This design comes from an exercise in tuning for small area, a short achievable clock period and few clock cycles per item on the open sky130 flow, not from production work.
In this exercise RTL edits were held to simulation tests only and were not proved equivalent to the original.
Some runs may be left out. An edit can pass the tests and still lose a function that they never use.

==> flow/design.v, too long to show whole: its modules and the start of the top module <==
// module fa: 4 lines
// module ha: 4 lines
// module reciprocal: 38 lines
// module imc: 1554 lines
module imc
  #(parameter INPUT_W = 16,
    parameter OUTPUT_W = 16)
(
    input  logic                   clk,
    input  logic                   rst_n,
    input  logic                   start,
    input  logic [INPUT_W-1:0]     aIn,
    input  logic [INPUT_W-1:0]     bIn,
    input  logic [INPUT_W-1:0]     cIn,
    input  logic [INPUT_W-1:0]     dIn,
    output logic                   ready,
    output logic [OUTPUT_W-1:0]    aOut,
    output logic [OUTPUT_W-1:0]    bOut,
    output logic [OUTPUT_W-1:0]    cOut,
    output logic [OUTPUT_W-1:0]    dOut,
    output logic                   aOut_sign,
    output logic                   bOut_sign,
    output logic                   cOut_sign,
    output logic                   dOut_sign
);
  // ...
==> flow/flow/run.sh <==
#!/bin/bash
# The standard layout (standard.sh, all ORFS steps from synthesis
# to finish), except that buffer_ports puts a buf_2 on every input and
# output port instead of the cell it picks on its own (a slow delay cell,
# clkdlybuf4s50_1). Timing repair still resizes port buffers as it needs.
# make's output goes to flow_make.log; ORFS keeps each step's log under
# orfs/logs.
set -euo pipefail
bash standard.sh "BUFFER_PORTS_ARGS=-buffer_cell sky130_fd_sc_hd__buf_2" finish > flow_make.log 2>&1
==> flow/standard.sh <==
#!/bin/bash
# synth_recipe.tcl (not shown) runs the flow's synth.tcl, then flattens the netlist and writes it again
# the make line also repeats each setting of config.mk as NAME=value (left out here)
make -C /OpenROAD-flow-scripts/flow DESIGN_CONFIG=/design/flow/config.mk WORK_HOME=/design/flow/orfs CLKGATE_MAP_FILE= SYNTH_SCRIPT=/design/flow/synth_recipe.tcl "${@:-finish}"
==> flow/config.mk <==
export PLATFORM = sky130hd
export DESIGN_NAME = imc
export DESIGN_NICKNAME = imc
export VERILOG_FILES = /design/flow/design.v
export SDC_FILE = /design/flow/constraint.sdc
export NUM_CORES = 4
export LEC_CHECK = 0
export CAP_MARGIN = 20
export CORE_MARGIN = 2
export CORE_UTILIZATION = 60
export PLACE_DENSITY = 0.75
export SETUP_SLACK_MARGIN = 3
export SLEW_MARGIN = 20
export SYNTH_HIERARCHICAL = 1
==> flow/constraint.sdc <==
create_clock -name core_clock -period 11.0 [get_ports {clk}]
set_input_delay 2.2000 -clock core_clock [delete_from_list [all_inputs] [get_ports {clk}]]
set_output_delay 2.2000 -clock core_clock [all_outputs]
set_load 0.01 [all_outputs]
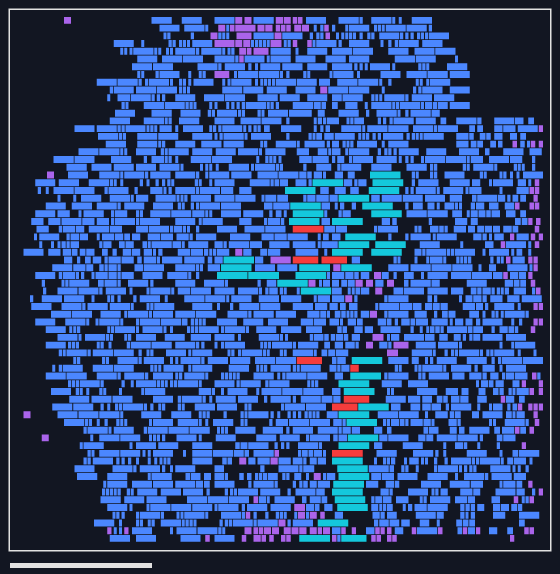
run_1/placement_by_type.png
Bar = 50 um.
| color | class | cells |
|---|---|---|
| blue | combinational and other logic | 1917 |
| cyan | flops | 45 |
| purple | other buffers and delay cells | 151 |
| red | clock drivers and dummy loads | 8 |
share of the core filled with cells: 0.640
area of all placed cells without fillers: 22000 um^2
std cell rows: 68
sequential share of cell area: 0.0613

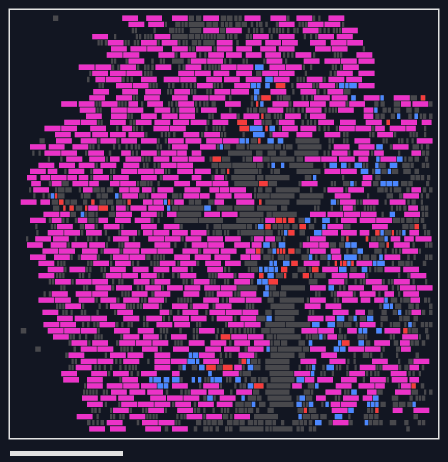
run_1/logic_types.png
Bar = 50 um.
| color | family | cells |
|---|---|---|
| blue | inverting AOI/OAI gates | 152 |
| red | NOR gates | 61 |
| magenta | adder and majority cells | 664 |
fraction of standard cell area in multi-input logic: 0.843
most common library cell in the layout ignoring fill and taps: nand2_1
fin cells: 2576

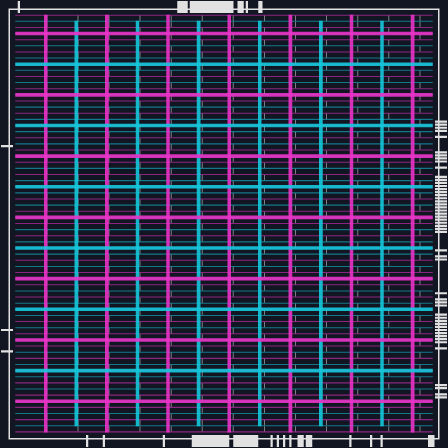
run_1/power_grid.png
Pins as bars on the die edge. Tap cells in gray.
| color | net |
|---|---|
| cyan | VDD |
| magenta | VSS |
rows: 68
met5 straps: 13
tap cells: 455
Die W: 190 um
floorplan die height: 190 um

==> out/results.tsv, run 1 <==
metric	value	unit
detail-route-antenna-nets	0	
critPathSlowestCell	fa_1	
setup.worst_path.end_class	flop	
num_antenna_cells	0	
hold_viol_final	0	
report.final.setup_viol	0	
timing.critical_path.mode_cell	fa_1	
netlist_instances	2100	
setup_repair_after_global_routing_missed_its_margin	yes	
cts_buffer_depth	2	
critical_path_arrival	8000	ps
largest_family_of_logic_cells_by_synthesized_area	adder cells	
cts_htree_levels	2	
nonClockBufferCount	151	
clockBufferCount	5	
routabilityCongestion	0.911	
largest_fanout_of_any_net_on_the_critical_path	17	
cts-hold-fix-buffers	0	
cts_root_buf	clkbuf_16	
grt_util_met2	0.512	
synth.area.top_cells	fa_1 (55%), nand2_1 (12%), edfxtp_1 (6.4%)	
grt_most_used_layer	met2	
numPortBuffers	135	
hold_ws	1680	ps
critical_path_cell_count	21	
maxcap_violations	0	
placeableCoreArea	34300	um^2
buf_share	0.0446	
run_status	timing/DRC/antenna clean	
cts_tree	yes	
fin_tns_setup	0	ps
pre_cts_slack	2390	ps
cts_resized	32	
synth_compound_area_frac	0.0719	
area.sequential	1350	um^2
layout.nets	2848	
tritoncts.num_buffers	5	
critical_path_buf_inv_count	1	
wirelength_met1	20100	um
finalWorstSetupSlack	3030	ps
met3_wire_length	5380	um
totalWireLength	54200	um
Testbench counts for the RTL of run 1, summed over its fixed seeds: cycles 3,200, items 3,200.
==> run 2: changes to the inputs <==
--- a/flow/config.mk
+++ b/flow/config.mk
@@ -9,5 +9,5 @@
 export CORE_MARGIN = 2
 export CORE_UTILIZATION = 60
-export PLACE_DENSITY = 0.75
+export GPL_ROUTABILITY_DRIVEN = 0
 export SETUP_SLACK_MARGIN = 3
 export SLEW_MARGIN = 20
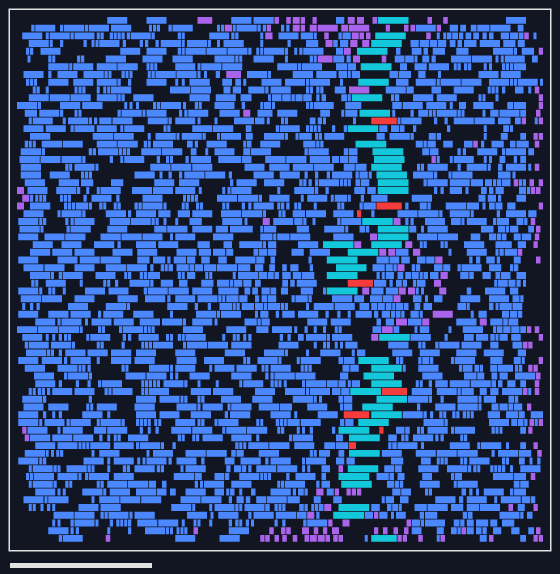
run_2/placement_by_type.png
Bar = 50 um.
| color | class | cells |
|---|---|---|
| red | clock drivers and dummy loads | 8 |
| cyan | flops | 45 |
| blue | combinational and other logic | 1917 |
| purple | other buffers and delay cells | 159 |
area of all placed cells without fillers: 21900 um^2
sequential share of cell area: 0.0613
Std-Cell Core Area: 34300 um^2

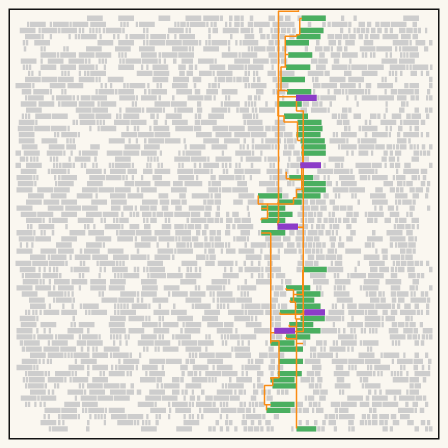
run_2/clk_routes.png
[purple] clock drivers | count: 5
[orange] clock wires | length: 628 um
[green] flip-flops | count: 45
routed clock nets: 6

==> out/results.tsv, run 2 <==
metric	value	unit
cts_root_buf	clkbuf_16	
run_status	timing/DRC/antenna clean	
postCtsSetupBuffers	3	
layout.nets	2856	
layout_commonest_cell	nand2_1	
wire_per_inst	21.8	um
setup_repair_after_global_routing_missed_its_margin	yes	
timing.critical_path.required	11040	ps
fin_util	0.640	
yosys.cell_types.count	66	
nonClockBufferCount	159	
netlist_instances	2100	
cts_buffer_depth	2	
std_cell_rows	68	
post_route_cells_drive_above_1_share	0.103	
totalWireLength	56300	um
critical_path_buf_inv_count	2	
largest_family_of_logic_cells_by_synthesized_area	adder cells	
area.sequential	1350	um^2
wirelength_met1	22800	um
detail-route-antenna-nets	0	
synth_compound_area_frac	0.0719	
wl_met2	27800	um
setup.worst_path.end_class	flop	
report.final.setup_viol	0	
most_instantiated_flip_flop_cell_in_the_synthesis_netlist	edfxtp_1	
cts_tree	yes	
fin_tns_setup	0	ps
largest_fanout_of_any_net_on_the_critical_path	20	
critPathSlowestCell	fa_1	
instances_no_fill	2584	
maxcap_violations	0	
finalWorstSetupSlack	3010	ps
synthMuxAreaShare	0.00145	
yosys.area_share.adder	0.605	
timing.critical_path.mode_cell	fa_1	
met3_wire_length	4560	um
cts-hold-fix-buffers	0	
synth.area.top_cells	fa_1 (55%), nand2_1 (12%), edfxtp_1 (6.4%)	
cts_resized	40	
num_antenna_cells	0	
hold_viol_final	0	
die_width	190	um
fraction_of_standard_cell_area_in_multi_input_logic	0.844	
yosysMostFrequentCell	nand2_1	
buf_share	0.0462	
cts_htree_levels	2	
pre_cts_slack	2290	ps
die_height	190	um
detail_route.vias_per_cell	6.06	
grt_most_used_layer	met2	
floorplan.initialDensity	0.605	
grt_util_met2	0.549	
critical_path_arrival	8030	ps
numPortBuffers	135	
groute.layer.met1.usage	0.467	
critical_path_cell_count	19	
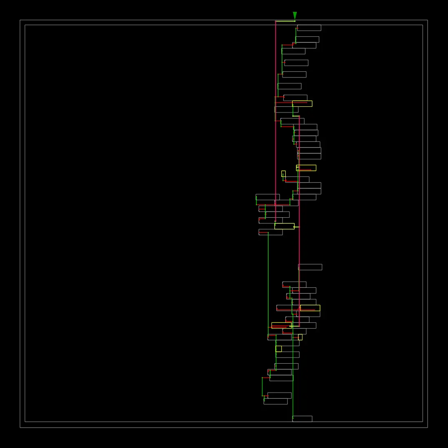
run_2/clocks.png
final sequential cell count: 45
Clock buffer cells: 5
clock buffers created by TritonCTS: 5
CTS sink cnt: 45

==> run 3: changes to the inputs <==
--- a/flow/design.v
+++ b/flow/design.v
@@ -1171,5 +1171,5 @@
   logic        ready_r;
   logic [4:0]  lo_r;        
-  logic        up0_r, up1_r, dsign_r;
+  logic        inrange_r, dsign_r;
   logic [7:0]  mA_r, mB_r, mC_r, mD_r;
   logic        sA_r, sB_r, sC_r, sD_r;
@@ -1181,6 +1181,5 @@
     if (start) begin
       lo_r    <= diff[4:0];
-      up0_r   <= up0;
-      up1_r   <= up1;
+      inrange_r <= diff[4] ? up1 : up0;
       dsign_r <= det_sign;
       mA_r <= mA;
@@ -1194,9 +1193,7 @@
     end
   end
-  logic        inrange;
   logic [8:0]  r, rlut;
-  assign inrange = lo_r[4] ? up1_r : up0_r;
   reciprocal u_recip (.x(lo_r), .y(rlut));
-  assign r = {9{inrange}} & rlut;
+  assign r = {9{inrange_r}} & rlut;
   logic [13:0] oax, oay, obx, oby, ocx, ocy, odx, ody;
   wire oa_1, oa_2;
--- a/flow/config.mk
+++ b/flow/config.mk
@@ -9,5 +9,5 @@
 export CORE_MARGIN = 2
 export CORE_UTILIZATION = 60
-export GPL_ROUTABILITY_DRIVEN = 0
+export PLACE_DENSITY = 0.75
 export SETUP_SLACK_MARGIN = 3
 export SLEW_MARGIN = 20
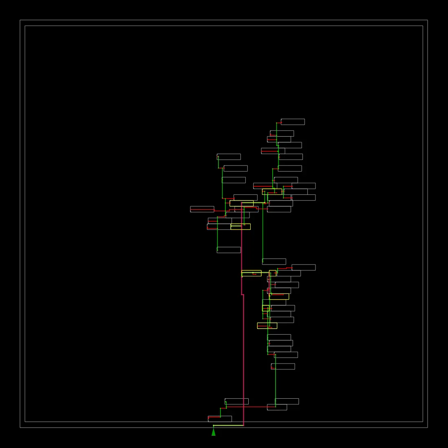
run_3/clocks.png
CTS sink cnt: 44

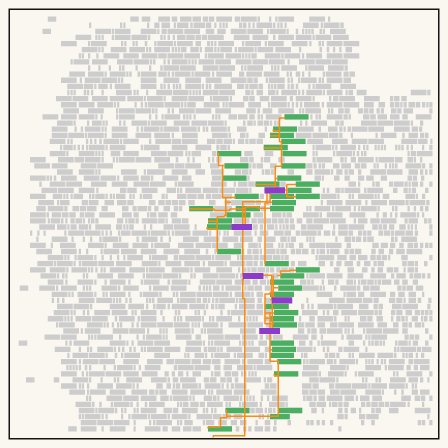
run_3/clk_routes.png
[purple] clock drivers | count: 5
[orange] clock wires | length: 576 um
[green] flip-flops | count: 44
routed clock nets: 6

==> out/results.tsv, run 3 <==
metric	value	unit
buf_share	0.0561	
layout_commonest_cell	nand2_1	
timing.critical_path.mode_cell	fa_1	
synth.cells.most_frequent	nand2_1 (683), fa_1 (567), clkbuf_1 (123)	
totalWireLength	55400	um
die_width	190	um
setup.worst_path.end_class	flop	
globalRouteOverflowTotal	0	
num_antenna_cells	0	
instances_no_fill	2612	
setup_repair_after_global_routing_missed_its_margin	yes	
grt_util_met2	0.519	
synthMuxAreaShare	0.00144	
fin_tns_setup	0	ps
cts_root_buf	clkbuf_16	
critical_path_arrival	8130	ps
cts-hold-fix-buffers	0	
wirelength_met1	21200	um
report.final.setup_viol	0	
detail-route-antenna-nets	0	
fin_util	0.650	
netlist_instances	2127	
cts_buffer_depth	2	
globalRouteTotalUtil	0.317	
critical_path_buf_inv_count	1	
seq_area_frac	0.0589	
area.sequential	1320	um^2
groute.layer.met1.usage	0.430	
hold_ws	1670	ps
final_cell_mix	nand2_1 (683), fa_1 (561), inv_1 (94), ha_1 (94), buf_2 (73)	
critical_path_cell_count	22	
cts_resized	42	
multi_input_comb_area	18700	um^2
yosys.cell_types.count	66	
detail_route.vias_per_cell	6.20	
pre_cts_slack	2390	ps
largest_fanout_of_any_net_on_the_critical_path	18	
layout.nets	2884	
finalWorstSetupSlack	2910	ps
design.seq.count	44	
dieArea	36200	um^2
cpLargestDelayFamily	adder cells	
grt_antenna_before_repair	0	
floorplan.initialDensity	0.606	
routabilityCongestion	0.944	
grt_start_max_net_pins	44	
place_inst	2583	
hold_viol_final	0	
std_cell_rows	68	
largest_family_of_logic_cells_by_synthesized_area	adder cells	
critPathSlowestCell	fa_1	
fin_area	22300	um^2
design.portCount	136	
cts_tree	yes	
synth_compound_area_frac	0.0739	
worstSetupPathType	input pin to flop	
dr_total_vias	16200	
postCtsSetupBuffers	10	
inverters	94	
tritoncts.num_buffers	5	
wl_met2	27000	um
cts_htree_levels	2	
taps	455	
grt_most_used_layer	met2	
wire_per_inst	21.2	um
maxcap_violations	0	
met3_wire_length	4650	um
drt-initial-drc-count	1704	
post_route_cells_drive_above_1_share	0.107	
nonClockBufferCount	164	
yosysMostFrequentCell	nand2_1	
run_status	timing/DRC/antenna clean	
clockBufferCount	5	
yosys.area_share.adder	0.602	
synth.area.top_cells	fa_1 (54%), nand2_1 (12%), edfxtp_1 (6.2%)	
timing.critical_path.required	11040	ps
fraction_of_standard_cell_area_in_multi_input_logic	0.836	
placed_area	21600	um^2
Testbench counts for the RTL of run 3, summed over its fixed seeds: cycles 3,200, items 3,200.
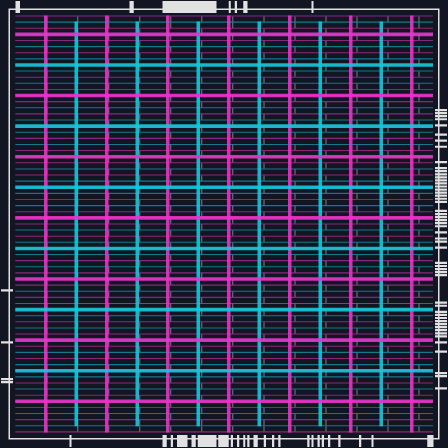
run_3/power_grid.png
Pins as bars on the die edge. Tap cells in gray.
| color | net |
|---|---|
| cyan | VDD |
| magenta | VSS |
rows: 68
signal pins: 136
met4 straps: 13
met1 rails: 69
Std-Cell Core Area: 34400 um^2
floorplan die height: 190 um

==> run 4: changes to the inputs <==
--- a/flow/design.v
+++ b/flow/design.v
@@ -1127,13 +1127,16 @@
   assign dxv      = {1'b1, dx[15], dx[14], dx[13], dx[12], dx[11], dx[10], dx[9], dx[8], dx[7], dx[6], dx[5], dx[4], dx[3], dx[2], dx[1], dx[0]};
   assign dyv      = {dy[16], dy[15], dy[14], dy[13], dy[12], dy[11], dy[10], dy[9], dy[8], dy[7], dy[6], dy[5], dy[4], dy[3], dy[2], dy[1], ~dy[0]};
-  wire [4:0] dl_p = {dx[4], dx[3], dx[2], dx[1], dx[0]} ^ {dy[4], dy[3], dy[2], dy[1], ~dy[0]};
-  wire [4:0] dl_g = {dx[4], dx[3], dx[2], dx[1], dx[0]} & {dy[4], dy[3], dy[2], dy[1], ~dy[0]};
-  wire dl_G1_0 = dl_g[1] | (dl_p[1] & (dl_g[0] | (dl_p[0] & cp)));
-  wire dl_G3_2 = dl_g[3] | (dl_p[3] & dl_g[2]);
-  wire dl_P3_2 = dl_p[3] & dl_p[2];
+  wire dl_b0c = (dx[0] & ~dy[0]) | (dx[0] & cp) | (~dy[0] & cp);
+  wire [2:0] dl_p = {dx[3], dx[2], dx[1]} ^ {dy[3], dy[2], dy[1]};
+  wire [2:0] dl_g = {dx[3], dx[2], dx[1]} & {dy[3], dy[2], dy[1]};
+  wire dl_G1_0 = dl_g[1] | (dl_p[1] & dl_g[0]);
+  wire dl_P1_0 = dl_p[1] & dl_p[0];
   wire dl_G2_0 = dl_g[2] | (dl_p[2] & dl_G1_0);
-  wire dl_G3_0 = dl_G3_2 | (dl_P3_2 & dl_G1_0);
-  wire dl_G4_0 = dl_g[4] | (dl_p[4] & dl_G3_0);
-  assign diff     = {12'd0, (dl_p[4] ^ dl_G3_0), (dl_p[3] ^ dl_G2_0), (dl_p[2] ^ dl_G1_0), (dl_p[1] ^ (dl_g[0] | (dl_p[0] & cp))), (dl_p[0] ^ cp)};
+  wire dl_P2_0 = dl_p[2] & dl_P1_0;
+  wire dl_c1 = dl_g[0] | (dl_p[0] & dl_b0c);
+  wire dl_c2 = dl_G1_0 | (dl_P1_0 & dl_b0c);
+  wire dl_c3 = dl_G2_0 | (dl_P2_0 & dl_b0c);
+  assign diff     = {12'd0, (dx[4] ^ dy[4] ^ dl_c3), (dl_p[2] ^ dl_c2), (dl_p[1] ^ dl_c1), (dl_p[0] ^ dl_b0c), (dx[0] ^ ~dy[0] ^ cp)};
+  wire dl_G3_0 = dl_c3;
   logic        c4, ghi, phi;
   assign c4       = dl_G3_0;
@@ -1171,5 +1174,5 @@
   logic        ready_r;
   logic [4:0]  lo_r;        
-  logic        inrange_r, dsign_r;
+  logic        up0_r, up1_r, dsign_r;
   logic [7:0]  mA_r, mB_r, mC_r, mD_r;
   logic        sA_r, sB_r, sC_r, sD_r;
@@ -1181,5 +1184,6 @@
     if (start) begin
       lo_r    <= diff[4:0];
-      inrange_r <= diff[4] ? up1 : up0;
+      up0_r   <= up0;
+      up1_r   <= up1;
       dsign_r <= det_sign;
       mA_r <= mA;
@@ -1193,7 +1197,9 @@
     end
   end
+  logic        inrange;
   logic [8:0]  r, rlut;
+  assign inrange = lo_r[4] ? up1_r : up0_r;
   reciprocal u_recip (.x(lo_r), .y(rlut));
-  assign r = {9{inrange_r}} & rlut;
+  assign r = {9{inrange}} & rlut;
   logic [13:0] oax, oay, obx, oby, ocx, ocy, odx, ody;
   wire oa_1, oa_2;
--- a/flow/config.mk
+++ b/flow/config.mk
@@ -9,5 +9,4 @@
 export CORE_MARGIN = 2
 export CORE_UTILIZATION = 60
-export PLACE_DENSITY = 0.75
 export SETUP_SLACK_MARGIN = 3
 export SLEW_MARGIN = 20
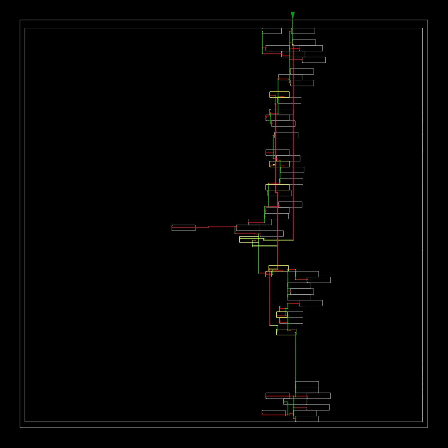
run_4/clocks.png
Clock buffer cells: 6
CTS sink cnt: 45

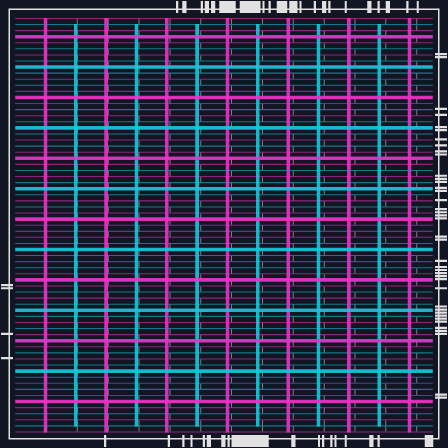
run_4/power_grid.png
Pins as bars on the die edge. Tap cells in gray.
| color | net |
|---|---|
| magenta | VSS |
| cyan | VDD |
tap cells: 455
met4 straps: 13
signal pins: 136
Die W: 191 um
Std-Cell Core Area: 34500 um^2
floorplan die height: 191 um

==> out/results.tsv, run 4 <==
metric	value	unit
grt_antenna_before_repair	0	
std_cell_rows	68	
setup_repair_after_global_routing_missed_its_margin	no	
floorplan.initialDensity	0.610	
hold_viol_final	0	
synth.area.top_cells	fa_1 (54%), nand2_1 (12%), edfxtp_1 (6.3%)	
groute.layer.met1.usage	0.453	
wire_per_inst	21.2	um
yosys.cell_types.count	65	
design.portCount	136	
globalRouteOverflowTotal	0	
postCtsSetupBuffers	0	
buf_share	0.0455	
pre_cts_slack	2680	ps
cts-hold-fix-buffers	0	
timing.critical_path.mode_cell	fa_1	
fraction_of_standard_cell_area_in_multi_input_logic	0.843	
cpLargestDelayFamily	adder cells	
routabilityCongestion	0.972	
grt_util_met2	0.537	
synthMuxAreaShare	0.00392	
report.final.setup_viol	0	
synth_compound_area_frac	0.0754	
placed_area	21800	um^2
multi_input_comb_area	18800	um^2
setup.worst_path.end_class	flop	
timing.critical_path.required	11030	ps
wirelength_met1	22700	um
cts_resized	4	
yosysMostFrequentCell	nand2_1	
seq_area_frac	0.0604	
hold_ws	1660	ps
cts_buffer_depth	2	
cts_tree	yes	
maxcap_violations	0	
place_inst	2631	
dieArea	36700	um^2
area.sequential	1350	um^2
critical_path_buf_inv_count	2	
worstSetupPathType	input pin to flop	
taps	455	
detail-route-antenna-nets	0	
cts_root_buf	clkbuf_16	
tritoncts.num_buffers	5	
dr_total_vias	16100	
drt-initial-drc-count	1398	
numPortBuffers	135	
run_status	timing/DRC/antenna clean	
most_instantiated_flip_flop_cell_in_the_synthesis_netlist	edfxtp_1	
nonClockBufferCount	157	
netlist_instances	2167	
grt_start_max_net_pins	45	
critPathSlowestCell	fa_1	
inverters	105	
instances_no_fill	2651	
yosys.area_share.adder	0.599	
num_antenna_cells	0	
totalWireLength	56200	um
wl_met2	27900	um
Testbench counts for the RTL of run 4, summed over its fixed seeds: cycles 3,200, items 3,200.
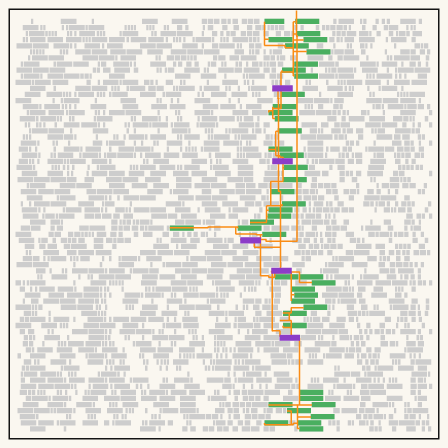
run_4/clk_routes.png
[purple] clock drivers | count: 5
[green] flip-flops | count: 45
[orange] clock wires | length: 674 um
routed clock nets: 6

run_4/logic_types.png
Bar = 50 um.
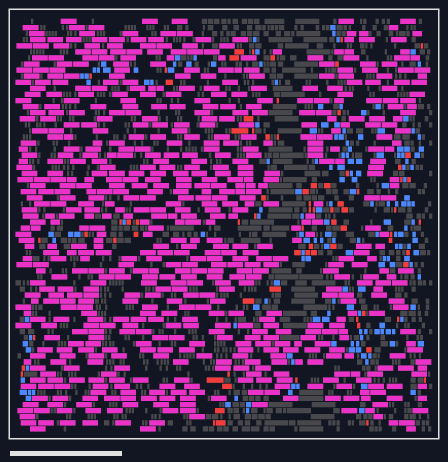

==> run 5: changes to the inputs <==
--- a/flow/config.mk
+++ b/flow/config.mk
@@ -9,5 +9,5 @@
 export CORE_MARGIN = 2
 export CORE_UTILIZATION = 60
-export SETUP_SLACK_MARGIN = 3
+export SETUP_SLACK_MARGIN = 3.2
 export SLEW_MARGIN = 20
 export SYNTH_HIERARCHICAL = 1
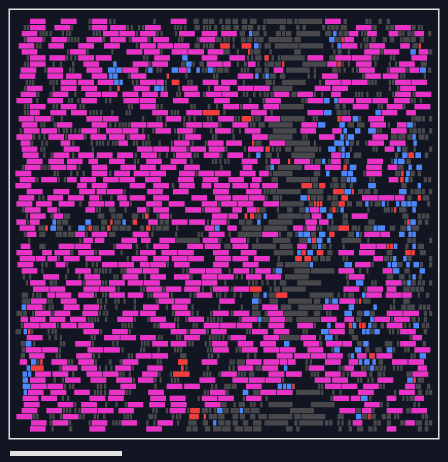
run_5/logic_types.png
Bar = 50 um.
| color | family | cells | where |
|---|---|---|---|
| red | NOR gates | 75 | spread over the die |
| magenta | adder and majority cells | 671 | spread over the die |
| blue | inverting AOI/OAI gates | 173 | spread over the die |
fraction of standard cell area in multi-input logic: 0.841
fin cells: 2651

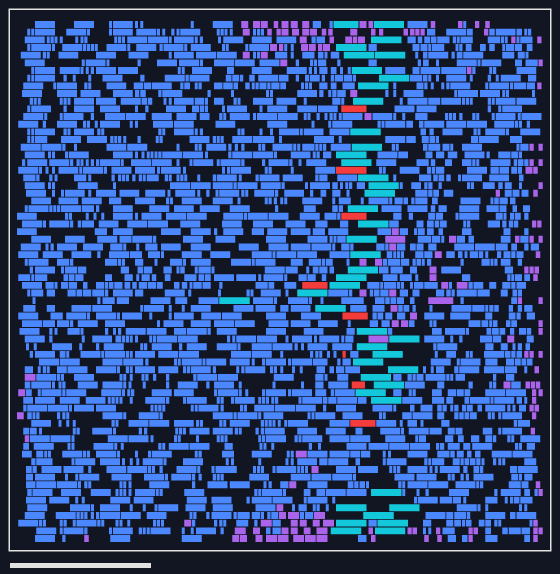
run_5/placement_by_type.png
Bar = 50 um.
| color | class | cells |
|---|---|---|
| blue | combinational and other logic | 1986 |
| purple | other buffers and delay cells | 157 |
| cyan | flops | 45 |
| red | clock drivers and dummy loads | 8 |
share of the core filled with cells: 0.648
area of all placed cells without fillers: 22400 um^2
sequential share of cell area: 0.0602

==> out/results.tsv, run 5 <==
metric	value	unit
run_status	timing/DRC/antenna clean	
finalWorstSetupSlack	3180	ps
grt_antenna_before_repair	0	
cts_resized	48	
dieArea	36700	um^2
layout_commonest_cell	nand2_1	
multi_input_comb_area	18800	um^2
cts_htree_levels	2	
met3_wire_length	4750	um
largest_fanout_of_any_net_on_the_critical_path	17	
synthMuxAreaShare	0.00392	
grt_most_used_layer	met2	
design.portCount	136	
detail-route-antenna-nets	0	
timing.critical_path.required	11040	ps
critical_path_buf_inv_count	1	
groute.layer.met1.usage	0.444	
wirelength_met1	22700	um
async_reset_ff_frac	0.0222	
nonClockBufferCount	157	
placed_area	21800	um^2
cts-hold-fix-buffers	0	
placeableCoreArea	34500	um^2
critical_path_cell_count	17	
cpLargestDelayFamily	adder cells	
synth_compound_area_frac	0.0754	
yosys.cell_types.count	65	
drcViolationCount	0	
yosys.area_share.adder	0.599	
largest_family_of_logic_cells_by_synthesized_area	adder cells	
cts_root_buf	clkbuf_16	
grt_util_met2	0.542	
place_inst	2630	
postCtsSetupBuffers	4	
post_route_cells_drive_above_1_share	0.0929	
num_antenna_cells	0	
report.final.setup_viol	0	
synthesis.area_per_instance	9.73	um^2
timing.critical_path.mode_cell	fa_1	
synth.cells.most_frequent	nand2_1 (679), fa_1 (566), clkbuf_1 (115)	
tritoncts.num_buffers	5	
totalWireLength	56900	um
synth.area.top_cells	fa_1 (54%), nand2_1 (12%), edfxtp_1 (6.3%)	
floorplan.initialDensity	0.610	
buf_share	0.0480	
critPathSlowestCell	fa_1	
inverters	105	
globalRouteTotalUtil	0.327	
routabilityCongestion	0.951	
synth-seq-area-share	0.0639	
critical_path_arrival	7860	ps
hold_ws	1670	ps
layout.nets	2923	
fin_tns_setup	0	ps
setup_repair_after_global_routing_missed_its_margin	yes	
wire_per_inst	21.5	um
cts_buffer_depth	2	
pre_cts_slack	2730	ps
maxcap_violations	0	
design.seq.count	45	
netlist_instances	2167	
numPortBuffers	135	
clock_sinks	45	
taps	455	
area.sequential	1350	um^2
die_height	191	um
yosysMostFrequentCell	nand2_1	
most_instantiated_flip_flop_cell_in_the_synthesis_netlist	edfxtp_1	
die_width	191	um
globalRouteOverflowTotal	0	
wl_met2	28300	um
cts_tree	yes	
hold_viol_final	0	
std_cell_rows	68	
dr_total_vias	16000	
drt-initial-drc-count	1187	
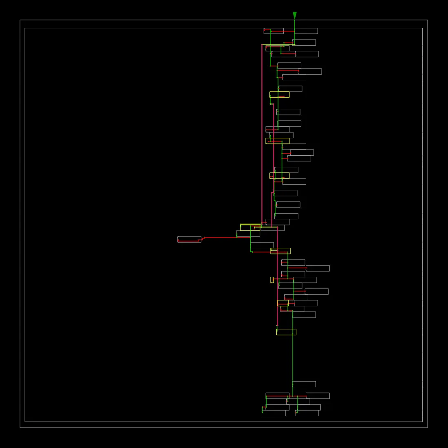
run_5/clocks.png
Clock buffer cells: 7

==> run 6: changes to the inputs <==
--- a/flow/design.v
+++ b/flow/design.v
@@ -1174,5 +1174,5 @@
   logic        ready_r;
   logic [4:0]  lo_r;        
-  logic        up0_r, up1_r, dsign_r;
+  logic        inrange_r, dsign_r;
   logic [7:0]  mA_r, mB_r, mC_r, mD_r;
   logic        sA_r, sB_r, sC_r, sD_r;
@@ -1184,6 +1184,5 @@
     if (start) begin
       lo_r    <= diff[4:0];
-      up0_r   <= up0;
-      up1_r   <= up1;
+      inrange_r <= diff[4] ? up1 : up0;
       dsign_r <= det_sign;
       mA_r <= mA;
@@ -1197,9 +1196,7 @@
     end
   end
-  logic        inrange;
   logic [8:0]  r, rlut;
-  assign inrange = lo_r[4] ? up1_r : up0_r;
   reciprocal u_recip (.x(lo_r), .y(rlut));
-  assign r = {9{inrange}} & rlut;
+  assign r = {9{inrange_r}} & rlut;
   logic [13:0] oax, oay, obx, oby, ocx, ocy, odx, ody;
   wire oa_1, oa_2;
--- a/flow/config.mk
+++ b/flow/config.mk
@@ -9,5 +9,6 @@
 export CORE_MARGIN = 2
 export CORE_UTILIZATION = 60
-export SETUP_SLACK_MARGIN = 3.2
+export PLACE_DENSITY = 0.75
+export SETUP_SLACK_MARGIN = 3
 export SLEW_MARGIN = 20
 export SYNTH_HIERARCHICAL = 1
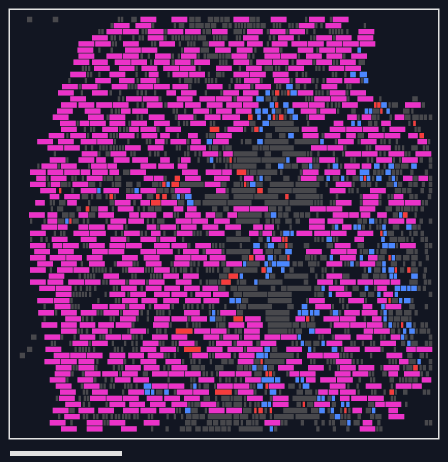
run_6/logic_types.png
Bar = 50 um.
| color | family | cells |
|---|---|---|
| blue | inverting AOI/OAI gates | 164 |
| red | NOR gates | 60 |
| magenta | adder and majority cells | 661 |
fin cells: 2632
fraction of standard cell area in multi-input logic: 0.844

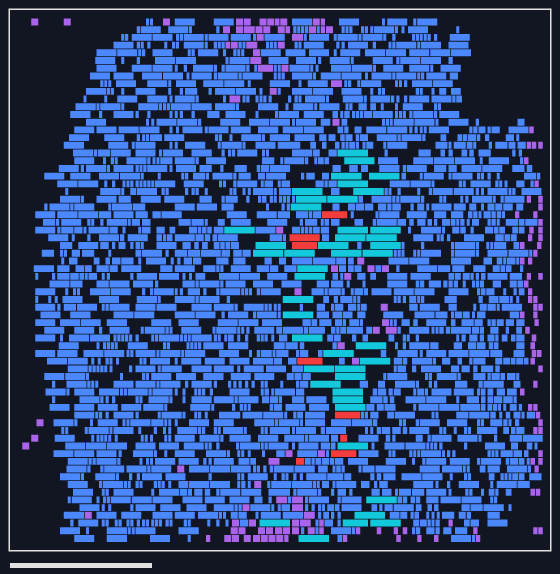
run_6/placement_by_type.png
Bar = 50 um.
| color | class | cells |
|---|---|---|
| cyan | flops | 44 |
| red | clock drivers and dummy loads | 8 |
| blue | combinational and other logic | 1974 |
| purple | other buffers and delay cells | 151 |
share of the core filled with cells: 0.642
area of all placed cells without fillers: 22100 um^2
sequential share of cell area: 0.0596
Std-Cell Core Area: 34400 um^2

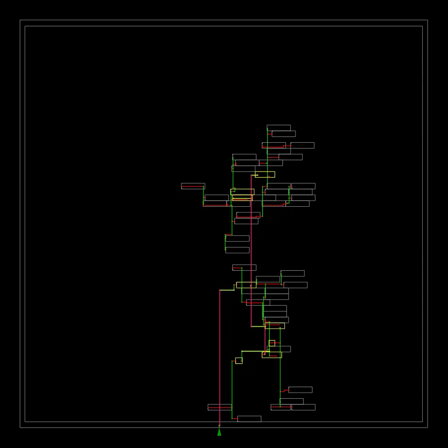
run_6/clocks.png
Clock buffer cells: 5
final sequential cell count: 44
CTS sink cnt: 44

==> out/results.tsv, run 6 <==
metric	value	unit
async_reset_ff_frac	0.0227	
cts_tree	yes	
wire_per_inst	21.5	um
inverters	100	
buf_share	0.0454	
die_height	191	um
synth_enable_flop_cells	43	
yosys.cell_types.count	64	
area.sequential	1320	um^2
dpl.hpwl	42600	um
critPathSlowestCell	fa_1	
ys.warnings.count	8	
synthesis.area_per_instance	9.67	um^2
postCtsSetupBuffers	1	
cts-hold-fix-buffers	0	
worstSetupPathType	input pin to flop	
synthXorXnorAreaFrac	0.0322	
cts_root_buf	clkbuf_16	
cp_cell_sequence	buf_2 > nand2_1 > fa_1 > fa_1 > fa_1 > fa_1 > fa_1 > fa_1 > fa_1 > fa_1 > ha_1 > fa_1 > a21o_1 > a21oi_1 > o22ai_1 > nor4bb_1 > nor3b_1	
met3_wire_length	5130	um
grt_util_met3	0.0521	
run_status	timing/DRC/antenna clean	
groute.layer.met1.usage	0.457	
timing.critical_path.mode_cell	fa_1	
yosys.area_share.adder	0.600	
tritoncts.num_buffers	5	
cts_buffer_depth	2	
wl_met2	27300	um
drcViolationCount	0	
setup_repair_after_global_routing_missed_its_margin	yes	
synthMuxAreaShare	0.000959	
largest_fanout_of_any_net_on_the_critical_path	17	
synth.area.top_cells	fa_1 (54%), nand2_1 (13%), edfxtp_1 (6.2%)	
netlist_instances	2160	
synth_top_area_cell	fa_1	
totalWireLength	56600	um
drt-initial-drc-count	1719	
nonClockBufferCount	151	
detail-route-antenna-nets	0	
layout.nets	2904	
taps	455	
post_route_cells_drive_above_1_share	0.0864	
std_cell_rows	68	
hold_ws	1680	ps
multi_input_comb_area	18600	um^2
die_width	191	um
design.portCount	136	
grt_antenna_before_repair	0	
wirelength_met1	22400	um
report.final.setup_viol	0	
critical_path_cell_count	17	
hold_viol_final	0	
grt_most_used_layer	met2	
floorplan.initialDensity	0.607	
dr_total_vias	16400	
cts_resized	6	
grt_util_met2	0.524	
layout_commonest_cell	nand2_1	
synth-seq-area-share	0.0630	
fin_tns_setup	0	ps
critical_path_arrival	7930	ps
final_cell_mix	nand2_1 (700), fa_1 (564), inv_1 (100)	
most_instantiated_flip_flop_cell_in_the_synthesis_netlist	edfxtp_1	
yosysMostFrequentCell	nand2_1	
grt_start_max_net_pins	44	
numPortBuffers	135	
finalWorstSetupSlack	3110	ps
cpLargestDelayFamily	adder cells	
globalRouteTotalUtil	0.326	
routabilityCongestion	0.937	
synth_compound_area_frac	0.0781	
place_inst	2615	
pre_cts_slack	2220	ps
globalRouteOverflowTotal	0	
timing.critical_path.required	11040	ps
placed_area	21600	um^2
dieArea	36300	um^2
largest_family_of_logic_cells_by_synthesized_area	adder cells	
setup.worst_path.end_class	flop	
cts_htree_levels	2	
Testbench counts for the RTL of run 6, summed over its fixed seeds: cycles 3,200, items 3,200.
==> run 7: changes to the inputs <==
--- a/flow/config.mk
+++ b/flow/config.mk
@@ -10,5 +10,5 @@
 export CORE_UTILIZATION = 60
 export PLACE_DENSITY = 0.75
-export SETUP_SLACK_MARGIN = 3
+export SETUP_SLACK_MARGIN = 3.2
 export SLEW_MARGIN = 20
 export SYNTH_HIERARCHICAL = 1
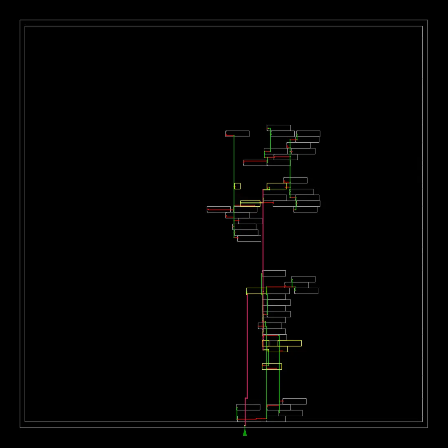
run_7/clocks.png

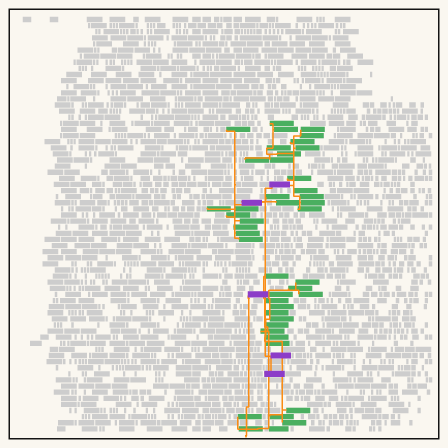
run_7/clk_routes.png
[orange] clock wires | length: 554 um
[purple] clock drivers | count: 5
[green] flip-flops | count: 44
routed clock nets: 6

==> out/results.tsv, run 7 <==
metric	value	unit
run_status	timing/DRC/antenna clean	
synth.cells.most_frequent	nand2_1 (700), fa_1 (566), clkbuf_1 (135)	
layout.nets	2939	
synth_compound_area_frac	0.0781	
routabilityCongestion	0.945	
numPortBuffers	135	
netlist_instances	2160	
final_cell_mix	nand2_1 (698), fa_1 (554), inv_1 (100)	
clock_sinks	44	
layout_commonest_cell	nand2_1	
cts-hold-fix-buffers	0	
totalWireLength	58600	um
detail_route.vias_per_cell	6.27	
std_cell_rows	68	
dieArea	36300	um^2
timing.critical_path.mode_cell	fa_1	
synthesis.area_per_instance	9.67	um^2
largest_family_of_logic_cells_by_synthesized_area	adder cells	
design.portCount	136	
placeableCoreArea	34400	um^2
postCtsSetupBuffers	5	
critPathSlowestCell	fa_1	
cts_tree	yes	
cts_resized	80	
synth_top_area_cell	fa_1	
inverters	100	
drcViolationCount	0	
report.final.setup_viol	0	
fin_tns_setup	0	ps
num_antenna_cells	0	
floorplan.initialDensity	0.607	
cp_cell_sequence	buf_12 > nand2_4 > fa_1 > fa_1 > fa_1 > fa_2 > fa_1 > fa_1 > a222oi_1 > nand4_1 > nor3_1 > a31oi_1 > o311ai_1 > a21oi_2 > fa_2 > a21o_1 > a21o_1 > a21oi_2 > nor4_2 > nor4bb_1 > nor3b_1	
fin_util	0.661	
synthMuxAreaShare	0.000959	
cts_root_buf	clkbuf_16	
finalWorstSetupSlack	3190	ps
post_route_cells_drive_above_1_share	0.108	
timing.critical_path.required	11040	ps
fraction_of_standard_cell_area_in_multi_input_logic	0.823	
async_reset_ff_frac	0.0227	
cpLargestDelayFamily	adder cells	
die_height	191	um
ys.warnings.count	8	
globalRouteOverflowTotal	0	
synthXorXnorAreaFrac	0.0322	
grt_util_met3	0.0436	
area.sequential	1320	um^2
most_instantiated_flip_flop_cell_in_the_synthesis_netlist	edfxtp_1	
design.seq.count	44	
cts_buffer_depth	2	
pre_cts_slack	2320	ps
synth_enable_flop_cells	43	
multi_input_comb_area	18700	um^2
clockBufferCount	5	
hold_ws	1670	ps
wire_per_inst	22.0	um
tritoncts.num_buffers	5	
drt-initial-drc-count	1803	
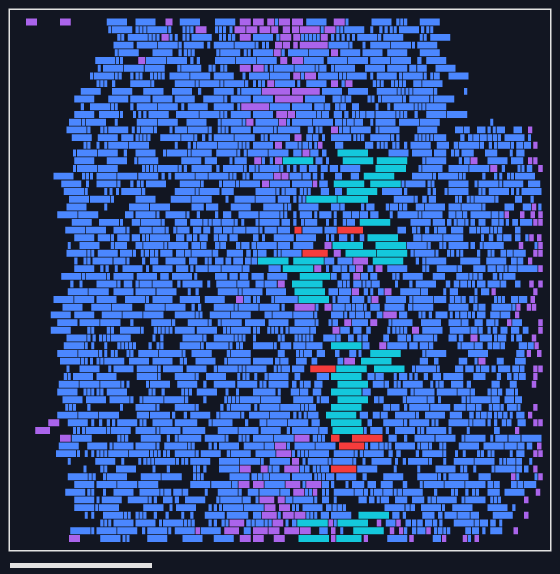
run_7/placement_by_type.png
Bar = 50 um.
| color | class | cells |
|---|---|---|
| cyan | flops | 44 |
| purple | other buffers and delay cells | 186 |
| red | clock drivers and dummy loads | 8 |
| blue | combinational and other logic | 1974 |
sequential share of cell area: 0.0579
area of all placed cells without fillers: 22700 um^2

==> run 8: changes to the inputs <==
--- a/flow/config.mk
+++ b/flow/config.mk
@@ -9,6 +9,7 @@
 export CORE_MARGIN = 2
 export CORE_UTILIZATION = 60
+export GPL_ROUTABILITY_DRIVEN = 0
 export PLACE_DENSITY = 0.75
-export SETUP_SLACK_MARGIN = 3.2
+export SETUP_SLACK_MARGIN = 3
 export SLEW_MARGIN = 20
 export SYNTH_HIERARCHICAL = 1
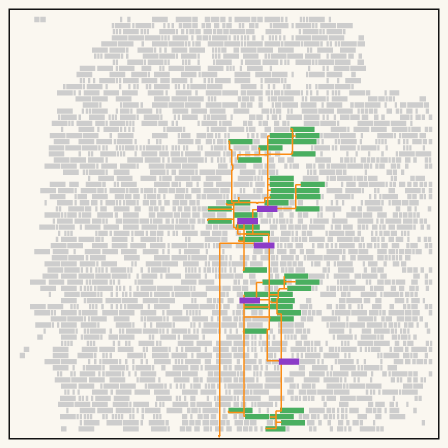
run_8/clk_routes.png
[green] flip-flops | count: 44
[purple] clock drivers | count: 5
[orange] clock wires | length: 644 um
routed clock nets: 6

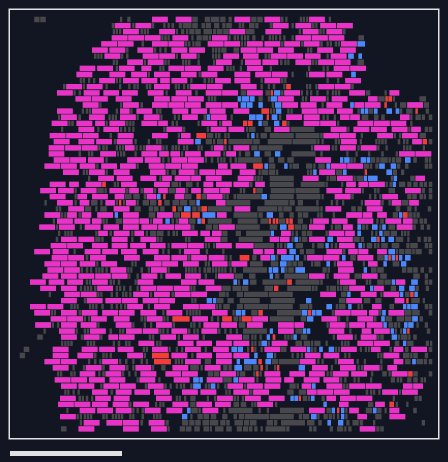
run_8/logic_types.png
Bar = 50 um.
| color | family | cells |
|---|---|---|
| blue | inverting AOI/OAI gates | 164 |
| red | NOR gates | 60 |
| magenta | adder and majority cells | 661 |
fraction of standard cell area in multi-input logic: 0.845
fin cells: 2635

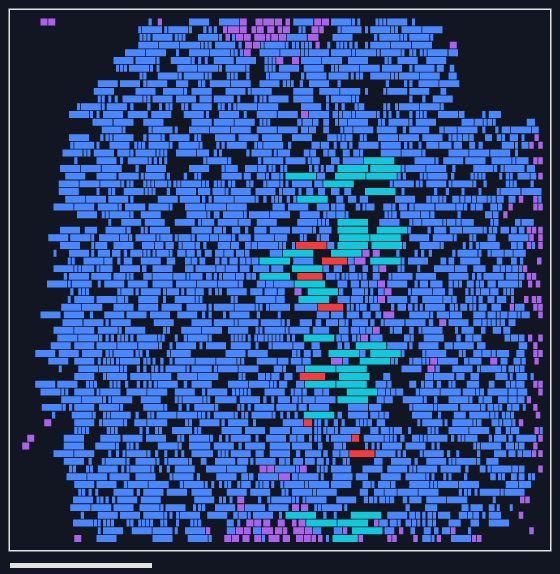
run_8/placement_by_type.png
Bar = 50 um.
| color | class | cells |
|---|---|---|
| blue | combinational and other logic | 1974 |
| cyan | flops | 44 |
| red | clock drivers and dummy loads | 8 |
| purple | other buffers and delay cells | 154 |
area of all placed cells without fillers: 22100 um^2
sequential share of cell area: 0.0596
share of the core filled with cells: 0.643

==> out/results.tsv, run 8 <==
metric	value	unit
placeableCoreArea	34400	um^2
final_cell_mix	nand2_1 (700), fa_1 (565), inv_1 (100)	
area.sequential	1320	um^2
largest_family_of_logic_cells_by_synthesized_area	adder cells	
clock_sinks	44	
numPortBuffers	135	
report.final.setup_viol	0	
synthXorXnorAreaFrac	0.0322	
synth_compound_area_frac	0.0781	
grt_antenna_before_repair	0	
ys.warnings.count	8	
tritoncts.num_buffers	5	
std_cell_rows	68	
cpLargestDelayFamily	adder cells	
finalWorstSetupSlack	3110	ps
async_reset_ff_frac	0.0227	
drcViolationCount	0	
dieArea	36300	um^2
die_width	191	um
globalRouteTotalUtil	0.322	
synthMuxAreaShare	0.000959	
multi_input_comb_area	18700	um^2
setup_repair_after_global_routing_missed_its_margin	no	
buf_share	0.0451	
inverters	100	
largest_fanout_of_any_net_on_the_critical_path	17	
synth_enable_flop_cells	43	
critical_path_buf_inv_count	2	
grt_most_used_layer	met2	
layout.nets	2907	
detail-route-antenna-nets	0	
yosys.cell_types.count	64	
grt_util_met2	0.526	
yosys.area_share.adder	0.600	
met3_wire_length	5500	um
hold_ws	1670	ps
grt_util_met3	0.0626	
num_antenna_cells	0	
cts_htree_levels	2	
synthesis.area_per_instance	9.67	um^2
cts_tree	yes	
wl_met2	27200	um
fin_tns_setup	0	ps
taps	455	
most_instantiated_flip_flop_cell_in_the_synthesis_netlist	edfxtp_1	
globalRouteOverflowTotal	0	
maxcap_violations	0	
pre_cts_slack	2430	ps
worstSetupPathType	input pin to flop	
cp_cell_sequence	buf_4 > nand2_1 > fa_1 > fa_1 > fa_1 > fa_1 > fa_1 > fa_1 > inv_1 > fa_1 > fa_1 > ha_1 > a21o_1 > a21o_1 > a21oi_2 > nor4_2 > nor4bb_1 > nor3b_1	
postCtsSetupBuffers	2	
detail_route.vias_per_cell	6.17	
die_height	191	um
synth_top_area_cell	fa_1	
wirelength_met1	21600	um
cts_root_buf	clkbuf_16	
post_route_cells_drive_above_1_share	0.0894	
netlist_instances	2160	
synth-seq-area-share	0.0630	
design.seq.count	44	
run_status	timing/DRC/antenna clean	
dpl.hpwl	42200	um
wire_per_inst	21.4	um
timing.critical_path.mode_cell	fa_1	
run_8/clocks.png
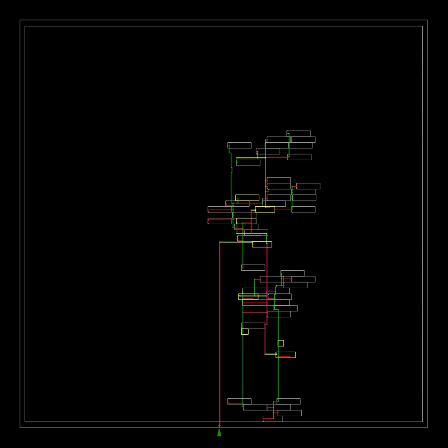

==> run 9: changes to the inputs <==
--- a/flow/design.v
+++ b/flow/design.v
@@ -1444,28 +1444,20 @@
   wire sa_G13_12 = sa_g[13] | (sa_p[13] & sa_g[12]);
   wire sa_P13_12 = sa_p[13] & sa_p[12];
-  wire sa_G2_0 = sa_g[2] | (sa_p[2] & sa_G1_0);
   wire sa_G3_0 = sa_G3_2 | (sa_P3_2 & sa_G1_0);
-  wire sa_G6_4 = sa_g[6] | (sa_p[6] & sa_G5_4);
-  wire sa_P6_4 = sa_p[6] & sa_P5_4;
   wire sa_G7_4 = sa_G7_6 | (sa_P7_6 & sa_G5_4);
   wire sa_P7_4 = sa_P7_6 & sa_P5_4;
-  wire sa_G10_8 = sa_g[10] | (sa_p[10] & sa_G9_8);
-  wire sa_P10_8 = sa_p[10] & sa_P9_8;
   wire sa_G11_8 = sa_G11_10 | (sa_P11_10 & sa_G9_8);
   wire sa_P11_8 = sa_P11_10 & sa_P9_8;
-  wire sa_G4_0 = sa_g[4] | (sa_p[4] & sa_G3_0);
-  wire sa_G5_0 = sa_G5_4 | (sa_P5_4 & sa_G3_0);
-  wire sa_G6_0 = sa_G6_4 | (sa_P6_4 & sa_G3_0);
   wire sa_G7_0 = sa_G7_4 | (sa_P7_4 & sa_G3_0);
-  wire sa_G12_8 = sa_g[12] | (sa_p[12] & sa_G11_8);
-  wire sa_P12_8 = sa_p[12] & sa_P11_8;
-  wire sa_G13_8 = sa_G13_12 | (sa_P13_12 & sa_G11_8);
-  wire sa_P13_8 = sa_P13_12 & sa_P11_8;
-  wire sa_G8_0 = sa_g[8] | (sa_p[8] & sa_G7_0);
-  wire sa_G9_0 = sa_G9_8 | (sa_P9_8 & sa_G7_0);
-  wire sa_G10_0 = sa_G10_8 | (sa_P10_8 & sa_G7_0);
   wire sa_G11_0 = sa_G11_8 | (sa_P11_8 & sa_G7_0);
-  wire sa_G12_0 = sa_G12_8 | (sa_P12_8 & sa_G7_0);
-  wire sa_G13_0 = sa_G13_8 | (sa_P13_8 & sa_G7_0);
+  wire sa_G5_0 = sa_G5_4 | (sa_P5_4 & sa_G3_0);
+  wire sa_G9_0 = sa_G9_8 | (sa_P9_8 & sa_G7_0);
+  wire sa_G13_0 = sa_G13_12 | (sa_P13_12 & sa_G11_0);
+  wire sa_G2_0 = sa_g[2] | (sa_p[2] & sa_G1_0);
+  wire sa_G4_0 = sa_g[4] | (sa_p[4] & sa_G3_0);
+  wire sa_G6_0 = sa_g[6] | (sa_p[6] & sa_G5_0);
+  wire sa_G8_0 = sa_g[8] | (sa_p[8] & sa_G7_0);
+  wire sa_G10_0 = sa_g[10] | (sa_p[10] & sa_G9_0);
+  wire sa_G12_0 = sa_g[12] | (sa_p[12] & sa_G11_0);
   assign pa = ~{(sa_p[13] ^ sa_G12_0), (sa_p[12] ^ sa_G11_0), (sa_p[11] ^ sa_G10_0), (sa_p[10] ^ sa_G9_0), (sa_p[9] ^ sa_G8_0), (sa_p[8] ^ sa_G7_0), (sa_p[7] ^ sa_G6_0), (sa_p[6] ^ sa_G5_0), (sa_p[5] ^ sa_G4_0), (sa_p[4] ^ sa_G3_0), (sa_p[3] ^ sa_G2_0), (sa_p[2] ^ sa_G1_0), (sa_p[1] ^ (sa_g[0] | sa_p[0])), (sa_p[0] ^ 1'b1)};
   wire [13:0] sb_p = {obx[13], obx[12], obx[11], obx[10], obx[9], obx[8], obx[7], obx[6], obx[5], obx[4], obx[3], obx[2], obx[1], obx[0]} ^ {1'b1, 1'b1, oby[11], oby[10], oby[9], oby[8], oby[7], oby[6], oby[5], oby[4], oby[3], oby[2], oby[1], 1'b1};
@@ -1484,28 +1476,20 @@
   wire sb_G13_12 = sb_g[13] | (sb_p[13] & sb_g[12]);
   wire sb_P13_12 = sb_p[13] & sb_p[12];
-  wire sb_G2_0 = sb_g[2] | (sb_p[2] & sb_G1_0);
   wire sb_G3_0 = sb_G3_2 | (sb_P3_2 & sb_G1_0);
-  wire sb_G6_4 = sb_g[6] | (sb_p[6] & sb_G5_4);
-  wire sb_P6_4 = sb_p[6] & sb_P5_4;
   wire sb_G7_4 = sb_G7_6 | (sb_P7_6 & sb_G5_4);
   wire sb_P7_4 = sb_P7_6 & sb_P5_4;
-  wire sb_G10_8 = sb_g[10] | (sb_p[10] & sb_G9_8);
-  wire sb_P10_8 = sb_p[10] & sb_P9_8;
   wire sb_G11_8 = sb_G11_10 | (sb_P11_10 & sb_G9_8);
   wire sb_P11_8 = sb_P11_10 & sb_P9_8;
-  wire sb_G4_0 = sb_g[4] | (sb_p[4] & sb_G3_0);
-  wire sb_G5_0 = sb_G5_4 | (sb_P5_4 & sb_G3_0);
-  wire sb_G6_0 = sb_G6_4 | (sb_P6_4 & sb_G3_0);
   wire sb_G7_0 = sb_G7_4 | (sb_P7_4 & sb_G3_0);
-  wire sb_G12_8 = sb_g[12] | (sb_p[12] & sb_G11_8);
-  wire sb_P12_8 = sb_p[12] & sb_P11_8;
-  wire sb_G13_8 = sb_G13_12 | (sb_P13_12 & sb_G11_8);
-  wire sb_P13_8 = sb_P13_12 & sb_P11_8;
-  wire sb_G8_0 = sb_g[8] | (sb_p[8] & sb_G7_0);
-  wire sb_G9_0 = sb_G9_8 | (sb_P9_8 & sb_G7_0);
-  wire sb_G10_0 = sb_G10_8 | (sb_P10_8 & sb_G7_0);
   wire sb_G11_0 = sb_G11_8 | (sb_P11_8 & sb_G7_0);
-  wire sb_G12_0 = sb_G12_8 | (sb_P12_8 & sb_G7_0);
-  wire sb_G13_0 = sb_G13_8 | (sb_P13_8 & sb_G7_0);
+  wire sb_G5_0 = sb_G5_4 | (sb_P5_4 & sb_G3_0);
+  wire sb_G9_0 = sb_G9_8 | (sb_P9_8 & sb_G7_0);
+  wire sb_G13_0 = sb_G13_12 | (sb_P13_12 & sb_G11_0);
+  wire sb_G2_0 = sb_g[2] | (sb_p[2] & sb_G1_0);
+  wire sb_G4_0 = sb_g[4] | (sb_p[4] & sb_G3_0);
+  wire sb_G6_0 = sb_g[6] | (sb_p[6] & sb_G5_0);
+  wire sb_G8_0 = sb_g[8] | (sb_p[8] & sb_G7_0);
+  wire sb_G10_0 = sb_g[10] | (sb_p[10] & sb_G9_0);
+  wire sb_G12_0 = sb_g[12] | (sb_p[12] & sb_G11_0);
   assign pb = ~{(sb_p[13] ^ sb_G12_0), (sb_p[12] ^ sb_G11_0), (sb_p[11] ^ sb_G10_0), (sb_p[10] ^ sb_G9_0), (sb_p[9] ^ sb_G8_0), (sb_p[8] ^ sb_G7_0), (sb_p[7] ^ sb_G6_0), (sb_p[6] ^ sb_G5_0), (sb_p[5] ^ sb_G4_0), (sb_p[4] ^ sb_G3_0), (sb_p[3] ^ sb_G2_0), (sb_p[2] ^ sb_G1_0), (sb_p[1] ^ (sb_g[0] | sb_p[0])), (sb_p[0] ^ 1'b1)};
   wire [13:0] sc_p = {ocx[13], ocx[12], ocx[11], ocx[10], ocx[9], ocx[8], ocx[7], ocx[6], ocx[5], ocx[4], ocx[3], ocx[2], ocx[1], ocx[0]} ^ {1'b1, 1'b1, ocy[11], ocy[10], ocy[9], ocy[8], ocy[7], ocy[6], ocy[5], ocy[4], ocy[3], ocy[2], ocy[1], 1'b1};
@@ -1524,28 +1508,20 @@
   wire sc_G13_12 = sc_g[13] | (sc_p[13] & sc_g[12]);
   wire sc_P13_12 = sc_p[13] & sc_p[12];
-  wire sc_G2_0 = sc_g[2] | (sc_p[2] & sc_G1_0);
   wire sc_G3_0 = sc_G3_2 | (sc_P3_2 & sc_G1_0);
-  wire sc_G6_4 = sc_g[6] | (sc_p[6] & sc_G5_4);
-  wire sc_P6_4 = sc_p[6] & sc_P5_4;
   wire sc_G7_4 = sc_G7_6 | (sc_P7_6 & sc_G5_4);
   wire sc_P7_4 = sc_P7_6 & sc_P5_4;
-  wire sc_G10_8 = sc_g[10] | (sc_p[10] & sc_G9_8);
-  wire sc_P10_8 = sc_p[10] & sc_P9_8;
   wire sc_G11_8 = sc_G11_10 | (sc_P11_10 & sc_G9_8);
   wire sc_P11_8 = sc_P11_10 & sc_P9_8;
-  wire sc_G4_0 = sc_g[4] | (sc_p[4] & sc_G3_0);
-  wire sc_G5_0 = sc_G5_4 | (sc_P5_4 & sc_G3_0);
-  wire sc_G6_0 = sc_G6_4 | (sc_P6_4 & sc_G3_0);
   wire sc_G7_0 = sc_G7_4 | (sc_P7_4 & sc_G3_0);
-  wire sc_G12_8 = sc_g[12] | (sc_p[12] & sc_G11_8);
-  wire sc_P12_8 = sc_p[12] & sc_P11_8;
-  wire sc_G13_8 = sc_G13_12 | (sc_P13_12 & sc_G11_8);
-  wire sc_P13_8 = sc_P13_12 & sc_P11_8;
-  wire sc_G8_0 = sc_g[8] | (sc_p[8] & sc_G7_0);
-  wire sc_G9_0 = sc_G9_8 | (sc_P9_8 & sc_G7_0);
-  wire sc_G10_0 = sc_G10_8 | (sc_P10_8 & sc_G7_0);
   wire sc_G11_0 = sc_G11_8 | (sc_P11_8 & sc_G7_0);
-  wire sc_G12_0 = sc_G12_8 | (sc_P12_8 & sc_G7_0);
-  wire sc_G13_0 = sc_G13_8 | (sc_P13_8 & sc_G7_0);
+  wire sc_G5_0 = sc_G5_4 | (sc_P5_4 & sc_G3_0);
+  wire sc_G9_0 = sc_G9_8 | (sc_P9_8 & sc_G7_0);
+  wire sc_G13_0 = sc_G13_12 | (sc_P13_12 & sc_G11_0);
+  wire sc_G2_0 = sc_g[2] | (sc_p[2] & sc_G1_0);
+  wire sc_G4_0 = sc_g[4] | (sc_p[4] & sc_G3_0);
+  wire sc_G6_0 = sc_g[6] | (sc_p[6] & sc_G5_0);
+  wire sc_G8_0 = sc_g[8] | (sc_p[8] & sc_G7_0);
+  wire sc_G10_0 = sc_g[10] | (sc_p[10] & sc_G9_0);
+  wire sc_G12_0 = sc_g[12] | (sc_p[12] & sc_G11_0);
   assign pc = ~{(sc_p[13] ^ sc_G12_0), (sc_p[12] ^ sc_G11_0), (sc_p[11] ^ sc_G10_0), (sc_p[10] ^ sc_G9_0), (sc_p[9] ^ sc_G8_0), (sc_p[8] ^ sc_G7_0), (sc_p[7] ^ sc_G6_0), (sc_p[6] ^ sc_G5_0), (sc_p[5] ^ sc_G4_0), (sc_p[4] ^ sc_G3_0), (sc_p[3] ^ sc_G2_0), (sc_p[2] ^ sc_G1_0), (sc_p[1] ^ (sc_g[0] | sc_p[0])), (sc_p[0] ^ 1'b1)};
   wire [13:0] sd_p = {odx[13], odx[12], odx[11], odx[10], odx[9], odx[8], odx[7], odx[6], odx[5], odx[4], odx[3], odx[2], odx[1], odx[0]} ^ {1'b1, 1'b1, ody[11], ody[10], ody[9], ody[8], ody[7], ody[6], ody[5], ody[4], ody[3], ody[2], ody[1], 1'b1};
@@ -1564,28 +1540,20 @@
   wire sd_G13_12 = sd_g[13] | (sd_p[13] & sd_g[12]);
   wire sd_P13_12 = sd_p[13] & sd_p[12];
-  wire sd_G2_0 = sd_g[2] | (sd_p[2] & sd_G1_0);
   wire sd_G3_0 = sd_G3_2 | (sd_P3_2 & sd_G1_0);
-  wire sd_G6_4 = sd_g[6] | (sd_p[6] & sd_G5_4);
-  wire sd_P6_4 = sd_p[6] & sd_P5_4;
   wire sd_G7_4 = sd_G7_6 | (sd_P7_6 & sd_G5_4);
   wire sd_P7_4 = sd_P7_6 & sd_P5_4;
-  wire sd_G10_8 = sd_g[10] | (sd_p[10] & sd_G9_8);
-  wire sd_P10_8 = sd_p[10] & sd_P9_8;
   wire sd_G11_8 = sd_G11_10 | (sd_P11_10 & sd_G9_8);
   wire sd_P11_8 = sd_P11_10 & sd_P9_8;
-  wire sd_G4_0 = sd_g[4] | (sd_p[4] & sd_G3_0);
-  wire sd_G5_0 = sd_G5_4 | (sd_P5_4 & sd_G3_0);
-  wire sd_G6_0 = sd_G6_4 | (sd_P6_4 & sd_G3_0);
   wire sd_G7_0 = sd_G7_4 | (sd_P7_4 & sd_G3_0);
-  wire sd_G12_8 = sd_g[12] | (sd_p[12] & sd_G11_8);
-  wire sd_P12_8 = sd_p[12] & sd_P11_8;
-  wire sd_G13_8 = sd_G13_12 | (sd_P13_12 & sd_G11_8);
-  wire sd_P13_8 = sd_P13_12 & sd_P11_8;
-  wire sd_G8_0 = sd_g[8] | (sd_p[8] & sd_G7_0);
-  wire sd_G9_0 = sd_G9_8 | (sd_P9_8 & sd_G7_0);
-  wire sd_G10_0 = sd_G10_8 | (sd_P10_8 & sd_G7_0);
   wire sd_G11_0 = sd_G11_8 | (sd_P11_8 & sd_G7_0);
-  wire sd_G12_0 = sd_G12_8 | (sd_P12_8 & sd_G7_0);
-  wire sd_G13_0 = sd_G13_8 | (sd_P13_8 & sd_G7_0);
+  wire sd_G5_0 = sd_G5_4 | (sd_P5_4 & sd_G3_0);
+  wire sd_G9_0 = sd_G9_8 | (sd_P9_8 & sd_G7_0);
+  wire sd_G13_0 = sd_G13_12 | (sd_P13_12 & sd_G11_0);
+  wire sd_G2_0 = sd_g[2] | (sd_p[2] & sd_G1_0);
+  wire sd_G4_0 = sd_g[4] | (sd_p[4] & sd_G3_0);
+  wire sd_G6_0 = sd_g[6] | (sd_p[6] & sd_G5_0);
+  wire sd_G8_0 = sd_g[8] | (sd_p[8] & sd_G7_0);
+  wire sd_G10_0 = sd_g[10] | (sd_p[10] & sd_G9_0);
+  wire sd_G12_0 = sd_g[12] | (sd_p[12] & sd_G11_0);
   assign pd = ~{(sd_p[13] ^ sd_G12_0), (sd_p[12] ^ sd_G11_0), (sd_p[11] ^ sd_G10_0), (sd_p[10] ^ sd_G9_0), (sd_p[9] ^ sd_G8_0), (sd_p[8] ^ sd_G7_0), (sd_p[7] ^ sd_G6_0), (sd_p[6] ^ sd_G5_0), (sd_p[5] ^ sd_G4_0), (sd_p[4] ^ sd_G3_0), (sd_p[3] ^ sd_G2_0), (sd_p[2] ^ sd_G1_0), (sd_p[1] ^ (sd_g[0] | sd_p[0])), (sd_p[0] ^ 1'b1)};
   assign aOut = {2'b00, pa} | ({16{r[8]}} & {mA_r, 8'd0}) | ({16{r[7]}} & {1'b0, mA_r, 7'd0});
--- a/flow/config.mk
+++ b/flow/config.mk
@@ -9,5 +9,4 @@
 export CORE_MARGIN = 2
 export CORE_UTILIZATION = 60
-export GPL_ROUTABILITY_DRIVEN = 0
 export PLACE_DENSITY = 0.75
 export SETUP_SLACK_MARGIN = 3
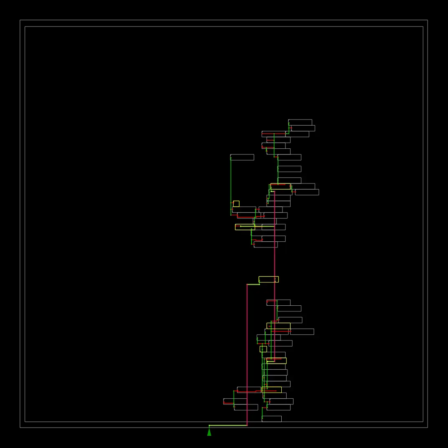
run_9/clocks.png

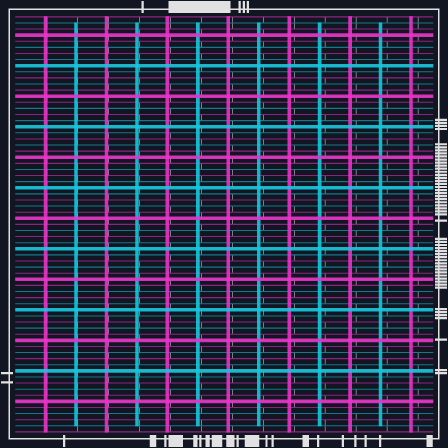
run_9/power_grid.png
Pins as bars on the die edge. Tap cells in gray.
| color | net |
|---|---|
| magenta | VSS |
| cyan | VDD |
tap cells: 455
met1 rails: 69
rows: 68
Die W: 191 um
Std-Cell Core Area: 34500 um^2
floorplan die height: 191 um

==> out/results.tsv, run 9 <==
metric	value	unit
run_status	timing/DRC/antenna clean	
design.seq.count	44	
drcViolationCount	0	
met3_wire_length	5140	um
timing.critical_path.required	11040	ps
groute.layer.met1.usage	0.419	
routabilityCongestion	0.954	
setup_repair_after_global_routing_missed_its_margin	yes	
inverters	107	
post_route_cells_drive_above_1_share	0.0895	
pre_cts_slack	2350	ps
num_antenna_cells	0	
numPortBuffers	135	
grt_util_met2	0.533	
buf_share	0.0470	
area.sequential	1320	um^2
synth.area.top_cells	fa_1 (55%), nand2_1 (12%), edfxtp_1 (6.2%)	
placed_area	21600	um^2
hold_viol_final	0	
wl_met2	27500	um
cpLargestDelayFamily	adder cells	
dieArea	36400	um^2
grt_start_max_net_pins	44	
setup.worst_path.end_class	flop	
grt_util_met3	0.0488	
wire_per_inst	21.3	um
yosysMostFrequentCell	nand2_1	
synth.cells.most_frequent	nand2_1 (685), fa_1 (574), clkbuf_1 (129)	
fraction_of_standard_cell_area_in_multi_input_logic	0.842	
clock_sinks	44	
hold_ws	1670	ps
netlist_instances	2133	
design.portCount	136	
report.final.setup_viol	0	
maxcap_violations	0	
cp_cell_sequence	buf_4 > nand2_1 > fa_1 > fa_1 > fa_1 > fa_1 > fa_1 > fa_1 > fa_1 > inv_1 > fa_1 > fa_1 > a211oi_1 > o21bai_1 > a221oi_1 > o21bai_1 > xnor2_1	
globalRouteTotalUtil	0.317	
synth_top_area_cell	fa_1	
cts_tree	yes	
cts_root_buf	clkbuf_16	
critPathSlowestCell	fa_1	
grt_most_used_layer	met2	
finalWorstSetupSlack	3030	ps
final_cell_mix	nand2_1 (685), fa_1 (574), inv_1 (107)	
dr_total_vias	16200	
largest_fanout_of_any_net_on_the_critical_path	18	
critical_path_buf_inv_count	2	
cts.clk_slew.worst_paths	60	ps
clockBufferCount	5	
layout_commonest_cell	nand2_1	
nonClockBufferCount	160	
synth_compound_area_frac	0.0747	
largest_family_of_logic_cells_by_synthesized_area	adder cells	
synthMuxAreaShare	0.000957	
cts_buffer_depth	2	
taps	455	
layout.nets	2895	
floorplan.initialDensity	0.607	
ys.warnings.count	8	
cts-hold-fix-buffers	0	
synthXorXnorAreaFrac	0.0343	
postCtsSetupBuffers	1	
place_inst	2585	
cts_resized	26	
drt-initial-drc-count	1627	
timing.critical_path.mode_cell	fa_1	
worstSetupPathType	input pin to flop	
async_reset_ff_frac	0.0227	
yosys.area_share.adder	0.608	
synth-seq-area-share	0.0629	
tritoncts.num_buffers	5	
cts_htree_levels	2	
critical_path_cell_count	17	
grt_antenna_before_repair	0	
detail_route.vias_per_cell	6.19	
critical_path_arrival	8000	ps
yosys.cell_types.count	59	
std_cell_rows	68	
dpl.hpwl	41100	um
wirelength_met1	21200	um
instances_no_fill	2611	
Testbench counts for the RTL of run 9, summed over its fixed seeds: cycles 3,200, items 3,200.
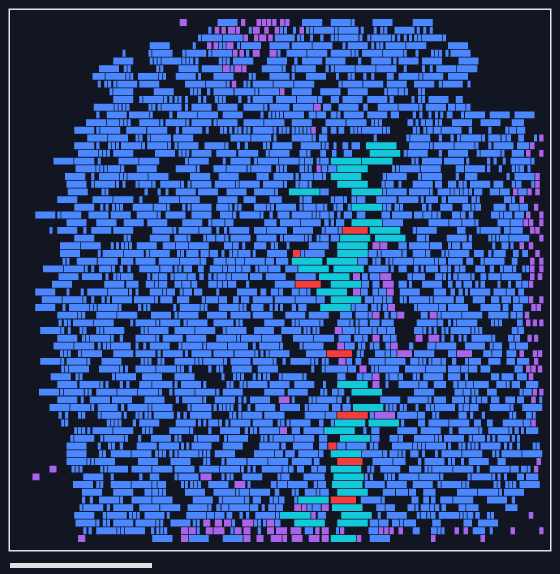
run_9/placement_by_type.png
Bar = 50 um.
| color | class | cells |
|---|---|---|
| cyan | flops | 44 |
| blue | combinational and other logic | 1944 |
| red | clock drivers and dummy loads | 8 |
| purple | other buffers and delay cells | 160 |
share of the core filled with cells: 0.642
area of all placed cells without fillers: 22100 um^2
sequential share of cell area: 0.0595

what the ideal ports hide:
How much do the figures lean on ideal ports? The routed layouts below were timed once more, with nothing changed but the port constraints.
Step 1 (the two cells are an assumption about what drives the block):
set clk [get_ports {clk}]
set_driving_cell -lib_cell sky130_fd_sc_hd__clkbuf_16 $clk
set_driving_cell -lib_cell sky130_fd_sc_hd__buf_2 [delete_from_list [all_inputs] $clk]
Step 2 times the ports against the registers' clock, not the clock port: input delays grow and output delays shrink by t, the midpoint of the rising clock arrivals with the driver on.
a / b / c = no drivers / after step 1 / after step 2; a / b = the first two.
run | shift t [ns] | setup WS [ns] | worst setup path at the end | slew at the worst register clock pin (ns) | worst slew at a driven data input, ns
run 1 | 0.318 | 3.031 / 3.025 / 2.707 | input to register | 0.07 / 0.07 | 0.07
run 2 | 0.332 | 3.005 / 3.014 / 2.682 | input to register | 0.06 / 0.06 | 0.08
run 3 | 0.322 | 2.907 / 2.893 / 2.571 | input to register | 0.07 / 0.07 | 0.07
run 4 | 0.336 | 3.178 / 3.173 / 2.850 | input to register | 0.06 / 0.06 | 0.05
run 5 | 0.335 | 3.182 / 3.202 / 2.867 | input to register | 0.06 / 0.06 | 0.07
run 6 | 0.323 | 3.106 / 3.112 / 2.790 | input to register | 0.07 / 0.07 | 0.07
run 7 | 0.322 | 3.188 / 3.115 / 2.793 | input to register | 0.06 / 0.06 | 0.11
run 8 | 0.330 | 3.112 / 3.130 / 2.800 | input to register | 0.07 / 0.07 | 0.06
run 9 | 0.325 | 3.035 / 3.009 / 2.684 | input to register | 0.06 / 0.06 | 0.08
After both steps every run listed still meets setup and hold. The setup slack of run 7, which loses most, moves by -0.073 ns with the drivers and by -0.395 ns with both steps.
